This is an optimization exercise on Yosys and OpenROAD, whose aim is small area, a short achievable clock period and few clock cycles per item, not a production implementation.
Where RTL was checked, it was by simulation tests only, not by an equivalence proof against the original.
Not every run is shown, and edits may drop behaviour that the tests do not exercise.
Function not checked in runs 3 to 7: the RTL went through the layout flow alone.

## run.sh

```bash
#!/bin/bash
# synth_recipe.tcl (not shown) runs the flow's synth.tcl, then flattens the netlist and writes it again
# the make line also repeats each setting of config.mk as NAME=value (left out here)
make -C /OpenROAD-flow-scripts/flow DESIGN_CONFIG=/design/flow/config.mk WORK_HOME=/design/flow/orfs CLKGATE_MAP_FILE= SYNTH_SCRIPT=/design/flow/synth_recipe.tcl finish
```

## config.mk

```make
export PLATFORM = sky130hd
export DESIGN_NAME = risc
export DESIGN_NICKNAME = risc
export VERILOG_FILES = /design/flow/design.v
export SDC_FILE = /design/flow/constraint.sdc
export NUM_CORES = 4
export LEC_CHECK = 0
export CAP_MARGIN = 20
export CORE_MARGIN = 2
export CORE_UTILIZATION = 40
export SLEW_MARGIN = 20
```

## constraint.sdc

```tcl
create_clock -name core_clock -period 6.5 [get_ports {clk0}]
set_input_delay 1.3000 -clock core_clock [delete_from_list [all_inputs] [get_ports {clk0}]]
set_output_delay 1.3000 -clock core_clock [all_outputs]
set_load 0.01 [all_outputs]
```

## design.v

```verilog
`timescale 1ns / 1ps
module ACC(
    clock,
    reset,
    ACCInEn,
    ACCDataIn,
    ACCNeg,
    ACCZero,
    ACCDataOut
);
parameter DataWidth = 32;
input  clock;
input  reset;
input  ACCInEn;
input  [DataWidth - 1 : 0] ACCDataIn;
output  ACCNeg;
output  ACCZero;
output [DataWidth - 1 : 0] ACCDataOut;
reg [DataWidth - 1 : 0] rACCDataOut;
assign ACCDataOut = rACCDataOut;
assign ACCNeg = rACCDataOut[31]; 
assign ACCZero = ~(((((((((((((((
    (ACCDataOut[0]  | ACCDataOut[1])   |
    (ACCDataOut[2]  | ACCDataOut[3]))  |
    (ACCDataOut[4]  | ACCDataOut[5]))  |
    (ACCDataOut[6]  | ACCDataOut[7]))  |
    (ACCDataOut[8]  | ACCDataOut[9]))  |
    (ACCDataOut[10] | ACCDataOut[11])) |
    (ACCDataOut[12] | ACCDataOut[13])) |
    (ACCDataOut[14] | ACCDataOut[15])) |
    (ACCDataOut[16] | ACCDataOut[17])) |
    (ACCDataOut[18] | ACCDataOut[19])) |
    (ACCDataOut[20] | ACCDataOut[21])) |
    (ACCDataOut[22] | ACCDataOut[23])) |
    (ACCDataOut[24] | ACCDataOut[25])) |
    (ACCDataOut[26] | ACCDataOut[27])) |
    (ACCDataOut[28] | ACCDataOut[29])) |
    (ACCDataOut[30] | ACCDataOut[31]));
always @(posedge reset or posedge clock)
begin
    if(reset == 1'b1)
        rACCDataOut <= 32'h0000;
    else if(ACCInEn == 1'b1)
        rACCDataOut <= ACCDataIn;
    else
        rACCDataOut <= rACCDataOut;
end
endmodule
`timescale 1ns / 1ps
module PC (     
                clock,
                reset,
                PCInEn,
                PCDataIn,
                PCDataOut
                );
parameter AddrWidth = 24;
input clock;
input reset;
input PCInEn;
input [AddrWidth - 1 : 0] PCDataIn;
output [AddrWidth - 1 : 0] PCDataOut;
reg [AddrWidth - 1 : 0] PCDataOut;
always @ (posedge reset or posedge clock)
begin
    if(reset == 1'b1)
         PCDataOut <= 24'h000;
    else
     if (PCInEn == 1'b1)
       PCDataOut <= PCDataIn;
    else
       PCDataOut <= PCDataOut;
end
endmodule
`timescale 1ns / 1ps
module  IR # (
    parameter DataWidth = 32,
              AddrWidth = 24,
              OpcodeSize = 8
) (
    input clock,
          reset,
          IRInEn,
    input [DataWidth - 1 : 0] IRDataIn,
    output reg [AddrWidth - 1 : 0] OperandOut,
    output reg [OpcodeSize - 1 : 0] OpCodeOut
);
always @ (posedge reset or posedge clock) begin
    if(reset == 1'b1) begin
        OperandOut <= 24'h00_0000;
        OpCodeOut  <= 8'h00;
    end else if(IRInEn == 1'b1) begin
        OperandOut <= IRDataIn [23:0];
        OpCodeOut  <= IRDataIn [31:24];
    end else begin
        OperandOut <= OperandOut;
        OpCodeOut  <= OpCodeOut;
    end
end
endmodule
`timescale 1ns / 1ps
module MUX12 # (
    parameter AddrWidth = 24
) (
    input [AddrWidth - 1 : 0] A_in,
                              B_in,
    input A_Select,
    output [AddrWidth - 1 : 0] Out
);
assign Out = A_Select ? A_in : B_in;
endmodule
`timescale 1ns / 1ps
module MUX16 (     
                    A_in,
                    B_in,
                    A_Select,
                    Out
                    );
parameter DataWidth = 32;
parameter AddrWidth = 24;
input  [AddrWidth - 1 : 0]  A_in;
input  [DataWidth - 1 : 0]  B_in;
input  A_Select;
output [DataWidth - 1 : 0]  Out;
assign Out = A_Select ? B_in : {8'b0, A_in};
endmodule
`timescale 1ns / 1ps
module ALU # (
   parameter DataWidth = 32,
             OpcodeSize = 8,
             StateSize = 2,
             FunctionSize = 8,
             LDA = 8'h0,
             STO = 8'h1,
             ADD = 8'h2,
             SUB = 8'h3,
             JMP = 8'h4,
             JGE = 8'h5,
             JNE = 8'h6,
             STP = 8'h7,
             SHR = 8'h8,
             SHL = 8'h9,
             AND = 8'ha,
             OR  = 8'hb,
             XOR = 8'hc,
             COM = 8'hd,
             SWP = 8'he,
             NOP = 8'hf,
             MAP = 9'h64,
             Init = 2'b00,
             InstrFetch = 2'b01,
             InstrExec  = 2'b10,
             FnAdd    = 8'b0000_0000,
             FnSub    = 8'b0000_0001,
             FnPassB = 8'b0000_0010,
             FnIncB    = 8'b0000_0011,
             FnShtR    = 8'b0000_0100,
             FnShtL    = 8'b0000_0101,
             FnAnd    = 8'b0000_0110,
             FnOr     = 8'b0000_0111,
             FnXor    = 8'b0000_1000,
             FnCom    = 8'b0000_1001,
             FnSwp    = 8'b0000_1010,
             FnNop   = 8'b0000_1011
) (
   input [DataWidth - 1 : 0] ALUSrcA,
                             ALUSrcB,
   input [OpcodeSize - 1 : 0] OpCode,
   input [StateSize - 1 : 0] CurrentState,
   output reg [DataWidth - 1 : 0] ALUDataOut
);
reg [FunctionSize - 1 : 0] FunctSel;
reg CIn;
wire [DataWidth - 1 : 0] AIn, BIn;
assign AIn = ALUSrcA;
assign BIn = ALUSrcB;
always @(OpCode or CurrentState) begin
   FunctSel <= FnPassB;
   CIn <= 0;
   if (CurrentState == InstrFetch) begin
      if (OpCode != STP) begin  
         FunctSel <= FnIncB;
         CIn <= 1;
      end else begin
         FunctSel <= FnPassB;
         CIn <= 0;
      end
   end else if(CurrentState == InstrExec) begin
      case (OpCode)
         LDA : begin
            FunctSel <= FnPassB;
            CIn <= 0;
         end
         STO : begin
            FunctSel <= FnAdd;
            CIn <= 0;
         end
         ADD : begin
            FunctSel <= FnAdd;
            CIn <= 0;
         end
         SUB : begin
            FunctSel <= FnSub;
            CIn <= 0;
         end
         JMP : begin
            FunctSel <= FnPassB;
            CIn <= 0;
         end
         JGE : begin
            FunctSel <= FnPassB;
            CIn <= 0;
         end
         JNE : begin
            FunctSel <= FnPassB;
            CIn <= 0;
         end
         STP : begin
            FunctSel <= FnPassB;
            CIn <= 0;
         end
         SHR : begin
            FunctSel <= FnShtR;
            CIn <= 0;
         end
         SHL : begin
            FunctSel <= FnShtL;
            CIn <= 0;
         end
         AND : begin
            FunctSel <= FnAnd;
            CIn <= 0;
         end
         OR : begin
            FunctSel <= FnOr;
            CIn <= 0;
         end
         XOR : begin
            FunctSel <= FnXor;
            CIn <= 0;
         end
         COM : begin
            FunctSel <= FnCom;
            CIn <= 0;
         end
         SWP : begin
            FunctSel <= FnSwp;
            CIn <= 0;
         end
         NOP : begin
            FunctSel <= FnNop;
            CIn <= 0;
         end
         default : ;
      endcase
   end
end
always @(AIn or BIn or CIn or FunctSel) begin
   case (FunctSel)
      FnAdd    :  ALUDataOut <= AIn + BIn;
      FnSub    :  ALUDataOut <= AIn - BIn;
      FnPassB  :  ALUDataOut <= BIn;
      FnIncB   :  ALUDataOut <= BIn + CIn;
      FnShtR   :  ALUDataOut <= AIn >> 1;
      FnShtL   :  ALUDataOut <= AIn << 1;
      FnAnd    :  ALUDataOut <= AIn & BIn;
      FnOr     :  ALUDataOut <= AIn | BIn;
      FnXor    :  ALUDataOut <= AIn ^ BIn;
      FnCom    :  ALUDataOut <= ~BIn;
      FnSwp    :  ALUDataOut <= {BIn[15:0],BIn[31:16]};
      FnNop    :  ALUDataOut <= BIn;
      default  :  ALUDataOut <= AIn + BIn;
   endcase
end
endmodule
`timescale 1ns / 1ps
module CNTRL # (
    parameter OpcodeSize = 8,
              StateSize = 2,
              Low = 1'b0,
              High = 1'b1,
              SelInstrAddr = 1'b0,
              SelOperandAddr = 1'b1,
              SelAddress = 1'b0,
              SelData = 1'b1,
              LDA = 8'h0,
              STO = 8'h1,
              ADD = 8'h2,
              SUB = 8'h3,
              JMP = 8'h4,
              JGE = 8'h5,
              JNE = 8'h6,
              STP = 8'h7,
              SHR = 8'h8, 
              SHL = 8'h9, 
              AND = 8'ha,
              OR  = 8'hb,
              XOR = 8'hc,
              COM = 8'hd,
              SWP = 8'he,
              NOP = 8'hf,
              MAP = 8'h64,
              Init = 2'b00,
              InstrFetch = 2'b01,
              InstrExec = 2'b10,
              InstrStop = 2'b11
) (
    input clock,
    input reset,
    input [OpcodeSize - 1 : 0] OpCode,
    input ACCNeg,
    input ACCZero,
    input Grant,
    output [StateSize - 1 : 0] NextState,
    output reg PCInEn,
    output reg IRInEn,
    output reg ACCInEn,
    output reg ACCOutEn,
    output reg MemReq,
    output reg RdWrBar,
    output reg AddressSel,
    output reg ALUSrcBSel
);
reg [1:0] state;
assign NextState = state;
always @(posedge reset or posedge clock) begin
    if(reset == 1'b1) begin
        state <= Init;        
    end else begin  
        casex ({Grant, OpCode, state})
            11'b0_xxxxxxxx_00 : state <= Init;
            11'b1_00000000_00 : state <= InstrFetch;
            11'b1_00000000_01 : state <= InstrExec;
            11'b1_00000001_01 : state <= InstrExec;
            11'b1_00000010_01 : state <= InstrExec;
            11'b1_00000011_01 : state <= InstrExec;
            11'b1_00000100_01 : state <= InstrExec;
            11'b1_00000101_01 : state <= InstrExec;
            11'b1_00000110_01 : state <= InstrExec;
            11'b1_00000111_01 : state <= InstrExec;
            11'b1_00001000_01 : state <= InstrExec;
            11'b1_00001001_01 : state <= InstrExec;
            11'b1_00001010_01 : state <= InstrExec;
            11'b1_00001011_01 : state <= InstrExec;
            11'b1_00001100_01 : state <= InstrExec;
            11'b1_00001101_01 : state <= InstrExec;
            11'b1_00001110_01 : state <= InstrExec;
            11'b1_00001111_01 : state <= InstrExec;
            11'b1_00010000_01 : state <= InstrExec;
            11'b1_00010001_01 : state <= InstrExec;
            11'b1_00010010_01 : state <= InstrExec;
            11'b1_00010011_01 : state <= InstrExec;
            11'b1_00010100_01 : state <= InstrExec;
            11'b1_00010101_01 : state <= InstrExec;
            11'b1_00010110_01 : state <= InstrExec;
            11'b1_00010111_01 : state <= InstrExec;
            11'b1_00011000_01 : state <= InstrExec;
            11'b1_00011001_01 : state <= InstrExec;
            11'b1_00011010_01 : state <= InstrExec;
            11'b1_00011011_01 : state <= InstrExec;
            11'b1_00011100_01 : state <= InstrExec;
            11'b1_00011101_01 : state <= InstrExec;
            11'b1_00011110_01 : state <= InstrExec;
            11'b1_00011111_01 : state <= InstrExec;
            11'b1_00100000_01 : state <= InstrExec;
            11'b1_00100001_01 : state <= InstrExec;
            11'b1_00100010_01 : state <= InstrExec;
            11'b1_00100011_01 : state <= InstrExec;
            11'b1_00100100_01 : state <= InstrExec;
            11'b1_00100101_01 : state <= InstrExec;
            11'b1_00100110_01 : state <= InstrExec;
            11'b1_00100111_01 : state <= InstrExec;
            11'b1_00101000_01 : state <= InstrExec;
            11'b1_00101001_01 : state <= InstrExec;
            11'b1_00101010_01 : state <= InstrExec;
            11'b1_00101011_01 : state <= InstrExec;
            11'b1_00101100_01 : state <= InstrExec;
            11'b1_00101101_01 : state <= InstrExec;
            11'b1_00101110_01 : state <= InstrExec;
            11'b1_00101111_01 : state <= InstrExec;
            11'b1_00110000_01 : state <= InstrExec;
            11'b1_00110001_01 : state <= InstrExec;
            11'b1_00110010_01 : state <= InstrExec;
            11'b1_00110011_01 : state <= InstrExec;
            11'b1_00110100_01 : state <= InstrExec;
            11'b1_00110101_01 : state <= InstrExec;
            11'b1_00110110_01 : state <= InstrExec;
            11'b1_00110111_01 : state <= InstrExec;
            11'b1_00111000_01 : state <= InstrExec;
            11'b1_00111001_01 : state <= InstrExec;
            11'b1_00111010_01 : state <= InstrExec;
            11'b1_00111011_01 : state <= InstrExec;
            11'b1_00111100_01 : state <= InstrExec;
            11'b1_00111101_01 : state <= InstrExec;
            11'b1_00111110_01 : state <= InstrExec;
            11'b1_00111111_01 : state <= InstrExec;
            11'b1_01000000_01 : state <= InstrExec;
            11'b1_01000001_01 : state <= InstrExec;
            11'b1_01000010_01 : state <= InstrExec;
            11'b1_01000011_01 : state <= InstrExec;
            11'b1_01000100_01 : state <= InstrExec;
            11'b1_01000101_01 : state <= InstrExec;
            11'b1_01000110_01 : state <= InstrExec;
            11'b1_01000111_01 : state <= InstrExec;
            11'b1_01001000_01 : state <= InstrExec;
            11'b1_01001001_01 : state <= InstrExec;
            11'b1_01001010_01 : state <= InstrExec;
            11'b1_01001011_01 : state <= InstrExec;
            11'b1_01001100_01 : state <= InstrExec;
            11'b1_01001101_01 : state <= InstrExec;
            11'b1_01001110_01 : state <= InstrExec;
            11'b1_01001111_01 : state <= InstrExec;
            11'b1_01010000_01 : state <= InstrExec;
            11'b1_01010001_01 : state <= InstrExec;
            11'b1_01010010_01 : state <= InstrExec;
            11'b1_01010011_01 : state <= InstrExec;
            11'b1_01010100_01 : state <= InstrExec;
            11'b1_01010101_01 : state <= InstrExec;
            11'b1_01010110_01 : state <= InstrExec;
            11'b1_01010111_01 : state <= InstrExec;
            11'b1_01011000_01 : state <= InstrExec;
            11'b1_01011001_01 : state <= InstrExec;
            11'b1_01011010_01 : state <= InstrExec;
            11'b1_01011011_01 : state <= InstrExec;
            11'b1_01011100_01 : state <= InstrExec;
            11'b1_01011101_01 : state <= InstrExec;
            11'b1_01011110_01 : state <= InstrExec;
            11'b1_01011111_01 : state <= InstrExec;
            11'b1_01100000_01 : state <= InstrExec;
            11'b1_01100001_01 : state <= InstrExec;
            11'b1_01100010_01 : state <= InstrExec;
            11'b1_01100011_01 : state <= InstrExec;
            11'b1_01100100_01 : state <= InstrExec;
            11'b1_01100101_01 : state <= InstrExec;
            11'b1_01100110_01 : state <= InstrExec;
            11'b1_01100111_01 : state <= InstrExec;
            11'b1_01101000_01 : state <= InstrExec;
            11'b1_01101001_01 : state <= InstrExec;
            11'b1_01101010_01 : state <= InstrExec;
            11'b1_01101011_01 : state <= InstrExec;
            11'b1_01101100_01 : state <= InstrExec;
            11'b1_01101101_01 : state <= InstrExec;
            11'b1_01101110_01 : state <= InstrExec;
            11'b1_01101111_01 : state <= InstrExec;
            11'b1_01110000_01 : state <= InstrExec;
            11'b1_01110001_01 : state <= InstrExec;
            11'b1_01110010_01 : state <= InstrExec;
            11'b1_01110011_01 : state <= InstrExec;
            11'b1_01110100_01 : state <= InstrExec;
            11'b1_01110101_01 : state <= InstrExec;
            11'b1_01110110_01 : state <= InstrExec;
            11'b1_01110111_01 : state <= InstrExec;
            11'b1_01111000_01 : state <= InstrExec;
            11'b1_01111001_01 : state <= InstrExec;
            11'b1_01111010_01 : state <= InstrExec;
            11'b1_01111011_01 : state <= InstrExec;
            11'b1_01111100_01 : state <= InstrExec;
            11'b1_01111101_01 : state <= InstrExec;
            11'b1_01111110_01 : state <= InstrExec;
            11'b1_01111111_01 : state <= InstrExec;
            11'b1_10000000_01 : state <= InstrExec;
            11'b1_10000001_01 : state <= InstrExec;
            11'b1_10000010_01 : state <= InstrExec;
            11'b1_10000011_01 : state <= InstrExec;
            11'b1_10000100_01 : state <= InstrExec;
            11'b1_10000101_01 : state <= InstrExec;
            11'b1_10000110_01 : state <= InstrExec;
            11'b1_10000111_01 : state <= InstrExec;
            11'b1_10001000_01 : state <= InstrExec;
            11'b1_10001001_01 : state <= InstrExec;
            11'b1_10001010_01 : state <= InstrExec;
            11'b1_10001011_01 : state <= InstrExec;
            11'b1_10001100_01 : state <= InstrExec;
            11'b1_10001101_01 : state <= InstrExec;
            11'b1_10001110_01 : state <= InstrExec;
            11'b1_10001111_01 : state <= InstrExec;
            11'b1_10010000_01 : state <= InstrExec;
            11'b1_10010001_01 : state <= InstrExec;
            11'b1_10010010_01 : state <= InstrExec;
            11'b1_10010011_01 : state <= InstrExec;
            11'b1_10010100_01 : state <= InstrExec;
            11'b1_10010101_01 : state <= InstrExec;
            11'b1_10010110_01 : state <= InstrExec;
            11'b1_10010111_01 : state <= InstrExec;
            11'b1_10011000_01 : state <= InstrExec;
            11'b1_10011001_01 : state <= InstrExec;
            11'b1_10011010_01 : state <= InstrExec;
            11'b1_10011011_01 : state <= InstrExec;
            11'b1_10011100_01 : state <= InstrExec;
            11'b1_10011101_01 : state <= InstrExec;
            11'b1_10011110_01 : state <= InstrExec;
            11'b1_10011111_01 : state <= InstrExec;
            11'b1_10100000_01 : state <= InstrExec;
            11'b1_10100001_01 : state <= InstrExec;
            11'b1_10100010_01 : state <= InstrExec;
            11'b1_10100011_01 : state <= InstrExec;
            11'b1_10100100_01 : state <= InstrExec;
            11'b1_10100101_01 : state <= InstrExec;
            11'b1_10100110_01 : state <= InstrExec;
            11'b1_10100111_01 : state <= InstrExec;
            11'b1_10101000_01 : state <= InstrExec;
            11'b1_10101001_01 : state <= InstrExec;
            11'b1_10101010_01 : state <= InstrExec;
            11'b1_10101011_01 : state <= InstrExec;
            11'b1_10101100_01 : state <= InstrExec;
            11'b1_10101101_01 : state <= InstrExec;
            11'b1_10101110_01 : state <= InstrExec;
            11'b1_10101111_01 : state <= InstrExec;
            11'b1_10110000_01 : state <= InstrExec;
            11'b1_10110001_01 : state <= InstrExec;
            11'b1_10110010_01 : state <= InstrExec;
            11'b1_10110011_01 : state <= InstrExec;
            11'b1_10110100_01 : state <= InstrExec;
            11'b1_10110101_01 : state <= InstrExec;
            11'b1_10110110_01 : state <= InstrExec;
            11'b1_10110111_01 : state <= InstrExec;
            11'b1_10111000_01 : state <= InstrExec;
            11'b1_10111001_01 : state <= InstrExec;
            11'b1_10111010_01 : state <= InstrExec;
            11'b1_10111011_01 : state <= InstrExec;
            11'b1_10111100_01 : state <= InstrExec;
            11'b1_10111101_01 : state <= InstrExec;
            11'b1_10111110_01 : state <= InstrExec;
            11'b1_10111111_01 : state <= InstrExec;
            11'b1_11000000_01 : state <= InstrExec;
            11'b1_11000001_01 : state <= InstrExec;
            11'b1_11000010_01 : state <= InstrExec;
            11'b1_11000011_01 : state <= InstrExec;
            11'b1_11000100_01 : state <= InstrExec;
            11'b1_11000101_01 : state <= InstrExec;
            11'b1_11000110_01 : state <= InstrExec;
            11'b1_11000111_01 : state <= InstrExec;
            11'b1_11001000_01 : state <= InstrExec;
            11'b1_11001001_01 : state <= InstrExec;
            11'b1_11001010_01 : state <= InstrExec;
            11'b1_11001011_01 : state <= InstrExec;
            11'b1_11001100_01 : state <= InstrExec;
            11'b1_11001101_01 : state <= InstrExec;
            11'b1_11001110_01 : state <= InstrExec;
            11'b1_11001111_01 : state <= InstrExec;
            11'b1_11010000_01 : state <= InstrExec;
            11'b1_11010001_01 : state <= InstrExec;
            11'b1_11010010_01 : state <= InstrExec;
            11'b1_11010011_01 : state <= InstrExec;
            11'b1_11010100_01 : state <= InstrExec;
            11'b1_11010101_01 : state <= InstrExec;
            11'b1_11010110_01 : state <= InstrExec;
            11'b1_11010111_01 : state <= InstrExec;
            11'b1_11011000_01 : state <= InstrExec;
            11'b1_11011001_01 : state <= InstrExec;
            11'b1_11011010_01 : state <= InstrExec;
            11'b1_11011011_01 : state <= InstrExec;
            11'b1_11011100_01 : state <= InstrExec;
            11'b1_11011101_01 : state <= InstrExec;
            11'b1_11011110_01 : state <= InstrExec;
            11'b1_11011111_01 : state <= InstrExec;
            11'b1_11100000_01 : state <= InstrExec;
            11'b1_11100001_01 : state <= InstrExec;
            11'b1_11100010_01 : state <= InstrExec;
            11'b1_11100011_01 : state <= InstrExec;
            11'b1_11100100_01 : state <= InstrExec;
            11'b1_11100101_01 : state <= InstrExec;
            11'b1_11100110_01 : state <= InstrExec;
            11'b1_11100111_01 : state <= InstrExec;
            11'b1_11101000_01 : state <= InstrExec;
            11'b1_11101001_01 : state <= InstrExec;
            11'b1_11101010_01 : state <= InstrExec;
            11'b1_11101011_01 : state <= InstrExec;
            11'b1_11101100_01 : state <= InstrExec;
            11'b1_11101101_01 : state <= InstrExec;
            11'b1_11101110_01 : state <= InstrExec;
            11'b1_11101111_01 : state <= InstrExec;
            11'b1_11110000_01 : state <= InstrExec;
            11'b1_11110001_01 : state <= InstrExec;
            11'b1_11110010_01 : state <= InstrExec;
            11'b1_11110011_01 : state <= InstrExec;
            11'b1_11110100_01 : state <= InstrExec;
            11'b1_11110101_01 : state <= InstrExec;
            11'b1_11110110_01 : state <= InstrExec;
            11'b1_11110111_01 : state <= InstrExec;
            11'b1_11111000_01 : state <= InstrExec;
            11'b1_11111001_01 : state <= InstrExec;
            11'b1_11111010_01 : state <= InstrExec;
            11'b1_11111011_01 : state <= InstrExec;
            11'b1_11111100_01 : state <= InstrExec;
            11'b1_11111101_01 : state <= InstrExec;
            11'b1_11111110_01 : state <= InstrExec;
            11'b1_11111111_01 : state <= InstrExec;
            11'b1_00000111_10 : state <= InstrStop;
            11'b1_xxxxxxxx_10 : state <= InstrFetch;
            11'b1_00000111_11 : state <= Init;
            default : state <= Init;
        endcase
    end
end
always @(reset or state or ACCNeg or ACCZero or OpCode) begin
    if (reset == 1'b1) begin
        PCInEn          <= Low;
        IRInEn          <= Low;
        ACCInEn         <= Low;
        ACCOutEn        <= Low;
        MemReq          <= Low;
        RdWrBar         <= Low;
        AddressSel      <= Low;
        ALUSrcBSel      <= Low;
    end else if (state == InstrFetch) begin
        PCInEn          <= High;
        IRInEn          <= High;
        ACCInEn         <= Low;
        ACCOutEn        <= Low;
        MemReq          <= High;
        RdWrBar         <= High;
        AddressSel      <= SelInstrAddr;
        ALUSrcBSel      <= SelAddress;
    end else if (state == InstrExec) begin
        case (OpCode)
            LDA : begin
                PCInEn          <= Low;
                IRInEn          <= Low;
                ACCInEn         <= High;
                ACCOutEn        <= Low;
                MemReq          <= High;
                RdWrBar         <= High;
                AddressSel      <= SelOperandAddr;
                ALUSrcBSel      <= SelData;
            end
            STO : begin
                PCInEn          <= Low;
                IRInEn          <= Low;
                ACCInEn         <= Low;
                ACCOutEn        <= High;
                MemReq          <= High;
                RdWrBar         <= Low;
                AddressSel      <= SelOperandAddr;
                ALUSrcBSel      <= SelAddress;
            end
            ADD : begin
                PCInEn          <= Low;
                IRInEn          <= Low;
                ACCInEn         <= High;
                ACCOutEn        <= Low;
                MemReq          <= High;
                RdWrBar         <= High;
                AddressSel      <= SelOperandAddr;
                ALUSrcBSel      <= SelData;
            end
            SUB : begin
                PCInEn          <= Low;
                IRInEn          <= Low;
                ACCInEn         <= High;
                ACCOutEn        <= Low;
                MemReq          <= High;
                RdWrBar         <= High;
                AddressSel      <= SelOperandAddr;
                ALUSrcBSel      <= SelData;
            end
            JMP : begin
                PCInEn          <= High;
                IRInEn          <= Low;
                ACCInEn         <= Low;
                ACCOutEn        <= Low;
                MemReq          <= Low;
                RdWrBar         <= High;
                AddressSel      <= SelOperandAddr;
                ALUSrcBSel      <= SelAddress;
            end
            JGE : begin
                PCInEn          <= ~ACCNeg;
                IRInEn          <= Low;
                ACCInEn         <= Low;
                ACCOutEn        <= Low;
                MemReq          <= Low;
                RdWrBar         <= High;
                AddressSel      <= SelOperandAddr;
                ALUSrcBSel      <= SelAddress;
            end
            JNE : begin
                PCInEn          <= ~ACCZero;
                IRInEn          <= Low;
                ACCInEn         <= Low;
                ACCOutEn        <= Low;
                MemReq          <= Low;
                RdWrBar         <= High;
                AddressSel      <= SelOperandAddr;
                ALUSrcBSel      <= SelAddress;
            end
            STP : begin
                PCInEn          <= Low;
                IRInEn          <= Low;
                ACCInEn         <= Low;
                ACCOutEn        <= Low;
                MemReq          <= Low;
                RdWrBar         <= High;
                AddressSel      <= SelAddress;
                ALUSrcBSel      <= SelAddress;
            end
            SHR : begin
                PCInEn          <= Low;
                IRInEn          <= Low;
                ACCInEn         <= High;
                ACCOutEn        <= Low;
                MemReq          <= Low;
                RdWrBar         <= Low;
                AddressSel      <= SelOperandAddr;
                ALUSrcBSel      <= SelAddress;
            end
            SHL : begin
                PCInEn          <= Low;
                IRInEn          <= Low;
                ACCInEn         <= High;
                ACCOutEn        <= Low;
                MemReq          <= Low;
                RdWrBar         <= Low;
                AddressSel      <= SelOperandAddr;
                ALUSrcBSel      <= SelAddress;
            end
            AND : begin
                PCInEn          <= Low;
                IRInEn          <= Low;
                ACCInEn         <= High;
                ACCOutEn        <= Low;
                MemReq          <= High;
                RdWrBar         <= High;
                AddressSel      <= SelOperandAddr;
                ALUSrcBSel      <= SelData;
            end
            OR : begin
                PCInEn          <= Low;
                IRInEn          <= Low;
                ACCInEn         <= High;
                ACCOutEn        <= Low;
                MemReq          <= High;
                RdWrBar         <= High;
                AddressSel      <= SelOperandAddr;
                ALUSrcBSel      <= SelData;
            end
            XOR : begin
                PCInEn          <= Low;
                IRInEn          <= Low;
                ACCInEn         <= High;
                ACCOutEn        <= Low;
                MemReq          <= High;
                RdWrBar         <= High;
                AddressSel      <= SelOperandAddr;
                ALUSrcBSel      <= SelData;
            end
            COM : begin
                PCInEn          <= Low;
                IRInEn          <= Low;
                ACCInEn         <= High;
                ACCOutEn        <= Low;
                MemReq          <= High;
                RdWrBar         <= High;
                AddressSel      <= SelOperandAddr;
                ALUSrcBSel      <= SelData;
            end
            SWP : begin
                PCInEn          <= Low;
                IRInEn          <= Low;
                ACCInEn         <= High;
                ACCOutEn        <= Low;
                MemReq          <= High;
                RdWrBar         <= High;
                AddressSel      <= SelOperandAddr;
                ALUSrcBSel      <= SelData;
            end
            NOP : begin
                PCInEn          <= Low;
                IRInEn          <= Low;
                ACCInEn         <= Low;
                ACCOutEn        <= Low;
                MemReq          <= Low;
                RdWrBar         <= High;
                AddressSel      <= SelOperandAddr;
                ALUSrcBSel      <= SelAddress;
            end
            default : begin
                PCInEn          <= Low;
                IRInEn          <= Low;
                ACCInEn         <= Low;
                ACCOutEn        <= Low;
                MemReq          <= Low;
                RdWrBar         <= High;
                AddressSel      <= SelOperandAddr;
                ALUSrcBSel      <= SelAddress;
            end
        endcase
    end else begin  
        PCInEn                  <= Low;
        IRInEn                  <= Low;
        ACCInEn                 <= Low;
        ACCOutEn                <= Low;
        MemReq                  <= Low;
        RdWrBar                 <= High;
        AddressSel              <= SelAddress;
        ALUSrcBSel              <= SelAddress;
    end
end
endmodule
`timescale 1ns / 10ps
module risc( 
                reset,
                clk0,
                mem_datain,
                paddr,
                mem_dataout,
                mem_req,
                mem_rdwr,
                halted
                );
parameter padd_size    = 24;
parameter data_size    = 32;
parameter DataWidth = 32;
parameter AddrWidth = 24;
parameter OpcodeWidth = 8;
parameter StateSize = 2;
input reset;
input clk0;
input [data_size - 1 : 0]mem_datain;
output [padd_size - 1 : 0]paddr;
output halted;
output [data_size - 1 : 0]mem_dataout;
output mem_req;
output mem_rdwr;
wire reset;
wire clk0;
wire [data_size - 1 : 0]mem_datain;
wire [padd_size - 1 : 0]paddr;
wire halted;
wire [data_size - 1 : 0]mem_dataout;
wire mem_req;
wire mem_rdwr;
wire [AddrWidth - 1 : 0] instraddress;
wire [DataWidth - 1 : 0] aludataout;
wire pcinen;
wire [AddrWidth - 1 : 0] operandaddress;
wire [OpcodeWidth - 1 : 0] opcode;
wire irinen;
wire [DataWidth - 1 : 0] accdataout;
wire accneg;
wire acczero;
wire accinen;
wire [StateSize - 1 : 0] currentstate;
wire [DataWidth - 1 : 0] mux16out;
wire [AddrWidth - 1 : 0] address;
wire addresssel;
wire alusrcbsel;
wire walusrcbsel;
wire accouten;
wire memreq;
wire rdwrbar;
wire Halted;
assign halted = Halted;
assign paddr = address;
assign mem_dataout = accouten? accdataout: 32'h0;
assign Halted = (opcode == 7) ? 1'b1 : 1'b0;
assign walusrcbsel = alusrcbsel;
assign mem_req = memreq;
assign mem_rdwr = rdwrbar;
PC ProgramCounter (     
                            .clock(clk0),
                            .reset(reset),
                            .PCInEn(pcinen),
                            .PCDataIn(aludataout[23:0]),
                            .PCDataOut(instraddress)
                            );
IR InstructionRegister (     
                                    .clock(clk0),
                                    .reset(reset),
                                    .IRInEn(irinen),
                                    .IRDataIn(mem_datain),
                                    .OperandOut(operandaddress),
                                    .OpCodeOut(opcode)
                                    );
ACC Accumulator (     
                        .clock(clk0),
                        .reset(reset),
                        .ACCInEn(accinen),
                        .ACCDataIn(aludataout),
                        .ACCNeg(accneg),
                        .ACCZero(acczero),
                        .ACCDataOut(accdataout)
                    );
ALU ALU             (     
                        .ALUSrcA(accdataout),
                        .ALUSrcB(mux16out),
                        .OpCode(opcode),
                        .CurrentState(currentstate),
                        .ALUDataOut(aludataout)
                    );
MUX12 Mux12         (     
                            .A_in(operandaddress),
                            .B_in(instraddress),
                            .A_Select(addresssel),
                            .Out(address)
                        );
MUX16 Mux16         (     
                            .A_in(address),
                            .B_in(mem_datain),
                            .A_Select(walusrcbsel),
                            .Out(mux16out)
                        );
CNTRL ControlUnit (     
                            .clock(clk0),
                            .reset(reset),
                            .OpCode(opcode),
                            .ACCNeg(accneg),
                            .ACCZero(acczero),
                            .Grant(1'b1),
                            .NextState(currentstate),
                            .PCInEn(pcinen),
                            .IRInEn(irinen),
                            .ACCInEn(accinen),
                            .ACCOutEn(accouten),
                            .MemReq(memreq),
                            .RdWrBar(rdwrbar),
                            .AddressSel(addresssel),
                            .ALUSrcBSel(alusrcbsel)
                            );
endmodule
```

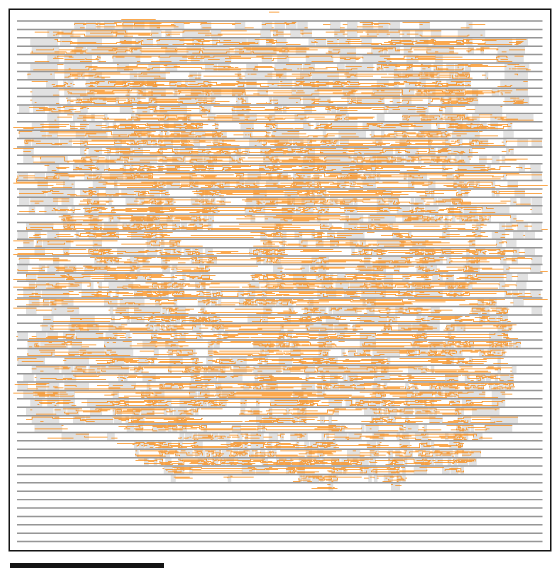
(run_1/layer_met1.png)
Scale bar: 50 um. Supply wires on this layer in grey.
main direction: horizontal
nets with wire on the layer: 1526
wire length on this layer: 20.8 mm
share of all routed wire: 41%
Detailed Route WL: 50400 um
met1 demand-to-capacity share in global routing: 43.1%
total number of vias: 12300

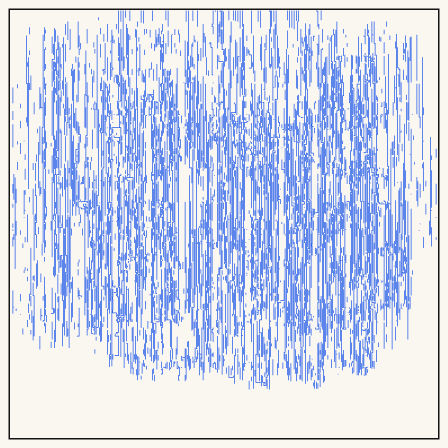
(run_1/layer_met2.png)
nets with wire on the layer: 1384
wire length on this layer: 21.7 mm
longest straight run: 66.6 um
main direction: vertical
share of all routed wire: 43%
met2 Use GR: 49.0%

==> run summary, run 1 <==
- The required time of the critical path is 6750 ps.
- The number of global-route vias before repair came to 11600.
- The launch instance of the worst register-to-register path is InstructionRegister.OpCodeOut[5]$_DFFE_PP0P_.
- The post-route clock skew is 13.6 ps.
- The routed via count divided by cell count is 6.50.
- The number of distinct library cells after synthesis is 96.
- After layout, the minimum clock period comes to 5870 ps.
- The area enclosed by the die boundary is 30600 um2.
- The proportion of register bits with asynchronous set or reset after synthesis is 100%.
- Buffers placed on the I/O ports in this run total 92.
- The worst setup path is captured at a flop.
- The post-placement cell count is 1879.
- Setup repair after global routing left no endpoint under its margin.
- The startpoint kind of the worst setup timing path is a primary input.
- A synthesized cell averages 8.21 um2.
- The slew at the pin closest to its max-slew limit is 1210 ps.
- The first routing iteration left 1569 violations.
- In this run the biggest area consumer among cell types represents 19.3% of the synthesized area.
- The cell area that synthesis handed to floorplanning was 11700 um2.
- The clock passes through at most 2 buffers.
- The cell count of the worst reg-to-reg path is 16.
- TritonCTS built the clock tree.
- The sequential area share after synthesis is 19.3%.
- In this run, synthesis inferred 0 flip-flops with an integrated enable.
- For this configuration, the core starts out at a cell density of 40.7%.
- The first global-routing pass estimated 73900 um of wire.
- The remaining number of nets flagged by the antenna check after routing is 0.
- When the netlist entered floorplanning its net count stood at 1594.
- Timing would allow up to 0.170 GHz.
- The final cell count without fillers is 1896.
- The worst hold endpoint is ControlUnit.state[0]$_DFF_PP0_.
- The critical path data arrival time is 6130 ps.
- The top flip-flop cell by instance count after synthesis is sky130_fd_sc_hd__dfrtp_1.
- The number of pins exceeding their max-slew limit in the final report came to 0.
- The height of the die is 175 um.
- The share of layout cells above drive strength 1 is 14.0%.
- The Yosys step of the flow raised 5 warnings.
- At the end of routability-driven placement, the weighted congestion stood at 1.06.
- Setup violations remaining at the end of the flow were counted as 0.
- Clock latency on the worst-skew pair, taken at its later pin, is 370 ps.
- The detailed placement HPWL is 37900 um.
- The root buffer cell is sky130_fd_sc_hd__clkbuf_16.
- The largest net degree at the start of global routing is 66.
- The setup check on the worst reg-to-reg path leaves a slack of 670 ps.
- The maximum fanout along the worst path is 10.
- The start-to-end type of the worst setup path is primary input to flop.
- After filler insertion, the fill cell instance count of the layout stands at 2843.
- The sequential cell area is 2250 um2.
- The H-tree generated during clock tree synthesis spans 3 levels.
- The leading cell type in the layout, fill and taps excluded is sky130_fd_sc_hd__ha_1.
- 93 I/O pins were placed.
- The floorplan step set the die width to 175 um.
- Adding up every negative setup slack in the final design gives 0 ps.
- Buffers inserted during clock tree synthesis total 9.
- The first-pass detailed-route iteration total is 7.
- The class of the tightest hold or removal check is flop to flop.
- By area the synthesized netlist is led by sky130_fd_sc_hd__dfrtp_1 (19%), sky130_fd_sc_hd__ha_1 (14%), sky130_fd_sc_hd__mux2_2 (8.4%).
- After clock tree synthesis, the setup repair step added 0 buffers.
- The critical hold path startpoint is ControlUnit.state[0]$_DFF_PP0_.
- The cell count after synthesis is 1424.
- After layout, the worst setup slack is 627 ps.
- The synthesis-to-finish area growth is 15.8%.
- The period utilization is 90.4%.
- The top cell types in the final layout, fill and taps aside, are sky130_fd_sc_hd__ha_1 (134), sky130_fd_sc_hd__nor2_1 (120), sky130_fd_sc_hd__inv_1 (113).
- The synthesized design contains 90 register bits.
- The max-slew headroom at the worst pin is 19.6%.
- The flow ran to the end and the layout has no timing, DRC or antenna violations.
- The average detailed-routed wire length per instance is 26.6 um.
- The clock sink count is 90.
Testbench counts for the RTL of run 1, summed over its fixed seeds: cycles 74,054, instructions 36,867.
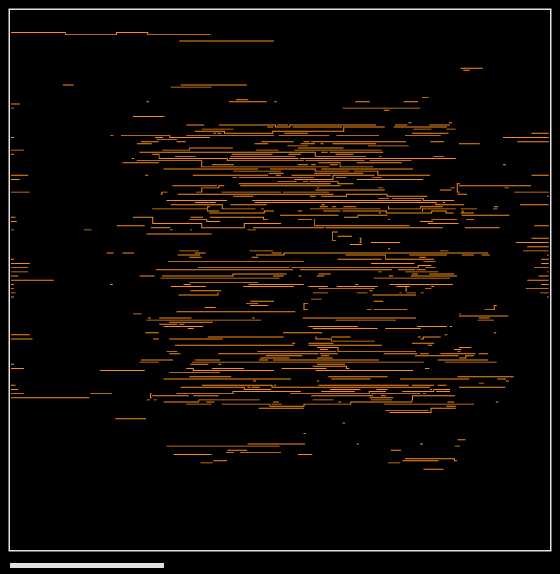
(run_1/layer_met3.png)
Scale bar: 50 um.
longest straight run: 74.8 um
share of all routed wire: 10%
nets with wire on the layer: 263
wire length on this layer: 5200 um
main direction: horizontal
met3 layer usage reported by global route: 6.20%

[run 1: cell usage after synthesis, drive strengths merged (6+ instances only)]
master	count
ha	134
nor2	123
inv	115
a21oi	101
nand2	101
dfrtp	90
mux2	88
o21ai	85
mux2i	49
clkbuf	43
and2	40
nor3	31
a31oi	24
buf	24
o211ai	24
nand3	21
nor4	19
a211oi	16
a21o	16
o21bai	16
xnor2	15
nand4	14
o22ai	13
a2111oi	12
a221oi	12
nand2b	12
o2111ai	11
o31ai	11
o21a	10
a32oi	9
and3	9
nor2b	9
xor2	9
a211o	8
or4	8
a22oi	7
or3	7
a21boi	6
mux4	6
[run 1: per-layer routing]
metal | part of all wire [%] | GRT usage (%) | routed length [um] | vias up
li1 | - | - | - | 5418
met1 | 41 | 43.1 | 20800 | 5962
met2 | 43 | 49.0 | 21700 | 794
met3 | 10 | 6.20 | 5200 | 149
met4 | 5.6 | 16.9 | 2800 | 0
met5 | 0 | 0 | 0 | -
[run 1: cell type report]
type / count / share of cell area (%)
multi-input cells: 1150 / 64.9
flip-flops and latches: 90 / 16.6
repair buffers: 138 / 9.54
well taps: 384 / 3.55
inverters: 117 / 3.27
clock buffers: 10 / 1.69
clock inverters: 6 / 0.361
diodes: 1 / 0.0185
[run 1: stage by stage]
| step | cell area [um2] | utilization, % | hold WS (ps) |
|---|---|---|---|
| detailed placement | 13200 | 46.2 | 476 |
| global route | 13500 | 47.1 | 502 |
| floorplan | 11700 | - | 439 |
| global placement | 13200 | 46.1 | 461 |
| CTS | 13500 | 47.1 | 493 |
| finish | 13500 | 47.1 | 495 |
[run 1: worst max-delay path, stage by stage]
cell and delay, ps:
sky130_fd_sc_hd__clkdlybuf4s50_1 520, sky130_fd_sc_hd__clkinvlp_4 110, sky130_fd_sc_hd__o211ai_2 320, sky130_fd_sc_hd__buf_12 220, sky130_fd_sc_hd__mux2_2 340, sky130_fd_sc_hd__mux2i_1 320, sky130_fd_sc_hd__inv_1 150, sky130_fd_sc_hd__ha_1 310
sky130_fd_sc_hd__o211ai_1 80, sky130_fd_sc_hd__o21ai_0 520, sky130_fd_sc_hd__o2111ai_1 300, sky130_fd_sc_hd__buf_4 230, sky130_fd_sc_hd__a2111oi_0 610, sky130_fd_sc_hd__o31ai_1 180, sky130_fd_sc_hd__mux2_2 260, sky130_fd_sc_hd__nor3_1 40
sky130_fd_sc_hd__a211o_1 300
[run 1: worst max path at each step]
stage	startpoint	end	slack [ps]
global placement	reset	Accumulator.rACCDataOut[14]$_DFFE_PP0P_	340
detailed placement	reset	Accumulator.rACCDataOut[25]$_DFFE_PP0P_	400
CTS	reset	Accumulator.rACCDataOut[25]$_DFFE_PP0P_	750
floorplan	reset	Accumulator.rACCDataOut[30]$_DFFE_PP0P_	30
global route	reset	Accumulator.rACCDataOut[25]$_DFFE_PP0P_	530
finish	reset	Accumulator.rACCDataOut[25]$_DFFE_PP0P_	630
[run 1: kinds of logic after synthesis]
family                   share of synthesized area (%)
AO/OA/AOI/OAI                                     25.2
XOR/XNOR                                          1.80
buffers and inverters                             6.47
AND/OR/NAND/NOR                                   17.9
multiplexers                                      14.7
flip-flops                                        19.3
adder cells (fa/ha/maj)                           14.7
[run 1: registers in the layout (all words and copies together), names as in the netlist]
name / flops
InstructionRegister.OperandOut: 24
ControlUnit.state: 2
ProgramCounter.PCDataOut: 24
InstructionRegister.OpCodeOut: 8
Accumulator.rACCDataOut: 32
==> run_1/layer_met4.png <==
Scale bar: 50 um. Supply wires on this layer in grey.
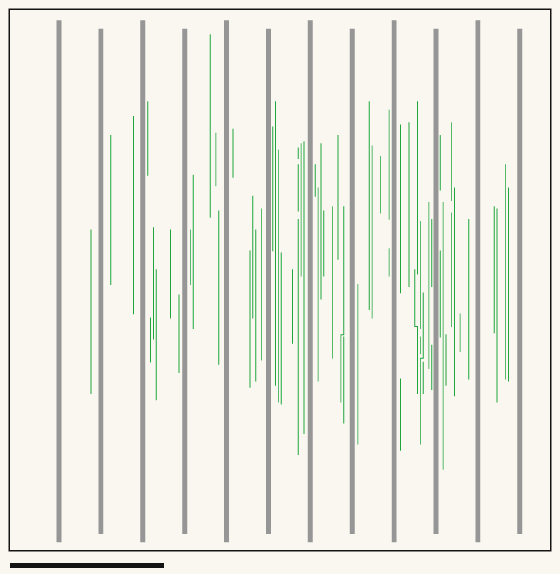

## Run 2: files that changed since run 1, shown whole
==> design.v <==
`timescale 1ns / 10ps
module risc (
    input         reset,
    input         clk0,
    input  [31:0] mem_datain,
    output [23:0] paddr,
    output [31:0] mem_dataout,
    output        mem_req,
    output        mem_rdwr,
    output        halted
);
reg  [23:0] pc;     
reg  [31:0] acc;
reg  [31:0] ir;     
reg  [3:0]  op;     
reg         e;      
wire       run  = (op != 4'h7);
wire       fcyc = ~e & run;
wire acc_nz = |acc;
wire take   = (op == 4'h4) | ((op == 4'h5) & ~acc[31]) | ((op == 4'h6) & acc_nz);
wire [23:0] faddr = take ? ir[23:0] : pc;
assign paddr       = e ? ir[23:0] : faddr;
assign mem_dataout = acc;
assign mem_req     = run;
assign mem_rdwr    = ~(e & (op == 4'h1));
assign halted      = ~run;
wire [3:0] nop  = (mem_datain[31:28] == 4'h0) ? mem_datain[27:24] : 4'hf;
wire       nmem = (nop <= 4'h3) | ((nop >= 4'ha) & (nop <= 4'he));
reg [31:0] acc_n;
always @* begin
    case (op)
        4'h0: acc_n = ir;
        4'h2: acc_n = acc + ir;
        4'h3: acc_n = acc - ir;
        4'h8: acc_n = {1'b0, acc[31:1]};
        4'h9: acc_n = {acc[30:0], 1'b0};
        4'ha: acc_n = acc & ir;
        4'hb: acc_n = acc | ir;
        4'hc: acc_n = acc ^ ir;
        4'hd: acc_n = ~ir;
        4'he: acc_n = {ir[15:0], ir[31:16]};
        default: acc_n = acc;
    endcase
end
always @(posedge clk0)
    ir <= mem_datain;
always @(posedge clk0 or posedge reset) begin
    if (reset) begin
        pc  <= 24'h0;
        acc <= 32'h0;
        op  <= 4'hf;
        e   <= 1'b0;
    end else if (fcyc) begin
        pc  <= faddr + 24'h1;
        acc <= acc_n;
        op  <= nop;
        e   <= nmem;
    end else begin
        e   <= 1'b0;
    end
end
endmodule
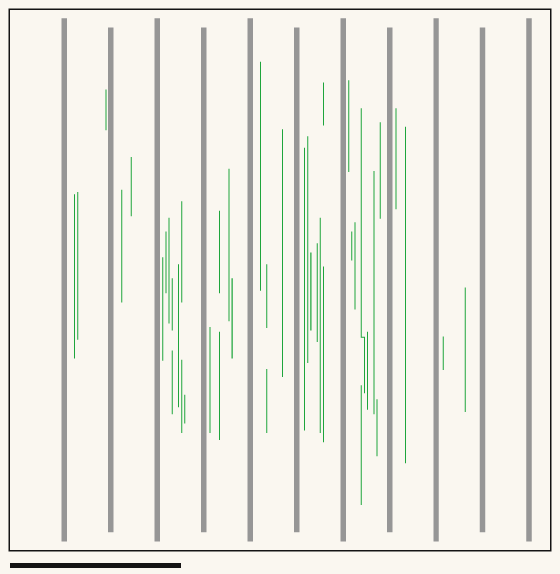
(run_2/layer_met4.png)
Scale bar: 50 um. Supply wires on this layer in grey.
nets with wire on the layer: 37
share of all routed wire: 4.2%
main direction: vertical
longest straight run: 97.9 um
wire length on this layer: 1510 um
total number of vias: 9951
Detailed Route WL: 36300 um

==> run 2 against run 1 <==
Effect of this change: non-clock buffer count down 27; cell count down 15%; final area down 19%; sequential share of layout area up 3.3 points; clock skew down 2.4 ps; routed wire length down 28%; register-to-register slack better by 710 ps; critical path type is now flop to flop; highest routed layer unchanged.
==> run summary, run 2 <==
- The flow ran to the end and the layout has no timing, DRC or antenna violations.
- The sort of element at the end of the critical path is a flop.
- The largest net degree at the start of global routing was 60 (-9.1%).
- The number of antenna violations at the first check in global routing came to 0.
- After synthesis, the most frequently instantiated cells are sky130_fd_sc_hd__nand2_1 (124), sky130_fd_sc_hd__a21oi_1 (123), sky130_fd_sc_hd__nor2_1 (106), sky130_fd_sc_hd__ha_1 (97), sky130_fd_sc_hd__o21ai_0 (95).
- The floorplan step defined a core boundary enclosing 23300 um2.
- The number of distinct library cells after synthesis was 76 (-21%).
- The depth of the CTS H-tree was 3 (unchanged).
- The antenna cell count came to 0 (-1).
- At the end of the flow, the number of nets in the layout was 1417.
- The root buffer cell is sky130_fd_sc_hd__clkbuf_16.
- Clock-pin slew was measured on the worst setup and hold paths at 80 ps.
- The TritonCTS buffer count is 9 (unchanged).
- The highest clock rate is 0.195 GHz (+15%).
- The final number of setup-violating endpoints is 0 (unchanged).
- The period utilization is 78.8% (-12 points).
- The startpoint kind of the worst setup timing path is a flop.
- The count of input and output buffers is 92 (unchanged).
- The final cell count without fillers is 1609 (-15%).
- The height of the die is 158 um (-9.9%).
- The final critical delay including setup and external delays is 5120 ps (-752 ps).
- The max-slew headroom at the worst pin is 23.6% (+4.0 points).
- The maximum fanout along the worst path is 30 (+20).
- The synthesis-stage register bit count was 93 (+3.3%).
- The layout filler cell count is 2365 (-17%).
- The average size of a mapped cell was 7.56 um2 (-7.8%).
- The leading cell type in the layout, fill and taps excluded is sky130_fd_sc_hd__nand2_1.
- The detailed placement HPWL is 26200 um (-31%).
- The critical path data arrival time is 5410 ps (-720 ps).
- The area enclosed by the die boundary is 24900 um2 (-19%).
- The area of the multi-input gates is 6670 um2.
- The area growth from synthesis to layout is 15.5%.
- The count of buffers added by post-CTS timing repair for setup came to 0 (unchanged).
- The clock tree from TritonCTS is done.
- The number of violations reported at the end of detailed-routing iteration 0 came to 871 (-44%).
- The hold-fix buffer count after cts is 0.
- The post-placement cell count is 1593 (-15%).
- The weighted congestion at the end of routability-driven global placement is 0.967 (-8.7%).
- The number of nets in the synthesized netlist is 1381 (-13%).
- The clock sink count is 93 (+3.3%).
- The first-pass detailed-route iteration total was 6 (-1).
- The post-route clock skew came to 11.2 ps (-2.41 ps).
- The global-route total usage across every layer is 29.3%.
- The largest total area in the synthesized netlist belongs to sky130_fd_sc_hd__dfrtp_1.
- The slew at the pin closest to its max-slew limit is 1140 ps (-64.3 ps).
- The final-report hold violation count is 0.
- The number of gates resized after CTS was 0.
- The latest clock arrival within the worst-skew pair is 360 ps (about the same).
- The remaining routing DRC violations is 0.
- The first-pass GRT wire length is 55600 um (-25%).
- The number of flops mapped to enable cells by yosys is 0 (unchanged).
- Sorting the synthesized cells by area gives the leading types as sky130_fd_sc_hd__dfrtp_1 (15%), sky130_fd_sc_hd__ha_1 (13%), sky130_fd_sc_hd__dfxtp_1 (6.8%).
- Leaving out fill and tap cells, the most frequent cells in the layout are sky130_fd_sc_hd__nand2_1 (124), sky130_fd_sc_hd__a21oi_1 (123), sky130_fd_sc_hd__nor2_1 (105).
- The top flip-flop cell by instance count after synthesis is sky130_fd_sc_hd__dfrtp_1.
- The final setup TNS is 0 ps (unchanged).
- The routed via count divided by cell count came to 6.18 (-4.8%).
- The worst hold path belongs to the class flop to flop.
- The cell count after synthesis came to 1249 (-12%).
- The number of synthesis warnings is 1 (-4).
- The proportion of register bits with asynchronous set or reset after synthesis came to 65.6% (-34 points).
- Yosys instantiated no cell more often than sky130_fd_sc_hd__nand2_1.
- The required time of the critical path came to 6790 ps (+40 ps).
- Across the run, the number of max-cap violations was 0.
- The start-to-end type of the worst setup path is flop to flop.
- The share of layout cells above drive strength 1 was 6.74% (-7.2 points).
- The number of pins exceeding their max-slew limit in the final report was 0 (unchanged).
- The share of the synthesized area in the top cell type is 15.1% (-4.2 points).
- The floorplan has 56 rows.
- The top-level I/O count is 93 (unchanged).
- The sequential cell area is 2170 um2 (-3.6%).
- Setup repair after global routing left no endpoint under its margin.
- The number of global-route vias before repair is 9556 (-18%).
- The remaining number of nets flagged by the antenna check after routing is 0 (unchanged).
- The number of buffers on the longest clock path is 2 (unchanged).
- The total overflow left after global routing is 0.
- The die width is 158 um (-9.9%).
- The sequential area share after synthesis was 23.0% (+3.7 points).
- The initial standard-cell utilization of the core is 40.5% (-0.22 points).
- The mapped cell area is 9450 um2 (-19%).
- The end-of-flow core utilization was 46.8% (-0.37 points).
- The largest registers in the layout are acc (32), ir (32), pc (24).
Testbench counts for the RTL of run 2, summed over its fixed seeds: cycles 64,339, instructions 36,867.
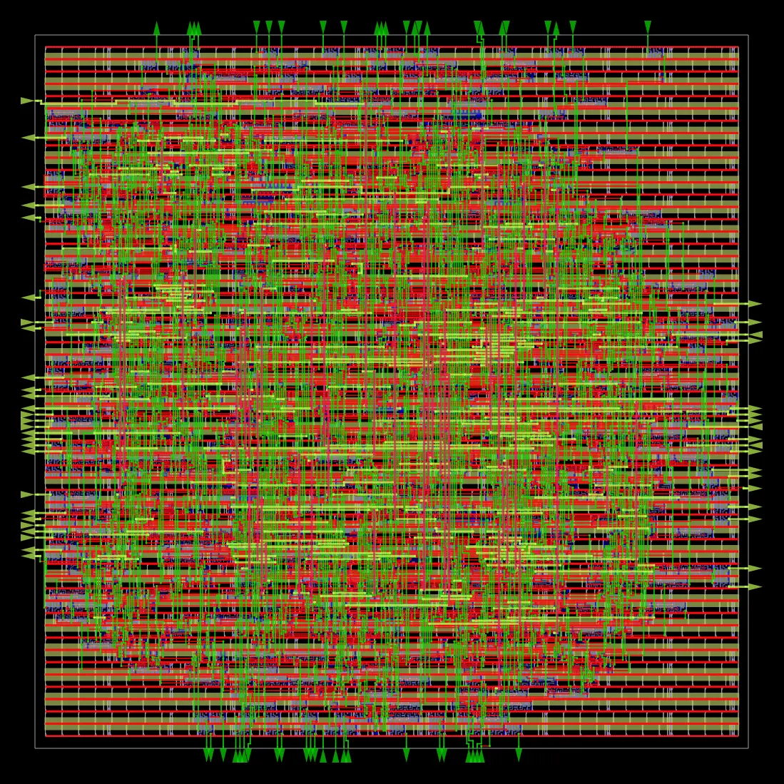
(run_2/routing.png)
wire length the detailed router placed on met1: 15800 um
detailed-route wire length per cell: 22.5 um

## run 2: critical path, stage by stage (launching register included)
cell and delay [ps]:
sky130_fd_sc_hd__dfstp_2 900, sky130_fd_sc_hd__nand3_1 670, sky130_fd_sc_hd__o21ai_0 540, sky130_fd_sc_hd__inv_1 90, sky130_fd_sc_hd__ha_1 280, sky130_fd_sc_hd__nand2b_1 70
sky130_fd_sc_hd__a21oi_1 360, sky130_fd_sc_hd__o21ai_1 240, sky130_fd_sc_hd__o41ai_2 700, sky130_fd_sc_hd__a31oi_1 310, sky130_fd_sc_hd__o21ai_1 400, sky130_fd_sc_hd__a21oi_1 110
sky130_fd_sc_hd__a31o_1 200, sky130_fd_sc_hd__a32oi_1 170
## run 2: cell families after synthesis
| logic type | count (synthesis) | share of synthesized area (%) |
|---|---|---|
| AOI/OAI and AO/OA | 425 | 29.1 |
| and+or+nand+nor | 373 | 18.6 |
| buffers and inverters | 169 | 6.90 |
| adders and majority gates | 98 | 13.1 |
| DFF | 93 | 23.0 |
| xor gates and xnor gates | 54 | 5.09 |
| muxes | 37 | 4.28 |
## run 2: metrics by stage
| step | area [um2] | hold WS, ps | setup slack (ps) |
|---|---|---|---|
| after floorplan | 9450 | 491 | 2620 |
| after global placement | 10600 | 515 | 1690 |
| after detailed placement | 10600 | 523 | 1520 |
| after CTS | 10900 | 543 | 1490 |
| after global routing | 10900 | 581 | 1070 |
| final | 10900 | 545 | 1380 |
## run 2: path summary, 6_finish.rpt
kind	from	end	slack [ps]	depth (start not counted)
worst min-delay path	pc[1]$_DFFE_PP0P_	pc[1]$_DFFE_PP0P_	550	2
worst max-delay path	op[0]$_DFFE_PP1P_	acc[31]$_DFFE_PP0P_	1380	13
worst min register to register	pc[1]$_DFFE_PP0P_	pc[1]$_DFFE_PP0P_	550	2
min in group asynchronous	reset	acc[15]$_DFFE_PP0P_	1370	2
worst max register to register	op[0]$_DFFE_PP1P_	acc[31]$_DFFE_PP0P_	1380	13
max in group asynchronous	reset	pc[6]$_DFFE_PP0P_	4130	3
## run 2: routing by layer
layer	wire [um]	share of wire, %	vias up	global-route usage (%)
met3	2790	7.7	91	5.72
met1	15800	43	4730	38.3
met4	1510	4.2	0	13.1
met5	0	0	-	0
li1	-	-	4651	-
met2	16200	45	479	46.9
## run 2: cell type report
cell class	count	area share, %
tap	319	3.66
clock buffer	11	2.13
clock inverter	5	0.550
multi-input combinational	987	61.1
timing repair buffer	111	9.75
inverter	83	2.86
sequential	93	19.9
==> run_2/layer_met1.png <==
Scale bar: 50 um. Supply wires on this layer in grey.
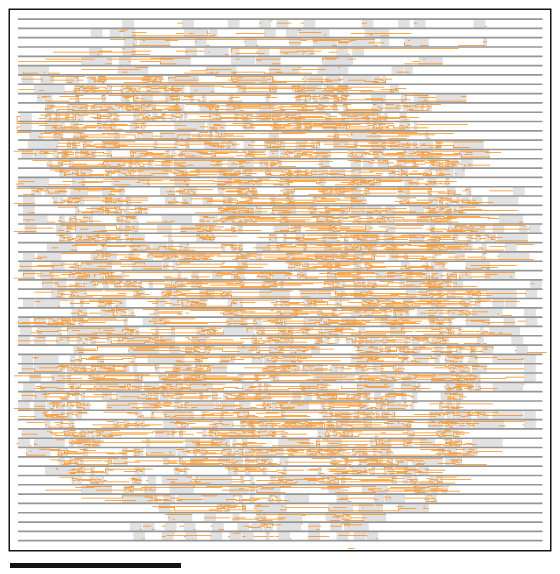

--- run 3 (changed files replaced; the others as in run 2) ---
==> design.v <==
module inc24 (input [23:0] a, output [23:0] s);
wire c_1 = a[1] & a[0];
wire c_2 = a[3] & a[2];
wire c_3 = a[5] & a[4];
wire c_4 = a[7] & a[6];
wire c_5 = a[9] & a[8];
wire c_6 = a[11] & a[10];
wire c_7 = a[13] & a[12];
wire c_8 = a[15] & a[14];
wire c_9 = a[17] & a[16];
wire c_10 = a[19] & a[18];
wire c_11 = a[21] & a[20];
wire c_12 = a[23] & a[22];
wire c_13 = c_2 & c_1;
wire c_14 = c_4 & c_3;
wire c_15 = c_6 & c_5;
wire c_16 = c_8 & c_7;
wire c_17 = c_10 & c_9;
wire c_18 = c_12 & c_11;
wire c_19 = c_14 & c_13;
wire c_20 = c_16 & c_15;
wire c_21 = c_18 & c_17;
wire c_22 = c_20 & c_19;
wire c_23 = c_21 & c_22;
wire c_24 = c_15 & c_19;
wire c_25 = c_17 & c_22;
wire c_26 = c_3 & c_13;
wire c_27 = c_5 & c_19;
wire c_28 = c_7 & c_24;
wire c_29 = c_9 & c_22;
wire c_30 = c_11 & c_25;
wire c_31 = a[2] & c_1;
wire c_32 = a[4] & c_13;
wire c_33 = a[6] & c_26;
wire c_34 = a[8] & c_19;
wire c_35 = a[10] & c_27;
wire c_36 = a[12] & c_24;
wire c_37 = a[14] & c_28;
wire c_38 = a[16] & c_22;
wire c_39 = a[18] & c_29;
wire c_40 = a[20] & c_25;
wire c_41 = a[22] & c_30;
assign s[0] = ~a[0];
assign s[1] = a[1] ^ a[0];
assign s[2] = a[2] ^ c_1;
assign s[3] = a[3] ^ c_31;
assign s[4] = a[4] ^ c_13;
assign s[5] = a[5] ^ c_32;
assign s[6] = a[6] ^ c_26;
assign s[7] = a[7] ^ c_33;
assign s[8] = a[8] ^ c_19;
assign s[9] = a[9] ^ c_34;
assign s[10] = a[10] ^ c_27;
assign s[11] = a[11] ^ c_35;
assign s[12] = a[12] ^ c_24;
assign s[13] = a[13] ^ c_36;
assign s[14] = a[14] ^ c_28;
assign s[15] = a[15] ^ c_37;
assign s[16] = a[16] ^ c_22;
assign s[17] = a[17] ^ c_38;
assign s[18] = a[18] ^ c_29;
assign s[19] = a[19] ^ c_39;
assign s[20] = a[20] ^ c_25;
assign s[21] = a[21] ^ c_40;
assign s[22] = a[22] ^ c_30;
assign s[23] = a[23] ^ c_41;
endmodule
module add32 (input [31:0] a, input [31:0] b, input ci, output [31:0] s);
wire [31:0] p = a ^ b;
wire [31:0] g0 = a & b;
wire gc0 = g0[0] | (p[0] & ci);
wire g_1 = g0[1] | (p[1] & gc0);
wire g_2 = g0[3] | (p[3] & g0[2]);
wire p_2 = p[3] & p[2];
wire g_3 = g0[5] | (p[5] & g0[4]);
wire p_3 = p[5] & p[4];
wire g_4 = g0[7] | (p[7] & g0[6]);
wire p_4 = p[7] & p[6];
wire g_5 = g0[9] | (p[9] & g0[8]);
wire p_5 = p[9] & p[8];
wire g_6 = g0[11] | (p[11] & g0[10]);
wire p_6 = p[11] & p[10];
wire g_7 = g0[13] | (p[13] & g0[12]);
wire p_7 = p[13] & p[12];
wire g_8 = g0[15] | (p[15] & g0[14]);
wire p_8 = p[15] & p[14];
wire g_9 = g0[17] | (p[17] & g0[16]);
wire p_9 = p[17] & p[16];
wire g_10 = g0[19] | (p[19] & g0[18]);
wire p_10 = p[19] & p[18];
wire g_11 = g0[21] | (p[21] & g0[20]);
wire p_11 = p[21] & p[20];
wire g_12 = g0[23] | (p[23] & g0[22]);
wire p_12 = p[23] & p[22];
wire g_13 = g0[25] | (p[25] & g0[24]);
wire p_13 = p[25] & p[24];
wire g_14 = g0[27] | (p[27] & g0[26]);
wire p_14 = p[27] & p[26];
wire g_15 = g0[29] | (p[29] & g0[28]);
wire p_15 = p[29] & p[28];
wire g_16 = g0[31] | (p[31] & g0[30]);
wire p_16 = p[31] & p[30];
wire g_17 = g_2 | (p_2 & g_1);
wire g_18 = g_4 | (p_4 & g_3);
wire p_18 = p_4 & p_3;
wire g_19 = g_6 | (p_6 & g_5);
wire p_19 = p_6 & p_5;
wire g_20 = g_8 | (p_8 & g_7);
wire p_20 = p_8 & p_7;
wire g_21 = g_10 | (p_10 & g_9);
wire p_21 = p_10 & p_9;
wire g_22 = g_12 | (p_12 & g_11);
wire p_22 = p_12 & p_11;
wire g_23 = g_14 | (p_14 & g_13);
wire p_23 = p_14 & p_13;
wire g_24 = g_16 | (p_16 & g_15);
wire p_24 = p_16 & p_15;
wire g_25 = g_18 | (p_18 & g_17);
wire g_26 = g_20 | (p_20 & g_19);
wire p_26 = p_20 & p_19;
wire g_27 = g_22 | (p_22 & g_21);
wire p_27 = p_22 & p_21;
wire g_28 = g_24 | (p_24 & g_23);
wire p_28 = p_24 & p_23;
wire g_29 = g_26 | (p_26 & g_25);
wire g_30 = g_28 | (p_28 & g_27);
wire p_30 = p_28 & p_27;
wire g_31 = g_30 | (p_30 & g_29);
wire g_32 = g_27 | (p_27 & g_29);
wire g_33 = g_19 | (p_19 & g_25);
wire g_34 = g_21 | (p_21 & g_29);
wire g_35 = g_23 | (p_23 & g_32);
wire g_36 = g_3 | (p_3 & g_17);
wire g_37 = g_5 | (p_5 & g_25);
wire g_38 = g_7 | (p_7 & g_33);
wire g_39 = g_9 | (p_9 & g_29);
wire g_40 = g_11 | (p_11 & g_34);
wire g_41 = g_13 | (p_13 & g_32);
wire g_42 = g_15 | (p_15 & g_35);
wire g_43 = g0[2] | (p[2] & g_1);
wire g_44 = g0[4] | (p[4] & g_17);
wire g_45 = g0[6] | (p[6] & g_36);
wire g_46 = g0[8] | (p[8] & g_25);
wire g_47 = g0[10] | (p[10] & g_37);
wire g_48 = g0[12] | (p[12] & g_33);
wire g_49 = g0[14] | (p[14] & g_38);
wire g_50 = g0[16] | (p[16] & g_29);
wire g_51 = g0[18] | (p[18] & g_39);
wire g_52 = g0[20] | (p[20] & g_34);
wire g_53 = g0[22] | (p[22] & g_40);
wire g_54 = g0[24] | (p[24] & g_32);
wire g_55 = g0[26] | (p[26] & g_41);
wire g_56 = g0[28] | (p[28] & g_35);
wire g_57 = g0[30] | (p[30] & g_42);
assign s[0] = p[0] ^ ci;
assign s[1] = p[1] ^ gc0;
assign s[2] = p[2] ^ g_1;
assign s[3] = p[3] ^ g_43;
assign s[4] = p[4] ^ g_17;
assign s[5] = p[5] ^ g_44;
assign s[6] = p[6] ^ g_36;
assign s[7] = p[7] ^ g_45;
assign s[8] = p[8] ^ g_25;
assign s[9] = p[9] ^ g_46;
assign s[10] = p[10] ^ g_37;
assign s[11] = p[11] ^ g_47;
assign s[12] = p[12] ^ g_33;
assign s[13] = p[13] ^ g_48;
assign s[14] = p[14] ^ g_38;
assign s[15] = p[15] ^ g_49;
assign s[16] = p[16] ^ g_29;
assign s[17] = p[17] ^ g_50;
assign s[18] = p[18] ^ g_39;
assign s[19] = p[19] ^ g_51;
assign s[20] = p[20] ^ g_34;
assign s[21] = p[21] ^ g_52;
assign s[22] = p[22] ^ g_40;
assign s[23] = p[23] ^ g_53;
assign s[24] = p[24] ^ g_32;
assign s[25] = p[25] ^ g_54;
assign s[26] = p[26] ^ g_41;
assign s[27] = p[27] ^ g_55;
assign s[28] = p[28] ^ g_35;
assign s[29] = p[29] ^ g_56;
assign s[30] = p[30] ^ g_42;
assign s[31] = p[31] ^ g_57;
endmodule
`timescale 1ns / 10ps
module risc (
    input         reset,
    input         clk0,
    input  [31:0] mem_datain,
    output [23:0] paddr,
    output [31:0] mem_dataout,
    output        mem_req,
    output        mem_rdwr,
    output        halted
);
reg  [23:0] pc;     
reg  [31:0] acc;
reg  [31:0] ir;     
reg         e;      
reg         hlt;    
reg         c_jmp, c_jge, c_jne, c_sto, c_inv;
reg         c_ld, c_add, c_sub, c_and, c_or, c_xor, c_swp, c_shr, c_shl;
wire take = c_jmp | (c_jge & ~acc[31]) | (c_jne & (|acc));
assign paddr       = (e | take) ? ir[23:0] : pc;
assign mem_dataout = acc;
assign mem_req     = ~hlt;
assign mem_rdwr    = ~(e & c_sto);
assign halted      = hlt;
wire [7:0] o   = mem_datain[31:24];
wire       def = (o[7:4] == 4'h0);
wire       d_lda = def & (o[3:0] == 4'h0);
wire       d_sto = def & (o[3:0] == 4'h1);
wire       d_add = def & (o[3:0] == 4'h2);
wire       d_sub = def & (o[3:0] == 4'h3);
wire       d_jmp = def & (o[3:0] == 4'h4);
wire       d_jge = def & (o[3:0] == 4'h5);
wire       d_jne = def & (o[3:0] == 4'h6);
wire       d_stp = def & (o[3:0] == 4'h7);
wire       d_shr = def & (o[3:0] == 4'h8);
wire       d_shl = def & (o[3:0] == 4'h9);
wire       d_and = def & (o[3:0] == 4'ha);
wire       d_or  = def & (o[3:0] == 4'hb);
wire       d_xor = def & (o[3:0] == 4'hc);
wire       d_com = def & (o[3:0] == 4'hd);
wire       d_swp = def & (o[3:0] == 4'he);
wire       d_mem = d_lda | d_sto | d_add | d_sub | d_and | d_or | d_xor | d_com | d_swp;
wire [31:0] sum;
add32 adder (.a(acc), .b(ir), .ci(c_sub), .s(sum));
wire acc_we = c_ld | c_add | c_shr | c_shl | c_and | c_or | c_xor | c_swp;
wire [31:0] acc_n =
      ({32{c_ld}}  & ir)
    | ({32{c_add}} & sum)
    | ({32{c_shr}} & {1'b0, acc[31:1]})
    | ({32{c_shl}} & {acc[30:0], 1'b0})
    | ({32{c_and}} & (acc & ir))
    | ({32{c_or }} & (acc | ir))
    | ({32{c_xor}} & (acc ^ ir))
    | ({32{c_swp}} & {ir[15:0], ir[31:16]})
    | ({32{~acc_we}} & acc);
wire [23:0] paddr1;
inc24 incr (.a(paddr), .s(paddr1));
always @(posedge clk0)
    ir <= mem_datain ^ {32{e & c_inv}};
always @(posedge clk0 or posedge reset) begin
    if (reset) begin
        pc    <= 24'h0;
        acc   <= 32'h0;
        e     <= 1'b0;
        hlt   <= 1'b0;
        c_jmp <= 1'b0; c_jge <= 1'b0; c_jne <= 1'b0; c_sto <= 1'b0; c_inv <= 1'b0;
        c_ld  <= 1'b0; c_add <= 1'b0; c_sub <= 1'b0; c_and <= 1'b0;
        c_or  <= 1'b0; c_xor <= 1'b0; c_swp <= 1'b0;
        c_shr <= 1'b0; c_shl <= 1'b0;
    end else if (e) begin
        e     <= 1'b0;
    end else if (~hlt) begin
        pc    <= paddr1;
        acc   <= acc_n;
        e     <= d_mem;
        hlt   <= d_stp;
        c_jmp <= d_jmp; c_jge <= d_jge; c_jne <= d_jne; c_sto <= d_sto;
        c_inv <= d_sub | d_com;
        c_ld  <= d_lda | d_com;
        c_add <= d_add | d_sub; c_sub <= d_sub;
        c_and <= d_and; c_or  <= d_or;  c_xor <= d_xor; c_swp <= d_swp;
        c_shr <= d_shr; c_shl <= d_shl;
    end
end
endmodule
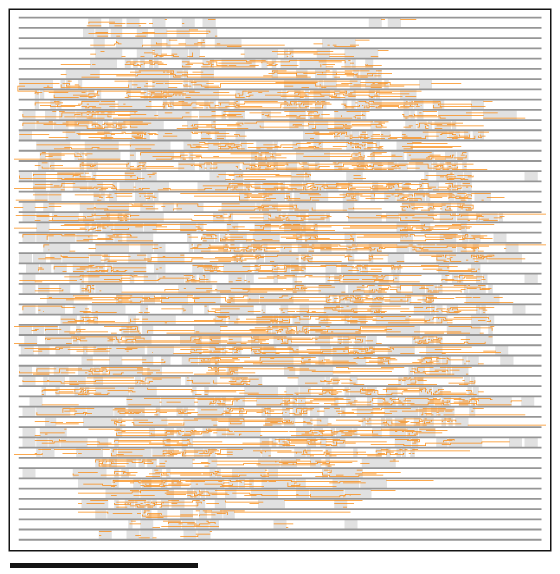
(run_3/layer_met1.png)
Scale bar: 50 um. Supply wires on this layer in grey.
main direction: horizontal
longest straight run: 64.4 um
wire length on this layer: 11300 um
share of all routed wire: 44%
total number of vias: 7011
Detailed Route WL: 25800 um

==> run 3 against run 2 <==
Effect of this change: critical path depth down 6; cell count down 25%; core utilization up 1.2 points.
==> run summary, run 3 <==
- Walking the worst path, the cells encountered are nor4_1 -> nand4_1 -> o21ai_2 -> nand2_2 -> mux2i_1 -> inv_1 -> clkdlybuf4s50_1.
- The share of synthesized cell area in and, or, nand and nor gates is 13.1% (-5.5 points).
- The flow ran to the end and the layout has no timing, DRC or antenna violations.
- The cell type of the slowest stage on the worst timing path is sky130_fd_sc_hd__dfrtp_1.
- The critical path data arrival time came to 3490 ps (-1920 ps).
- The max-slew headroom at the worst pin is 26.4% (+2.8 points).
- The worst path setup slack after routing is 1710 ps (+331 ps).
- The routed via count divided by cell count came to 5.78 (-6.5%).
- The final critical delay including setup and external delays is 4790 ps (-331 ps).
- The worst setup path is captured at an output port.
- The share of the synthesized area in the top cell type is 23.2% (+8.1 points).
- The sequential area share after synthesis is 31.4% (+8.4 points).
- The family with the most delay on the worst path is simple AND/OR/NAND/NOR gates.
- The die width is 143 um (-9.0%).
- Setup repair after global routing left no endpoint under its margin.
- The count of max-cap constraint violations was 0 (unchanged).
- The synthesis-stage register bit count is 104 (+12%).
- The compound-gate portion of the synthesized area is 21.9% (-7.2 points).
- The number of synthesis warnings is 1 (unchanged).
- The final number of setup-violating endpoints is 0 (unchanged).
- The CTS clock-pin slew for the worst setup and hold paths is 80 ps (about the same).
- The cell count after synthesis is 882 (-29%).
- The remaining number of nets flagged by the antenna check after routing is 0 (unchanged).
- The post-synthesis share of cell area spent on xor and xnor gates is 6.53% (+1.4 points).
- The number of flops mapped to enable cells by yosys is 0 (unchanged).
- The mapped cell area is 7780 um2 (-18%).
- The highest clock rate is 0.209 GHz (+6.9%).
- The worst setup path is launched from a flop.
- The main combinational cell family by area after synthesis is compound AO/OA/AOI/OAI gates.
- The clock sink count came to 104 (+12%).
- The average size of a mapped cell came to 8.82 um2 (+17%).
- The most area-hungry cell type in the Yosys netlist is sky130_fd_sc_hd__dfrtp_1.
- Counting instances in the post-synthesis netlist gives the leading cell types as sky130_fd_sc_hd__nand2_1 (140), sky130_fd_sc_hd__inv_1 (82), sky130_fd_sc_hd__ha_1 (76), sky130_fd_sc_hd__o21ai_0 (73), sky130_fd_sc_hd__dfrtp_1 (72).
- The proportion of register bits with asynchronous set or reset after synthesis is 69.2% (+3.6 points).
- The maximum fanout along the worst path is 32 (+6.7%).
- The buffering stage count on the worst path with inverters included came to 2 (+1).
- The number of pins exceeding their max-slew limit in the final report came to 0 (unchanged).
- The number of buffers on the longest clock path is 2 (unchanged).
- The hold-fix buffer count after cts came to 0 (unchanged).
- The count of input and output buffers is 92 (unchanged).
- The remaining routing DRC violations is 0 (unchanged).
- The latest clock arrival within the worst-skew pair is 360 ps (about the same).
- After synthesis, the cell types taking the most area are sky130_fd_sc_hd__dfrtp_1 (23%), sky130_fd_sc_hd__ha_1 (12%), sky130_fd_sc_hd__dfxtp_1 (8.2%).
- The number of distinct library cells after synthesis is 64 (-16%).
- TritonCTS built the clock tree.
- The adder and majority gate portion of the synthesized area is 16.6% (+3.5 points).
- The start point of the critical path is acc[18]$_DFFE_PP0P_.
- The number of antenna violations at the first check in global routing came to 0 (unchanged).
- The final-layout worst hold slack is 476 ps (-69.2 ps).
- The number of violations reported at the end of detailed-routing iteration 0 is 640 (-27%).
- The detailed placement HPWL is 17800 um (-32%).
- The global-route total usage across every layer is 25.8% (-3.5 points).
- The top-level I/O count is 93 (unchanged).
- The period utilization was 73.7% (-5.1 points).
- The share of layout cells above drive strength 1 is 6.65% (-0.099 points).
- The slew at the pin closest to its max-slew limit was 1100 ps (-42.1 ps).
- The multiplexer fraction of the synthesized cell area was 3.89% (-0.39 points).
- Leaving out fill and tap cells, the most frequent cells in the layout are sky130_fd_sc_hd__nand2_1 (139), sky130_fd_sc_hd__clkdlybuf4s50_1 (92), sky130_fd_sc_hd__inv_1 (81).
- The first-pass GRT wire length came to 40400 um (-27%).
- The post-CTS resize count was 0 (unchanged).
- The first-pass detailed-route iteration total is 8 (+2).
- The depth of the CTS H-tree is 3 (unchanged).
- Leaving out fill and tap cells, the most frequent cell in the layout is sky130_fd_sc_hd__nand2_1.
- The worst hold path begins at pc[22]$_DFFE_PP0P_.
- By startpoint and endpoint, the worst setup path is classified as flop to output port.
- The antenna cell count was 0 (unchanged).
- The number of global-route vias before repair was 6872 (-28%).
- The placed standard-cell area came to 8930 um2 (-16%).
- The core area came to 19300 um2 (-17%).
- The final-report hold violation count is 0 (unchanged).
- The layout filler cell count is 1896 (-20%).
- The largest net degree at the start of global routing is 53 (-12%).
- The cell sitting at the root of the clock tree is a sky130_fd_sc_hd__clkbuf_16.
- The initial standard-cell utilization of the core is 40.4% (-0.11 points).
- The number of nets in the synthesized netlist came to 1009 (-27%).
- In the synthesized netlist the dominant register cell turns out to be sky130_fd_sc_hd__dfrtp_1.
- The area enclosed by the die boundary is 20600 um2 (-17%).
- The layout net count came to 1070 (-24%).
- The TritonCTS buffer count was 9 (unchanged).
- From synthesis to final layout, the design area changed by 18.9%.
- In this run the critical register-to-register path is launched from acc[0]$_DFFE_PP0P_.
- The largest registers in the layout are acc (32), ir (32), pc (24).
- The height of the die is 143 um (-9.0%).
- The most common cell in the synthesized netlist is sky130_fd_sc_hd__nand2_1.
- The area of all placed cells without fillers came to 9250 um2 (-15%).
- The class of the tightest hold or removal check is flop to flop.
- The weighted congestion at the end of routability-driven global placement came to 0.921 (-4.7%).
- The post-route clock skew is 9.68 ps (-1.50 ps).
- The total overflow reported by the global router is 0 (unchanged).
- The required time of the critical path is 5200 ps (-1590 ps).
- The largest incremental delay on the critical path is 510 ps (-390 ps).
- The number of cell rows is 51 (-8.9%).
- The count of buffers added by post-CTS timing repair for setup came to 0 (unchanged).
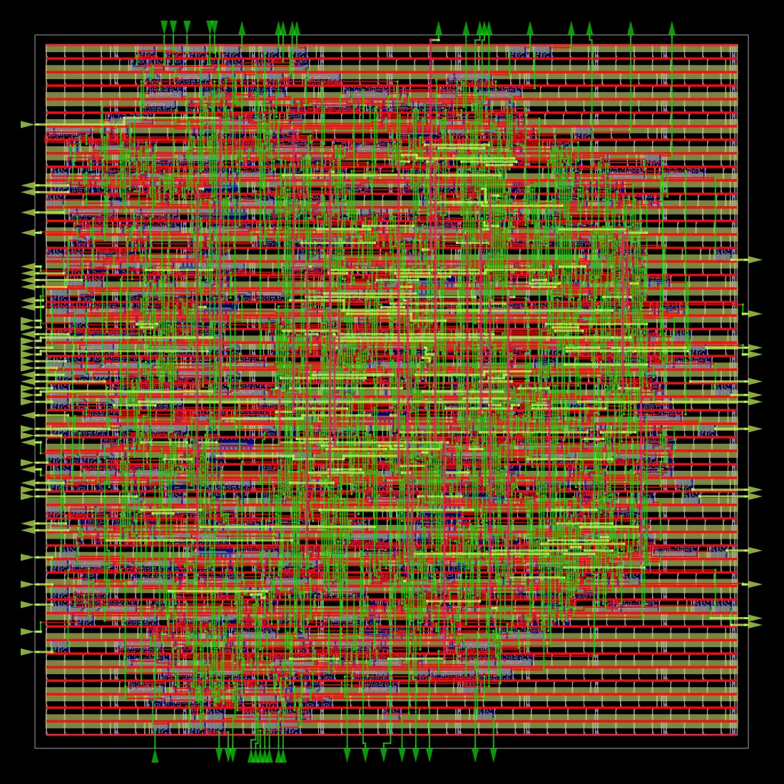
(run_3/routing.png)
Met2 Routed Length: 11600 um
detailed-route wire length per cell: 21.3 um
met3 WL post-DR: 2010 um

run 3: changes by cell type in the layout (fill, tap and decap cells not counted), sizes merged, moves of 15 or more:
cell / change
nor2: -91
nor3: -23
a22o: +20
a211oi: -19
a31oi: -15
dfrtp: +15
a21oi: -100
nand3: -18
nand2: +17
ha: -21
o21ai: -24
fa: +16
run 3: cells by family (layout without fill, tap and decap cells):
logic type               count (synthesis)  after routing
flip-flops                             104            104
multiplexers                            27             27
AND/OR/NAND/NOR                        225            225
XOR/XNOR                                58             58
adder cells (fa/ha/maj)                 93             93
AO/OA/AOI/OAI                          240            240
buffers and inverters                  135            201
run 3: layout make-up:
type / instances / area, um2 / share of cell area, %
inverters: 82 / 308 / 3.33
multi-input cells: 643 / 4840 / 52.4
flip-flops and latches: 104 / 2440 / 26.4
clock buffers: 9 / 225 / 2.43
well taps: 265 / 332 / 3.58
repair buffers: 103 / 1000 / 10.8
clock inverters: 7 / 97.6 / 1.05
run 3: worst paths after layout:
check                                      end  slack [ps]  cells after the start
setup / recovery                     paddr[19]        1710                      7
hold / removal              pc[22]$_DFFE_PP0P_         480                      2
setup reg to reg           acc[30]$_DFFE_PP0P_        2330                     16
hold reg to reg             pc[22]$_DFFE_PP0P_         480                      2
max in group asynchronous  acc[12]$_DFFE_PP0P_        4050                      3
min in group asynchronous    pc[1]$_DFFE_PP0P_        1350                      2
run 3: worst min-delay path, cell delays in order, from the launching register on:
cell                      delay (ps)
sky130_fd_sc_hd__dfrtp_1         350
sky130_fd_sc_hd__nand2_1          50
sky130_fd_sc_hd__nand2_1          50
run 3: per-stage QoR:
| step | utilization, % | cells |
|---|---|---|
| after floorplan | - | 882 |
| after global placement | 46.3 | 1197 |
| after detailed placement | 46.3 | 1197 |
| after CTS | 48.0 | 1213 |
| after global routing | 48.0 | 1213 |
| final | 48.0 | 1213 |
run 3: metal layers:
layer | global-route usage, % | vias to the layer above | wire (um)
met2 | 40.2 | 309 | 11600
met5 | 0 | - | 0
met1 | 35.0 | 3386 | 11300
met3 | 4.50 | 54 | 2010
met4 | 12.0 | 0 | 945
li1 | - | 3262 | -
==> run_3/layer_met2.png <==
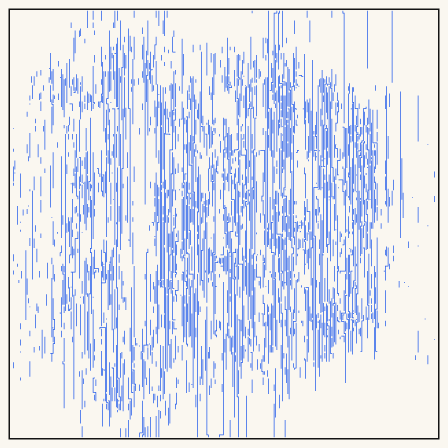

==> run 4: changes to the inputs <==
--- a/config.mk
+++ b/config.mk
@@ -6,6 +6,8 @@
 export NUM_CORES = 4
 export LEC_CHECK = 0
+export ABC_AREA = 1
 export CAP_MARGIN = 20
 export CORE_MARGIN = 2
 export CORE_UTILIZATION = 40
+export SETUP_SLACK_MARGIN = 2.5
 export SLEW_MARGIN = 20
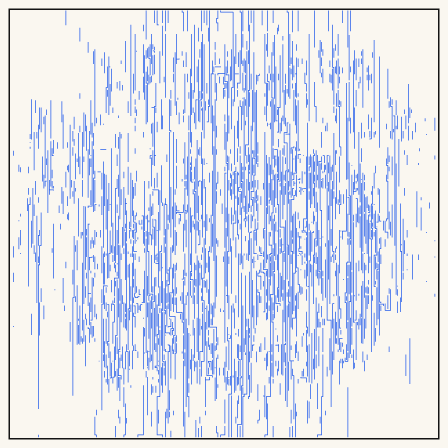
(run_4/layer_met2.png)
longest straight run: 69.5 um
nets with wire on the layer: 895
wire length on this layer: 11700 um
share of all routed wire: 45%
main direction: vertical
Detailed Route WL: 25800 um
total number of vias: 7267
met2 Use GR: 40.6%

==> run 4 against run 3 <==
Effect of this change: global-route usage increased by 0.069 points; first-iteration DRC count grew 13%; critical path type unchanged; setup slack better by 920 ps.
==> run summary, run 4 <==
- The root buffer cell is sky130_fd_sc_hd__clkbuf_16.
- The max-slew headroom at the worst pin is 34.6% (+8.2 points).
- In the layout the commonest cells are sky130_fd_sc_hd__nand2_1 (176), sky130_fd_sc_hd__inv_1 (134), sky130_fd_sc_hd__o21ai_0 (97).
- The final critical delay including setup and external delays is 3870 ps (-919 ps).
- The worst path setup slack after routing is 2630 ps (+919 ps).
- Setup repair after global routing could not meet its margin everywhere.
- The final cell count without fillers is 1288 (+6.2%).
- sky130_fd_sc_hd__dfrtp_1 takes more of the synthesized area than any other cell.
- The die width is 143 um (-0.68%).
- The synthesis-stage register bit count is 104 (unchanged).
- The remaining number of nets flagged by the antenna check after routing was 0 (unchanged).
- The weighted congestion at the end of routability-driven global placement is 0.954 (+3.6%).
- The peak-usage layer in the global routing report is met2.
- The startpoint kind of the worst setup timing path is a flop.
- The share of layout cells above drive strength 1 was 6.27% (-0.37 points).
- The number of synthesis warnings is 1 (unchanged).
- The maximum fanout along the worst path is 17 (-47%).
- The sequential area share after synthesis is 31.8% (+0.44 points).
- The depth of the CTS H-tree is 3 (unchanged).
- The number of violations reported at the end of detailed-routing iteration 0 came to 723 (+13%).
- The TritonCTS buffer count is 9 (unchanged).
- The layout net count was 1174 (+9.7%).
- The final-report hold violation count is 0 (unchanged).
- TritonCTS built the clock tree.
- The detailed placement HPWL is 17600 um (-0.81%).
- Yosys instantiated no cell more often than sky130_fd_sc_hd__nand2_1.
- Relative to the synthesized area, the layout overhead comes to 19.4%.
- The final number of setup-violating endpoints is 0 (unchanged).
- By area the synthesized netlist is led by sky130_fd_sc_hd__dfrtp_1 (23%), sky130_fd_sc_hd__ha_1 (12%), sky130_fd_sc_hd__nand2_1 (8.8%).
- The start-to-end type of the worst setup path is flop to output port.
- The number of antenna violations at the first check in global routing is 1 (+1).
- The CTS clock-pin slew for the worst setup and hold paths is 80 ps (about the same).
- The clock sink count is 104 (unchanged).
- The proportion of register bits with asynchronous set or reset after synthesis is 69.2% (unchanged).
- The remaining routing DRC violations is 0 (unchanged).
- In the synthesized netlist the dominant register cell turns out to be sky130_fd_sc_hd__dfrtp_1.
- The total overflow reported by the global router is 0 (unchanged).
- The number of buffers on the longest clock path was 2 (unchanged).
- Sorting the synthesized cells by how often they occur yields sky130_fd_sc_hd__nand2_1 (179), sky130_fd_sc_hd__inv_1 (137), sky130_fd_sc_hd__o21ai_0 (100), sky130_fd_sc_hd__ha_1 (76), sky130_fd_sc_hd__dfrtp_1 (72).
- The first-pass detailed-route iteration total is 5 (-3).
- The number of distinct library cells after synthesis is 44 (-31%).
- In the final layout, the registers with the most flip-flops are acc (32), ir (32), pc (24).
- The number of nets in the synthesized netlist is 1105 (+9.5%).
- The height of the die came to 143 um (-0.68%).
- The run finished with no timing, DRC or antenna violations.
- The largest net degree at the start of global routing came to 73 (+38%).
- The first-pass GRT wire length was 40400 um (-0.12%).
- The sort of element at the end of the critical path is an output port.
- The core area is 18800 um2 (-2.6%).
- The final-layout worst hold slack is 489 ps (+12.5 ps).
- The mapped cell area was 7670 um2 (-1.4%).
- The initial standard-cell utilization of the core came to 40.9% (+0.51 points).
- The number of pins exceeding their max-slew limit in the final report was 0 (unchanged).
- The share of the synthesized area in the top cell type is 23.5% (+0.32 points).
- The number of flops mapped to enable cells by yosys came to 0 (unchanged).
- The count of input and output buffers is 92 (unchanged).
- The routed via count divided by cell count is 5.64 (-2.4%).
- The average detailed-routed wire length per instance is 20.0 um (-5.9%).
- The area of all placed cells without fillers is 9160 um2 (-0.97%).
- The period utilization is 59.6% (-14 points).
- The latest clock arrival within the worst-skew pair is 370 ps (about the same).
- The post-route clock skew came to 13.3 ps (+3.60 ps).
- The post-placement cell count is 1266 (+5.8%).
- The number of global-route vias before repair is 7009 (+2.0%).
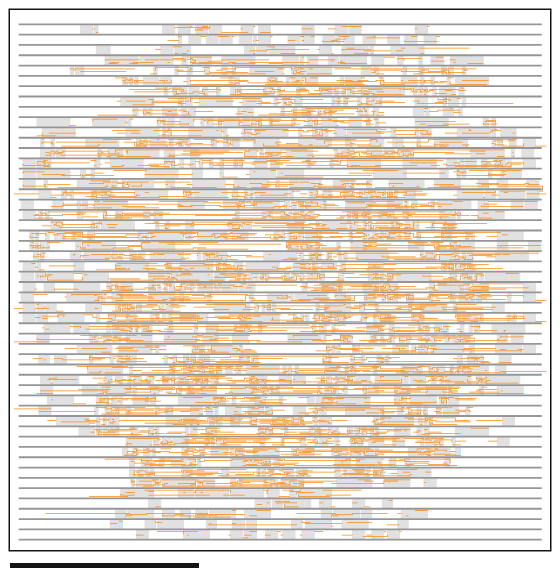
(run_4/layer_met1.png)
Scale bar: 50 um. Supply wires on this layer in grey.
met1 demand-to-capacity share in global routing: 35.0%

## run 4: cell count changes in the layout (fill, tap and decap cells not counted), moves of 22 or more
cell	before	now
sky130_fd_sc_hd__inv_1	81	134
sky130_fd_sc_hd__nor2_1	14	44
sky130_fd_sc_hd__mux2_2	22	0
sky130_fd_sc_hd__a22oi_1	28	0
sky130_fd_sc_hd__a21oi_1	23	48
sky130_fd_sc_hd__nand2_1	139	176
sky130_fd_sc_hd__o21ai_0	73	97
sky130_fd_sc_hd__o22ai_1	3	42
## run 4: path summary, 6_finish.rpt
| path | startpoint | slack (ps) | cells past startpoint | endpoint |
|---|---|---|---|---|
| hold reg to reg | pc[2]$_DFFE_PP0P_ | 490 | 2 | pc[2]$_DFFE_PP0P_ |
| min in group asynchronous | reset | 1430 | 3 | pc[5]$_DFFE_PP0P_ |
| setup reg to reg | acc[0]$_DFFE_PP0P_ | 2770 | 23 | acc[30]$_DFFE_PP0P_ |
| setup / recovery | acc[30]$_DFFE_PP0P_ | 2630 | 9 | paddr[0] |
| hold / removal | pc[2]$_DFFE_PP0P_ | 490 | 2 | pc[2]$_DFFE_PP0P_ |
| max in group asynchronous | reset | 4510 | 3 | acc[18]$_DFFE_PP0P_ |
## run 4: through the flow
step                util [%]
detailed placement      46.8
global route            48.8
CTS                     48.5
global placement        46.8
finish                  48.8
floorplan                  -
## run 4: logic make-up after synthesis
family                     after synthesis  share of synthesized area [%]
and+or+nand+nor                        297                           16.6
buffers and inverters                  184                           9.23
xor gates and xnor gates                43                           4.91
adders and majority gates               93                           16.8
DFF                                    104                           31.8
AOI/OAI and AO/OA                      257                           20.6
## run 4: cell type report
cell class	count	area [um2]
repair buffers	103	1020
diodes	2	5.00
fillers	1867	9610
multi-input cells	691	4580
well taps	234	293
clock buffers	9	225
inverters	138	518
flip-flops and latches	104	2450
clock inverters	7	67.6
## run 4: metal layers
layer  wire length (um)  part of all wire (%)
met3               2000                   7.7
met5                  0                     0
met4                773                   3.0
met2              11700                    45
met1              11300                    44
## run 4: worst max-delay path, cell delays in order (launching register included)
cell and delay [ps]:
sky130_fd_sc_hd__dfrtp_1 490, sky130_fd_sc_hd__nor2_1 140, sky130_fd_sc_hd__nand2_1 70, sky130_fd_sc_hd__nor2_1 100
sky130_fd_sc_hd__nand2_1 90, sky130_fd_sc_hd__o21ai_4 210, sky130_fd_sc_hd__buf_12 150, sky130_fd_sc_hd__nand2_8 100
sky130_fd_sc_hd__a21oi_1 280, sky130_fd_sc_hd__clkdlybuf4s50_1 580
## run 4: repair_timing
action / in CTS / in global routing
gates resized for setup: 3 / 16
pin swaps: 2 / 2
setup endpoints to repair: 24 / 28
hold buffers: 0 / 0
setup buffers: 2 / 1
gates cloned: 0 / 1
==> run_4/layer_met4.png <==
Scale bar: 50 um. Supply wires on this layer in grey.
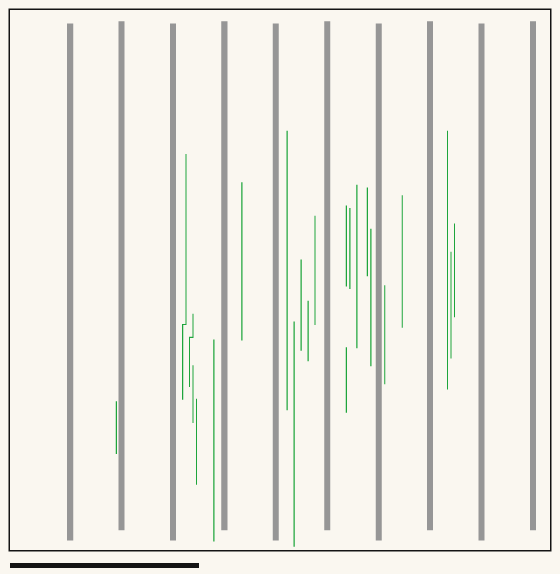

==> run 5: changes to the inputs <==
==> flow/run.sh (new file) <==
#!/bin/bash
# Own flow: the standard layout (standard.sh, ORFS make) with the ports
# buffered by the smallest buffer instead of the default delay buffer. The
# resizer still upsizes any port buffer that timing or slew needs.
set -euo pipefail
bash standard.sh BUFFER_PORTS_ARGS="-buffer_cell sky130_fd_sc_hd__buf_1" finish > make_finish.log 2>&1
==> standard.sh (new file) <==
#!/bin/bash
# synth_recipe.tcl (not shown) runs the flow's synth.tcl, then flattens the netlist and writes it again
# the make line also repeats each setting of config.mk as NAME=value (left out here)
make -C /OpenROAD-flow-scripts/flow DESIGN_CONFIG=/design/flow/config.mk WORK_HOME=/design/flow/orfs CLKGATE_MAP_FILE= SYNTH_SCRIPT=/design/flow/synth_recipe.tcl "${@:-finish}"
removed: run.sh
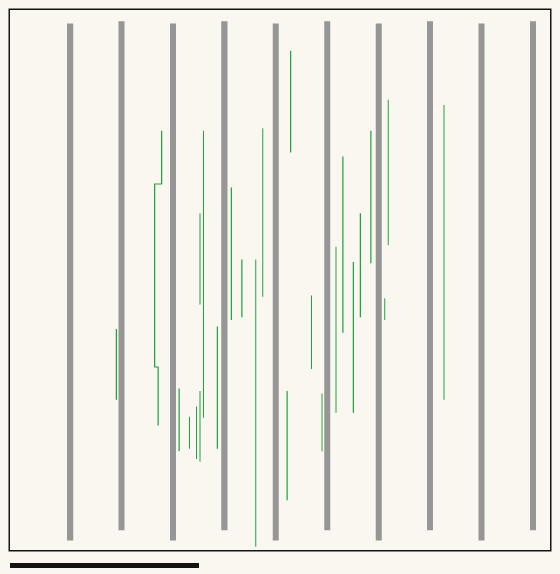
(run_5/layer_met4.png)
Scale bar: 50 um. Supply wires on this layer in grey.
total number of vias: 7308
Detailed Route WL: 25200 um

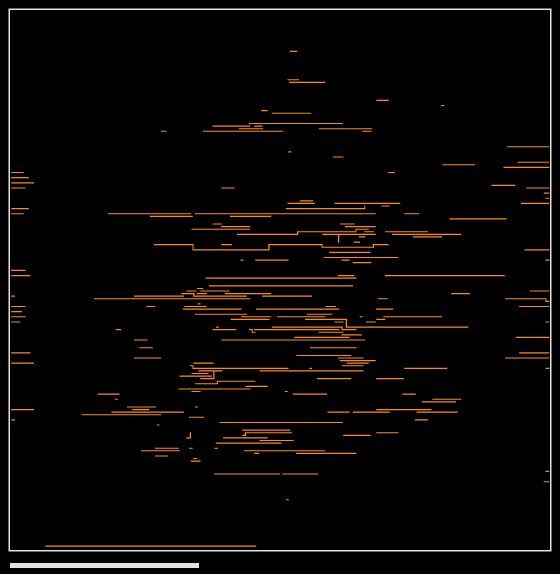
(run_5/layer_met3.png)
Scale bar: 50 um.
met3 layer usage reported by global route: 2.99%

==> run 5 against run 4 <==
Effect of this change: still clean; hold slack improved by 2.1 ps; flip-flop and latch count unchanged; core utilization decreased by 3.4 points; cell count decreased by 0.16%; via count increased by 0.56%; final area decreased by 6.9%; critical endpoint is now acc[30]$_DFFE_PP0P_.
==> run summary, run 5 <==
- The average detailed-routed wire length per instance is 19.6 um (-2.4%).
- The number of flops mapped to enable cells by yosys was 0 (unchanged).
- The most numerous cell type found on the critical path is sky130_fd_sc_hd__nand2_1.
- Clock tree synthesis selected as its root buffer the cell sky130_fd_sc_hd__clkbuf_16.
- Setup repair after global routing left no endpoint under its margin.
- The number of violations reported at the end of detailed-routing iteration 0 is 628 (-13%).
- The share of synthesized cell area in and, or, nand and nor gates is 16.6% (unchanged).
- The clock sink count came to 104 (unchanged).
- The detailed placement HPWL is 17300 um (-1.7%).
- The number of distinct library cells after synthesis is 44 (unchanged).
- The number of nets in the synthesized netlist is 1105 (unchanged).
- The final critical delay including setup and external delays is 3700 ps (-168 ps).
- The first-pass detailed-route iteration total was 5 (unchanged).
- The run finished with no timing, DRC or antenna violations.
- The mapped cell area is 7670 um2 (unchanged).
- The initial standard-cell utilization of the core came to 40.9% (unchanged).
- The latest clock arrival within the worst-skew pair came to 360 ps (about the same).
- The remaining number of nets flagged by the antenna check after routing is 0 (unchanged).
- The routed via count divided by cell count is 5.68 (+0.72%).
- The final number of setup-violating endpoints came to 0 (unchanged).
- The TritonCTS buffer count is 9 (unchanged).
- The number of synthesis warnings is 1 (unchanged).
- The start-to-end type of the worst setup path is flop to flop.
- The main combinational cell family by area after synthesis is compound AO/OA/AOI/OAI gates.
- Walking the worst path, the cells encountered are fa_1 -> inv_1 -> fa_1 -> inv_1 -> nand3_1 -> o211ai_1 -> inv_1 -> o21ai_1 -> nand2_1 -> nand2_1 -> nand2_1 -> nand2_2 -> nand2_1 -> nand2_1 -> nand2_1 -> nand2_1 -> nand2_1 -> nand2_1 -> fa_1 -> nand2_1 -> o21ai_0 -> nor4_1 -> o22ai_1.
- The hold-fix buffer count after cts came to 0 (unchanged).
- The depth of the CTS H-tree is 3 (unchanged).
- The sequential area share after synthesis is 31.8% (unchanged).
- The maximum fanout along the worst path is 5 (-12).
- Among all cell types in the netlist, the one instantiated most often is sky130_fd_sc_hd__nand2_1.
- The remaining routing DRC violations is 0 (unchanged).
- Yosys attributes the largest share of cell area to sky130_fd_sc_hd__dfrtp_1 (23%), sky130_fd_sc_hd__ha_1 (12%), sky130_fd_sc_hd__nand2_1 (8.8%).
- The synthesis-stage register bit count was 104 (unchanged).
- The first-pass GRT wire length is 39600 um (-2.0%).
- The number of global-route vias before repair came to 6975 (-0.49%).
- The post-synthesis share of cell area spent on xor and xnor gates is 4.91% (unchanged).
- The post-placement cell count came to 1264 (-0.16%).
- The multiplexer fraction of the synthesized cell area is 0% (unchanged).
- The height of the die is 143 um (unchanged).
- The adder and majority gate portion of the synthesized area is 16.8% (unchanged).
- The antenna cell count was 0 (-2).
- The total overflow reported by the global router is 0 (unchanged).
-- run 5: cell counts after synthesis --
Identical to the previous run, type by type.
-- run 5: logic make-up after synthesis --
group           count (synthesis)
simple gates                  297
compound gates                257
buf+inv                       184
flops                         104
fa+ha+maj                      93
xor+xnor                       43
-- run 5: path summary, 6_finish.rpt --
| check | from | endpoint | slack [ps] | cells past startpoint |
|---|---|---|---|---|
| worst max-delay path | acc[0]$_DFFE_PP0P_ | acc[30]$_DFFE_PP0P_ | 2800 | 23 |
| worst min register to register | pc[3]$_DFFE_PP0P_ | pc[3]$_DFFE_PP0P_ | 490 | 2 |
| max in group asynchronous | reset | acc[0]$_DFFE_PP0P_ | 4890 | 3 |
| worst min-delay path | pc[3]$_DFFE_PP0P_ | pc[3]$_DFFE_PP0P_ | 490 | 2 |
| min in group asynchronous | reset | pc[1]$_DFFE_PP0P_ | 1110 | 3 |
| worst max register to register | acc[0]$_DFFE_PP0P_ | acc[30]$_DFFE_PP0P_ | 2800 | 23 |
-- run 5: stage by stage --
stage	worst slack, ps	hold slack, ps
after floorplan	3230	443
after global placement	2840	464
after detailed placement	2700	472
after CTS	2520	487
after global routing	2510	506
final	2800	491
-- run 5: routing by layer --
metal | up-vias | global-route usage, % | wire length [um]
met5 | - | 0 | 0
met4 | 0 | 10.5 | 856
met3 | 56 | 2.99 | 1820
met2 | 341 | 39.7 | 11300
met1 | 3481 | 35.3 | 11100
li1 | 3430 | - | -
-- run 5: cell type report --
type	instances	area (um2)	area share [%]
tap	234	293	3.43
sequential	104	2440	28.7
clock inverter	3	21.3	0.249
timing repair buffer	104	452	5.30
multi-input combinational	690	4550	53.3
clock buffer	13	250	2.94
inverter	138	519	6.09
-- run 5: repair_timing --
item / in CTS / in global routing
setup endpoints to repair: 1 / 21
gates resized for setup: 0 / 3
buffers inserted: 1 / 4
pin swaps: 1 / 1
-- run 5: worst register-to-register path: cells and delay by family (launching register included) --
family                     cells  cell delay (ps)
adders and majority gates      3             1000
buffers and inverters          3              210
AOI/OAI and AO/OA              4              530
and+or+nand+nor               13             1390
DFF                            1              410
==> run_5/layer_met2.png <==
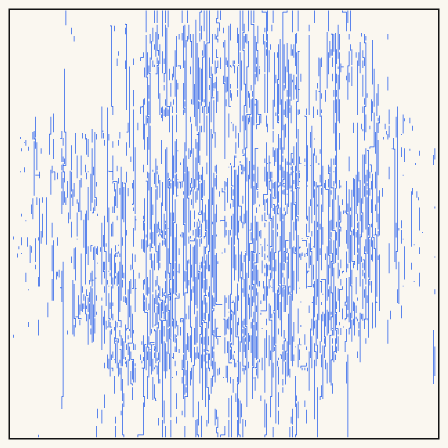

==> run 6: changes to the inputs <==
--- a/design.v
+++ b/design.v
@@ -66,7 +66,7 @@
 assign s[23] = a[23] ^ c_41;
 endmodule
-module add32 (input [31:0] a, input [31:0] b, input ci, output [31:0] s);
-wire [31:0] p = a ^ b;
-wire [31:0] g0 = a & b;
+module add32 (input [31:0] a, input [31:0] b, input ci, output [31:0] s, output [31:0] p, output [31:0] g0);
+assign p = a ^ b;
+assign g0 = a & b;
 wire gc0 = g0[0] | (p[0] & ci);
 wire g_1 = g0[1] | (p[1] & gc0);
@@ -202,6 +202,10 @@
 reg         e;      
 reg         hlt;    
-reg         c_jmp, c_jge, c_jne, c_sto, c_inv;
-reg         c_ld, c_add, c_sub, c_and, c_or, c_xor, c_swp, c_shr, c_shl;
+reg         c_jmp, c_jge, c_jne;    
+reg         c_sto;                  
+reg         c_inv, c_sub;           
+reg         c_we;                   
+reg         c_ld, c_add, c_swp, c_shr, c_shl;
+reg         c_g, c_p;               
 wire take = c_jmp | (c_jge & ~acc[31]) | (c_jne & (|acc));
 assign paddr       = (e | take) ? ir[23:0] : pc;
@@ -228,21 +232,26 @@
 wire       d_swp = def & (o[3:0] == 4'he);
 wire       d_mem = d_lda | d_sto | d_add | d_sub | d_and | d_or | d_xor | d_com | d_swp;
-wire [31:0] sum;
-add32 adder (.a(acc), .b(ir), .ci(c_sub), .s(sum));
-wire acc_we = c_ld | c_add | c_shr | c_shl | c_and | c_or | c_xor | c_swp;
+wire [31:0] sum, p, g;
+add32 adder (.a(acc), .b(ir), .ci(c_sub), .s(sum), .p(p), .g0(g));
 wire [31:0] acc_n =
       ({32{c_ld}}  & ir)
     | ({32{c_add}} & sum)
+    | ({32{c_g}}   & g)
+    | ({32{c_p}}   & p)
     | ({32{c_shr}} & {1'b0, acc[31:1]})
     | ({32{c_shl}} & {acc[30:0], 1'b0})
-    | ({32{c_and}} & (acc & ir))
-    | ({32{c_or }} & (acc | ir))
-    | ({32{c_xor}} & (acc ^ ir))
     | ({32{c_swp}} & {ir[15:0], ir[31:16]})
-    | ({32{~acc_we}} & acc);
+    | ({32{~c_we}} & acc);
 wire [23:0] paddr1;
 inc24 incr (.a(paddr), .s(paddr1));
 always @(posedge clk0)
     ir <= mem_datain ^ {32{e & c_inv}};
+always @(posedge clk0) begin
+    if (~e & ~hlt) begin
+        c_sto <= d_sto;
+        c_inv <= d_sub | d_com;
+        c_sub <= d_sub;
+    end
+end
 always @(posedge clk0 or posedge reset) begin
     if (reset) begin
@@ -251,8 +260,8 @@
         e     <= 1'b0;
         hlt   <= 1'b0;
-        c_jmp <= 1'b0; c_jge <= 1'b0; c_jne <= 1'b0; c_sto <= 1'b0; c_inv <= 1'b0;
-        c_ld  <= 1'b0; c_add <= 1'b0; c_sub <= 1'b0; c_and <= 1'b0;
-        c_or  <= 1'b0; c_xor <= 1'b0; c_swp <= 1'b0;
-        c_shr <= 1'b0; c_shl <= 1'b0;
+        c_jmp <= 1'b0; c_jge <= 1'b0; c_jne <= 1'b0;
+        c_we  <= 1'b0;
+        c_ld  <= 1'b0; c_add <= 1'b0; c_swp <= 1'b0; c_shr <= 1'b0; c_shl <= 1'b0;
+        c_g   <= 1'b0; c_p   <= 1'b0;
     end else if (e) begin
         e     <= 1'b0;
@@ -262,10 +271,11 @@
         e     <= d_mem;
         hlt   <= d_stp;
-        c_jmp <= d_jmp; c_jge <= d_jge; c_jne <= d_jne; c_sto <= d_sto;
-        c_inv <= d_sub | d_com;
+        c_jmp <= d_jmp; c_jge <= d_jge; c_jne <= d_jne;
+        c_we  <= d_lda | d_com | d_add | d_sub | d_and | d_or | d_xor | d_swp | d_shr | d_shl;
         c_ld  <= d_lda | d_com;
-        c_add <= d_add | d_sub; c_sub <= d_sub;
-        c_and <= d_and; c_or  <= d_or;  c_xor <= d_xor; c_swp <= d_swp;
-        c_shr <= d_shr; c_shl <= d_shl;
+        c_add <= d_add | d_sub;
+        c_swp <= d_swp; c_shr <= d_shr; c_shl <= d_shl;
+        c_g   <= d_and | d_or;
+        c_p   <= d_or  | d_xor;
     end
 end
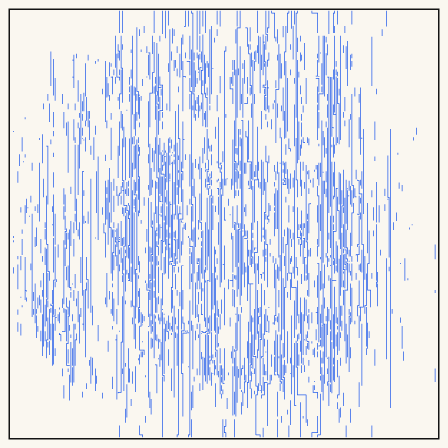
(run_6/layer_met2.png)
longest straight run: 89.4 um
main direction: vertical
nets with wire on the layer: 841
wire length on this layer: 10400 um
total number of vias: 6716
met2 Use GR: 38.4%
Detailed Route WL: 22700 um

==> run 6 against run 5 <==
Effect of this change: still clean on timing, DRC and antenna; flip-flop and latch count unchanged; sequential share of layout area up 2.1 points; first-iteration DRC count up 4.8%; register-to-register slack better by 50 ps; critical path type is now flop to output port.
==> run summary, run 6 <==
- The core area is 17400 um2.
- The remaining routing DRC violations is 0 (unchanged).
- The global-route total usage across every layer is 24.7%.
- The highest clock rate is 0.271 GHz.
- The met3 layer wire length in the routed design was 1830 um (+0.50%).
- Setup repair after global routing left no endpoint under its margin.
- The first-pass GRT wire length came to 35200 um (-11%).
- The end point of the critical path is paddr[20].
- By instance count, the leading cell after synthesis is sky130_fd_sc_hd__nand2_1.
- The final number of setup-violating endpoints was 0 (unchanged).
- Walking the worst path, the cells encountered are nor2_1 -> nand2_1 -> nor2_1 -> nand2_1 -> o21ai_4 -> nand2_4 -> o21ai_0 -> buf_1.
- The endpoint identified for the worst register-to-register timing path is acc[30]$_DFFE_PP0P_.
- The maximum fanout along the worst path came to 30 (+25).
- The detailed placement HPWL is 15700 um (-9.4%).
- The met1 layer wirelength in the final routing is 10000 um (-10%).
- The final critical delay including setup and external delays is 3690 ps (-17.4 ps).
- The number of synthesis warnings is 1 (unchanged).
- The number of violations reported at the end of detailed-routing iteration 0 came to 658 (+4.8%).
- The number of distinct library cells after synthesis was 46 (+4.5%).
- The average detailed-routed wire length per instance is 18.7 um (-4.2%).
- The cell sitting at the root of the clock tree is a sky130_fd_sc_hd__clkbuf_16.
- The critical path in this run is classified as flop to output port.
- The total overflow reported by the global router was 0 (unchanged).
- The remaining number of nets flagged by the antenna check after routing is 0 (unchanged).
- The library cell used most frequently in the layout, excluding fill and tap cells, is sky130_fd_sc_hd__nand2_1.
- The post-route netlist has 5.76% of its cells at a drive strength greater than 1.
- The number of nets in the synthesized netlist is 1005 (-9.0%).
- The mapped cell area is 7110 um2 (-7.3%).
- Sorting the synthesized cells by area gives the leading types as sky130_fd_sc_hd__dfrtp_1 (24%), sky130_fd_sc_hd__nand2_1 (9.5%), sky130_fd_sc_hd__dfxtp_1 (9.0%).
- The most used flip-flop cell after synthesis is sky130_fd_sc_hd__dfrtp_1.
- The depth of the CTS H-tree came to 3 (unchanged).
- The number of global-route vias before repair was 6354 (-8.9%).
- The initial standard-cell utilization of the core was 41.0% (+0.081 points).
- The largest total area in the synthesized netlist belongs to sky130_fd_sc_hd__dfrtp_1.
- The latest clock arrival within the worst-skew pair is 360 ps (about the same).
- Entering global routing, the biggest net connects 70 pins.
- The hold-fix buffer count after cts was 0 (unchanged).
- For this run, the share of the core covered by cells in the final layout is 46.1%.
- The number of pins exceeding their max-slew limit in the final report was 0.
- The tightest min-delay check is of the flop to flop type.
- The routed via count divided by cell count is 5.53 (-2.7%).
- The clock passes through at most 2 buffers.
- The sequential cell area is 2460 um2 (+0.61%).
- The number of flops mapped to enable cells by yosys is 3 (+3).
- The first-pass detailed-route iteration total was 5 (unchanged).
- The start point of the critical path is acc[14]$_DFFE_PP0P_.
- The height of the die is 137 um (-3.6%).
- The area of the multi-input gates is 4030 um2 (-11%).
- The minimum setup slack among reg-to-reg paths came to 2850 ps (+50 ps).
- The run finished with no timing, DRC or antenna violations.
- At the worst endpoint, the required time is 5200 ps.
- The sequential area share after synthesis is 34.6% (+2.7 points).
- The hold-critical path depth is 2 (unchanged).
- The antenna cell count is 0 (unchanged).
- The count of buffers added on input and output ports is 92.
- The cell count of the worst reg-to-reg path is 20 (-13%).
- Relative to the synthesized area, the layout overhead comes to 12.5%.
- The sum of met2 wire segment lengths after detailed routing was 10400 um (-8.6%).
- The post-placement cell count came to 1197 (-5.3%).
- The slowest stage of the critical path is the sky130_fd_sc_hd__dfrtp_1 cell.
- The CTS clock-pin slew for the worst setup and hold paths is 70 ps.
- The post-route clock skew is 9.83 ps.
- The cell count after synthesis came out at 910.
- The clock sink count is 104 (unchanged).
- At the end of the flow, the number of nets in the layout was 1079.
- The top layer used by detailed routing is met4.
- The TritonCTS buffer count is 9 (unchanged).
- Excluding fillers, the count of instances in the completed layout stands at 1214.
- The startpoint kind of the worst setup timing path is a flop.
- The launch instance of the worst register-to-register path is ir[0]$_DFF_P_.
- The synthesis-stage register bit count was 104 (unchanged).
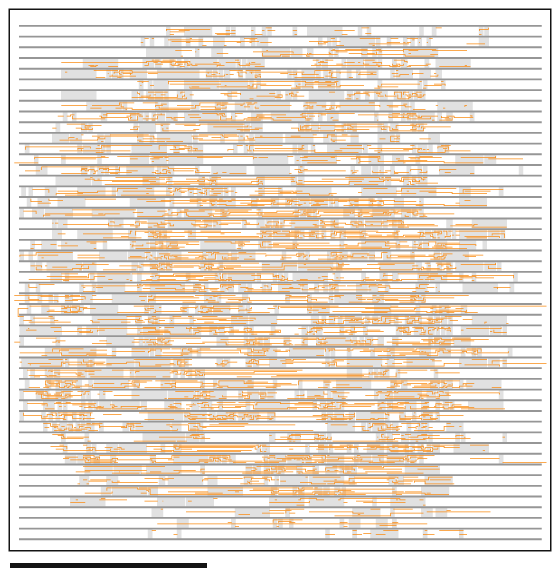
(run_6/layer_met1.png)
Scale bar: 50 um. Supply wires on this layer in grey.
share of all routed wire: 44%
longest straight run: 68.5 um
nets with wire on the layer: 988
wire length on this layer: 10000 um
met1 demand-to-capacity share in global routing: 34.6%

-- run 6: cell count changes in the layout (fill, tap and decap cells not counted), moves of 6 or more --
| cell | before | now |
|---|---|---|
| sky130_fd_sc_hd__o21ai_0 | 99 | 93 |
| sky130_fd_sc_hd__ha_1 | 76 | 44 |
| sky130_fd_sc_hd__a221oi_1 | 27 | 18 |
| sky130_fd_sc_hd__nand4_1 | 4 | 11 |
| sky130_fd_sc_hd__o211ai_1 | 1 | 7 |
| sky130_fd_sc_hd__inv_1 | 136 | 121 |
| sky130_fd_sc_hd__nand3_1 | 40 | 24 |
| sky130_fd_sc_hd__o22ai_1 | 42 | 36 |
| sky130_fd_sc_hd__a2111oi_0 | 0 | 7 |
| sky130_fd_sc_hd__nor4_1 | 7 | 1 |
-- run 6: layout make-up --
class                      instances  area share (%)
multi-input combinational        642            50.4
sequential                       104            30.7
inverter                         123            5.77
timing repair buffer             104            5.44
tap                              225            3.52
clock buffer                      10            2.99
clock inverter                     6            1.14
-- run 6: layer usage --
metal  GRT usage, %  up-vias
met2           38.4      273
met3           4.93       42
met1           34.6     3168
met4           7.45        0
li1               -     3233
met5              0        -
-- run 6: critical path, delay by kind of cell (launching register included) --
family,cells,cell delay [ps]
and+or+nand+nor,5,800
AOI/OAI and AO/OA,2,590
DFF,1,450
buffers and inverters,1,190
-- run 6: how the worst min path moves through the flow --
stage	slack [ps]	endpoint	start
after floorplan	440	pc[2]$_DFFE_PP0P_	pc[2]$_DFFE_PP0P_
after global placement	460	pc[5]$_DFFE_PP0P_	pc[5]$_DFFE_PP0P_
after detailed placement	460	pc[11]$_DFFE_PP0P_	pc[11]$_DFFE_PP0P_
after CTS	480	pc[5]$_DFFE_PP0P_	pc[5]$_DFFE_PP0P_
after global routing	510	pc[11]$_DFFE_PP0P_	pc[11]$_DFFE_PP0P_
final	480	pc[5]$_DFFE_PP0P_	pc[5]$_DFFE_PP0P_
-- run 6: through the flow --
step / instance area (um2) / hold WS [ps] / worst slack [ps]
finish: 8000 / 478 / 2810
global route: 8000 / 508 / 2520
CTS: 7990 / 482 / 2530
detailed placement: 7650 / 464 / 2550
global placement: 7650 / 458 / 2670
floorplan: 7110 / 443 / 3090
-- run 6: logic make-up after synthesis --
group,count (synthesis),synth area share [%]
XOR/XNOR,43,5.30
adder cells (fa/ha/maj),61,12.5
flip-flops,104,34.6
buffers and inverters,164,9.01
multiplexers,1,0.158
AND/OR/NAND/NOR,294,17.8
AO/OA/AOI/OAI,243,20.7
-- run 6: what timing repair did --
| item | 4_1_cts | 5_1_grt |
|---|---|---|
| gates resized for setup | 0 | 4 |
| buffers inserted | 1 | 0 |
| setup endpoints to repair | 15 | 5 |
| pin swaps | 1 | 1 |
| hold endpoints to repair | 0 | 0 |
==> run_6/layer_met4.png <==
Scale bar: 50 um. Supply wires on this layer in grey.
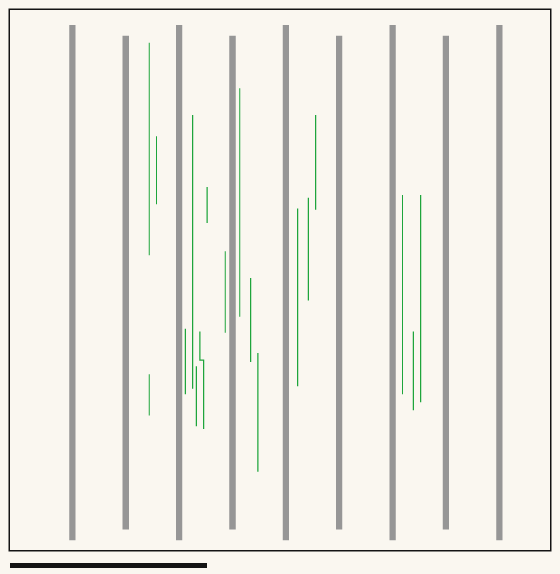

==> run 7: changes to the inputs <==
--- a/config.mk
+++ b/config.mk
@@ -10,4 +10,4 @@
 export CORE_MARGIN = 2
 export CORE_UTILIZATION = 40
-export SETUP_SLACK_MARGIN = 2.5
+export SETUP_SLACK_MARGIN = 3.0
 export SLEW_MARGIN = 20
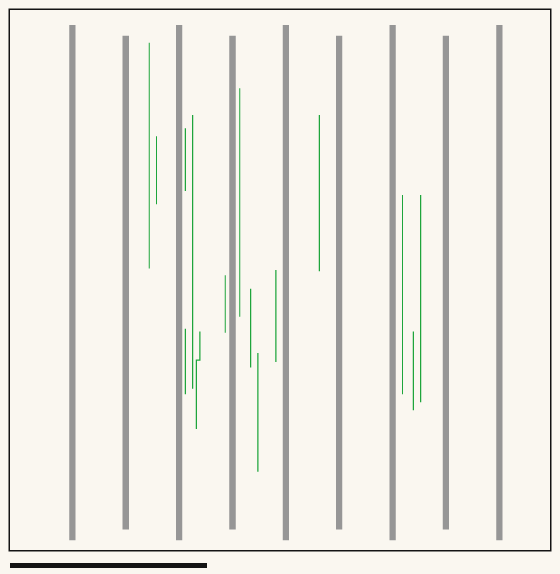
(run_7/layer_met4.png)
Scale bar: 50 um. Supply wires on this layer in grey.
nets with wire on the layer: 12
share of all routed wire: 2.2%
main direction: vertical
longest straight run: 69.4 um
Detailed Route WL: 23600 um
total number of vias: 6899

==> run 7 against run 6 <==
Effect of this change: fmax is 7.2% higher; setup slack better by 250 ps; flip-flop and latch count stayed put; hold slack better by 3.6 ps; die area stayed put; synthesized cell count stayed put; clock skew is 0.52 ps lower; cell count is 2.6% higher; largest cell class unchanged; highest routed layer unchanged.
==> run summary, run 7 <==
- The run finished with no timing, DRC or antenna violations.
- The number of synthesis warnings was 1 (unchanged).
- The area of the multi-input gates is 4210 um2 (+4.4%).
- The remaining number of nets flagged by the antenna check after routing is 0 (unchanged).
- The final number of setup-violating endpoints was 0 (unchanged).
- The leading cell type in the layout, fill and taps excluded is sky130_fd_sc_hd__nand2_1.
- The sequential cell area is 2480 um2 (+0.76%).
- The worst path setup slack after routing came to 3060 ps (+248 ps).
- In the finished design, the share of the clock period the worst path needs comes to 52.9%.
- The final critical delay including setup and external delays came to 3440 ps (-248 ps).
- The core area is 17400 um2 (unchanged).
- The number of distinct library cells after synthesis came to 46 (unchanged).
- The root buffer cell is sky130_fd_sc_hd__clkbuf_16.
- The initial standard-cell utilization of the core is 41.0% (unchanged).
- The first-pass detailed-route iteration total is 5 (unchanged).
- The startpoint kind of the worst setup timing path is a flop.
- The number of violations reported at the end of detailed-routing iteration 0 is 663 (+0.76%).
- The global-route total usage across every layer is 25.0% (+0.33 points).
- The latest clock arrival within the worst-skew pair is 360 ps (about the same).
- The most area-hungry cell type in the Yosys netlist is sky130_fd_sc_hd__dfrtp_1.
- In this run the worst hold path is classified as flop to flop.
- In the synthesized netlist the dominant register cell turns out to be sky130_fd_sc_hd__dfrtp_1.
- The start-to-end type of the worst setup path is flop to output port.
- The cell type of the slowest stage on the worst timing path is sky130_fd_sc_hd__dfrtp_2.
- The critical path goes through buf_6 -> nor2_4 -> nand2_4 -> nor2_4 -> nand2_2 -> o21ai_4 -> buf_12 -> clkbuf_16 -> nand3_1 -> nand2_2 -> inv_1 -> buf_1.
- The clock sink count is 104 (unchanged).
- The count of input and output buffers is 92 (unchanged).
- The detailed placement HPWL is 15700 um (unchanged).
- The number of flops mapped to enable cells by yosys is 3 (unchanged).
- The synthesis-stage register bit count is 104 (unchanged).
- The cell count after synthesis came to 910 (unchanged).
- The first-pass GRT wire length is 35700 um (+1.5%).
- Setup repair after global routing could not meet its margin everywhere.
- The height of the die was 137 um (unchanged).
- The mapped cell area is 7110 um2 (unchanged).
- The number of buffers on the longest clock path is 2 (unchanged).
- The largest registers in the layout are acc (32), ir (32), pc (24).
- The required time of the critical path was 5200 ps (about the same).
- The routed via count divided by cell count is 5.54 (+0.17%).
- The total overflow reported by the global router came to 0 (unchanged).
- The sequential area share after synthesis is 34.6% (unchanged).
- The depth of the CTS H-tree is 3 (unchanged).
- The remaining routing DRC violations is 0 (unchanged).
- The number of pins exceeding their max-slew limit in the final report is 0 (unchanged).
- The CTS clock-pin slew for the worst setup and hold paths is 70 ps (about the same).
- The maximum fanout along the worst path is 8 (-73%).
- Sorting the synthesized cells by area gives the leading types as sky130_fd_sc_hd__dfrtp_1 (24%), sky130_fd_sc_hd__nand2_1 (9.5%), sky130_fd_sc_hd__dfxtp_1 (9.0%).
- The antenna cell count is 0 (unchanged).
- The layout net count is 1110 (+2.9%).
- The TritonCTS buffer count is 9 (unchanged).
- The number of nets in the synthesized netlist came to 1005 (unchanged).
- The average detailed-routed wire length per instance is 19.0 um (+1.2%).
- The highest clock rate is 0.291 GHz (+7.2%).
- The worst setup timing slack at the placement stage is 2550 ps (unchanged).
- The number of global-route vias before repair is 6439 (+1.3%).
- The post-route clock skew is 9.31 ps (-0.524 ps).
- The final-layout worst hold slack is 481 ps (+3.62 ps).
- Compared with the post-synthesis result, the final layout area differs by 19.3%.
- The hold-fix buffer count after cts is 0 (unchanged).
- The largest net degree at the start of global routing is 70 (unchanged).
- The share of layout cells above drive strength 1 is 13.9% (+8.2 points).
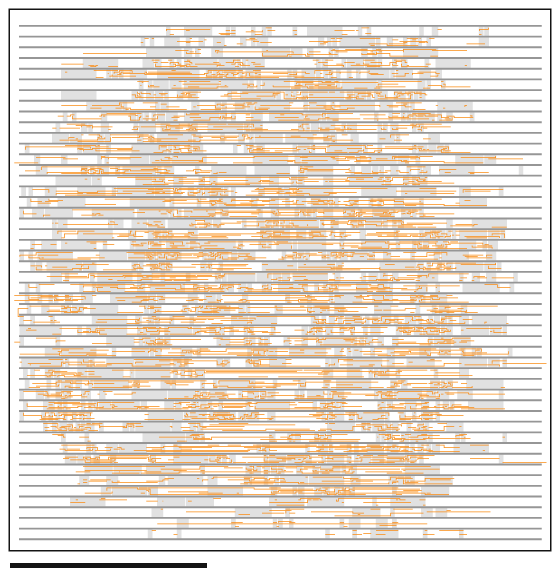
(run_7/layer_met1.png)
Scale bar: 50 um. Supply wires on this layer in grey.
nets with wire on the layer: 1026
wire length on this layer: 10300 um
main direction: horizontal
share of all routed wire: 44%
met1 demand-to-capacity share in global routing: 35.2%

run 7: cell types whose count changed in the layout (fill, tap and decap cells not counted), sizes merged:
cell    change
nand2       +2
clkbuf      +9
buf        +20
run 7: area by class of cell:
type / instances / share of cell area, %
Multi-Input combinational cell: 644 / 49.7
Sequential cell: 104 / 29.2
Timing Repair Buffer: 133 / 8.49
Inverter: 123 / 5.44
Tap cell: 225 / 3.32
Clock buffer: 10 / 2.82
Clock inverter: 6 / 1.08
run 7: worst paths after layout:
check | slack [ps] | cells after the start | end | start
worst max-delay path | 3060 | 12 | paddr[7] | acc[0]$_DFFE_PP0P_
worst min-delay path | 480 | 2 | pc[5]$_DFFE_PP0P_ | pc[5]$_DFFE_PP0P_
worst max register to register | 3180 | 17 | acc[27]$_DFFE_PP0P_ | acc[17]$_DFFE_PP0P_
worst min register to register | 480 | 2 | pc[5]$_DFFE_PP0P_ | pc[5]$_DFFE_PP0P_
max in group asynchronous | 4550 | 3 | acc[24]$_DFFE_PP0P_ | reset
min in group asynchronous | 1190 | 3 | pc[14]$_DFFE_PP0P_ | reset
run 7: what timing repair did:
item                       4_1_cts  5_1_grt
resized for setup               17       67
pin swaps                        5       18
buffers inserted                 7       22
gates cloned                     1        2
setup endpoints to repair       46       32
run 7: kinds of logic (layout without fill, tap and decap cells):
group	Yosys count	after routing	share of synthesized area [%]
buffers and inverters	164	272	9.01
XOR/XNOR	43	43	5.30
AO/OA/AOI/OAI	243	243	20.7
AND/OR/NAND/NOR	294	296	17.8
multiplexers	1	1	0.158
adder cells (fa/ha/maj)	61	61	12.5
flip-flops	104	104	34.6
run 7: critical path, delay by kind of cell (launching register included):
kind	cells	cell delay (ps)
AOI/OAI and AO/OA	1	170
buffers and inverters	5	630
DFF	1	420
and+or+nand+nor	6	530
run 7: routing by layer:
metal | wire length [um] | track usage, % | vias up
met5 | 0 | 0 | -
li1 | - | - | 3297
met1 | 10300 | 35.2 | 3303
met2 | 10900 | 38.7 | 266
met3 | 1880 | 5.00 | 33
met4 | 507 | 7.56 | 0
run 7: stage by stage:
step	cells	util, %	instance area, um2
floorplan	910	-	7110
global placement	1197	44.1	7650
detailed placement	1197	44.1	7650
CTS	1221	46.7	8100
global route	1245	48.9	8480
finish	1245	48.9	8480

## Gallery

Signal wires on met3.
Scale bar: 50 um.
panel A
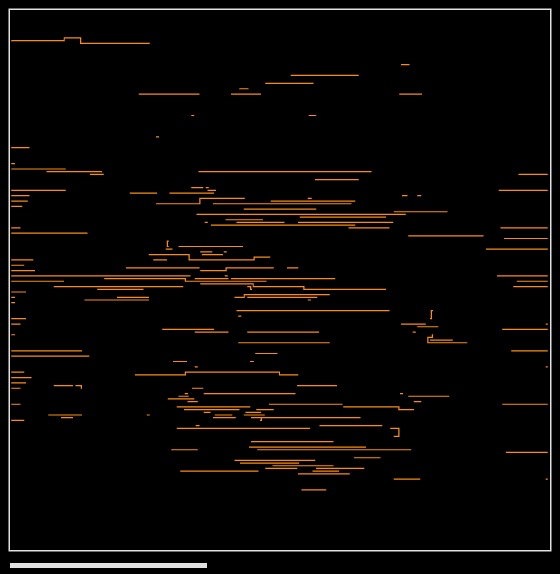
panel B
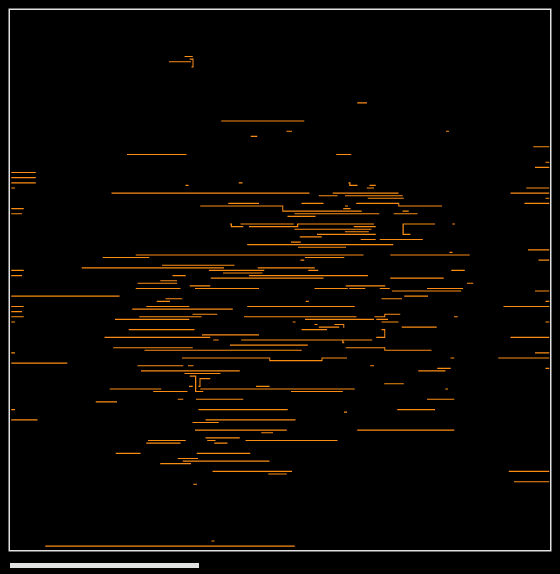
panel C
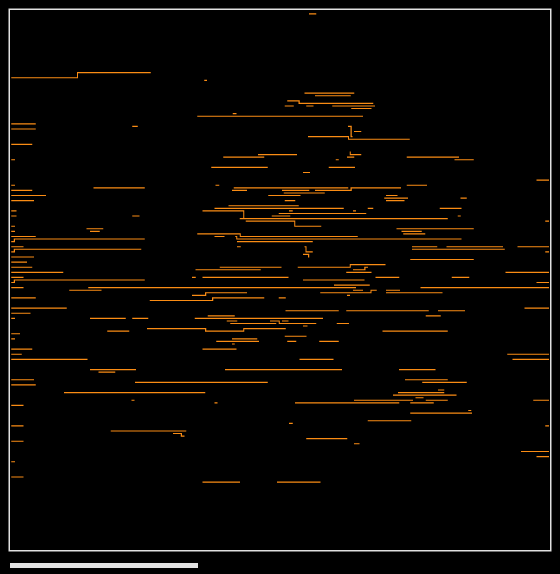
panel D
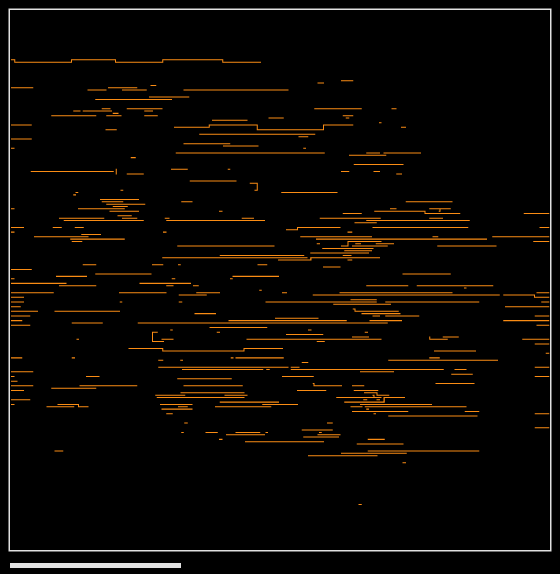
| from | picture |
|---|---|
| run 6 | panel A |
| run 4 | panel B |
| run 3 | panel C |
| run 2 | panel D |
Of these, largest die: panel D

Key to panel D:
share of all routed wire: 7.7%
longest straight run: 72.7 um
wire length on this layer: 2790 um
nets with wire on the layer: 174


## Gallery

Wires after detailed routing.
Plate I
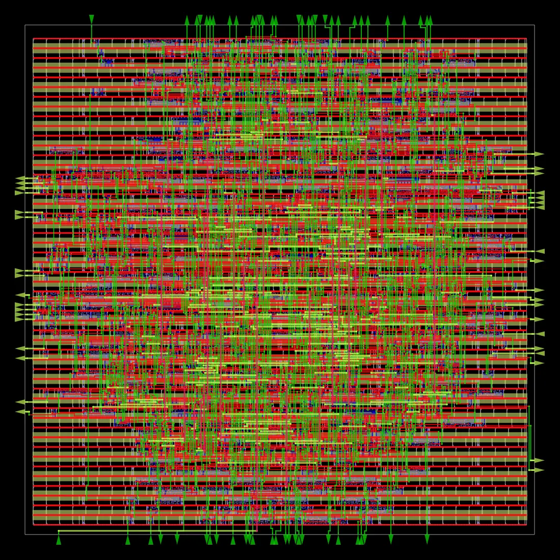
Plate II
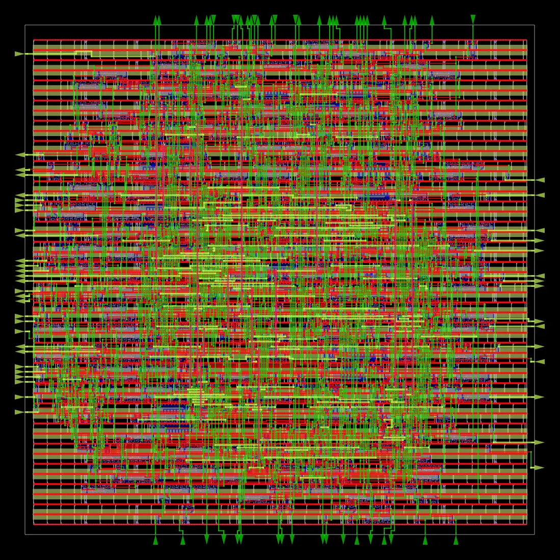
Plate III
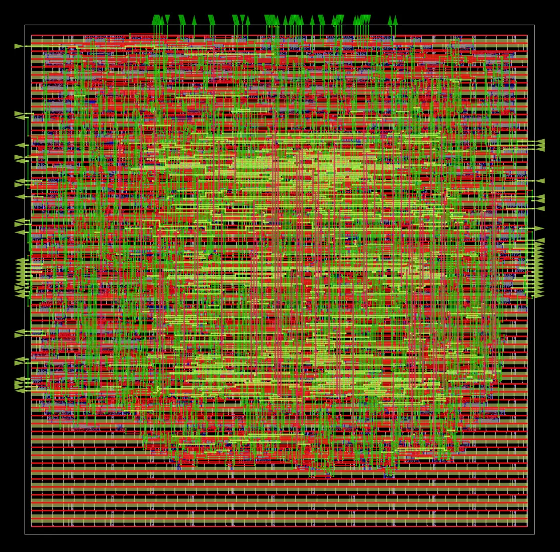
The one with the most wire is Plate III.
The one with the most wire per cell is Plate III.
- Plate III = run 1
- Plate II = run 7
- Plate I = run 5

-- static timing again, ports no longer ideal --
No port has a modelled driver above. Below, the same layouts with a new extraction and two added sets of constraints.
Step 1 (the two cells are an assumption about what drives the block):
set clk [get_ports {clk0}]
set_driving_cell -lib_cell sky130_fd_sc_hd__clkbuf_16 $clk
set_driving_cell -lib_cell sky130_fd_sc_hd__buf_2 [delete_from_list [all_inputs] $clk]
Step 2 moves the port delays by t, midway between the first and last clock arrival at a register: inputs arrive t later, outputs are due t later. That takes back most of the time a late clock gives input paths.
Three values: ideal ports, drivers, drivers and shift; two values: the first two.
run	shift t [ns]	setup slack, ns	latest minus earliest clock arrival (ns)	pins driven straight from the clock port
run 1	0.412	0.627 / 0.649 / 0.237	0.014 / 0.014	1
run 2	0.405	1.379 / 1.379 / 1.379	0.011 / 0.012	1
run 3	0.407	1.709 / 1.662 / 2.069	0.010 / 0.010	1
run 4	0.410	2.628 / 2.585 / 2.773	0.013 / 0.013	1
run 5	0.403	2.796 / 2.761 / 2.796	0.010 / 0.010	1
run 6	0.399	2.814 / 2.769 / 2.847	0.010 / 0.010	1
run 7	0.401	3.061 / 3.016 / 3.177	0.010 / 0.009	1
After both steps setup and hold are still met in every run listed. The setup slack of run 1, which loses most, moves by +0.022 ns with the drivers and by -0.390 ns with both steps.
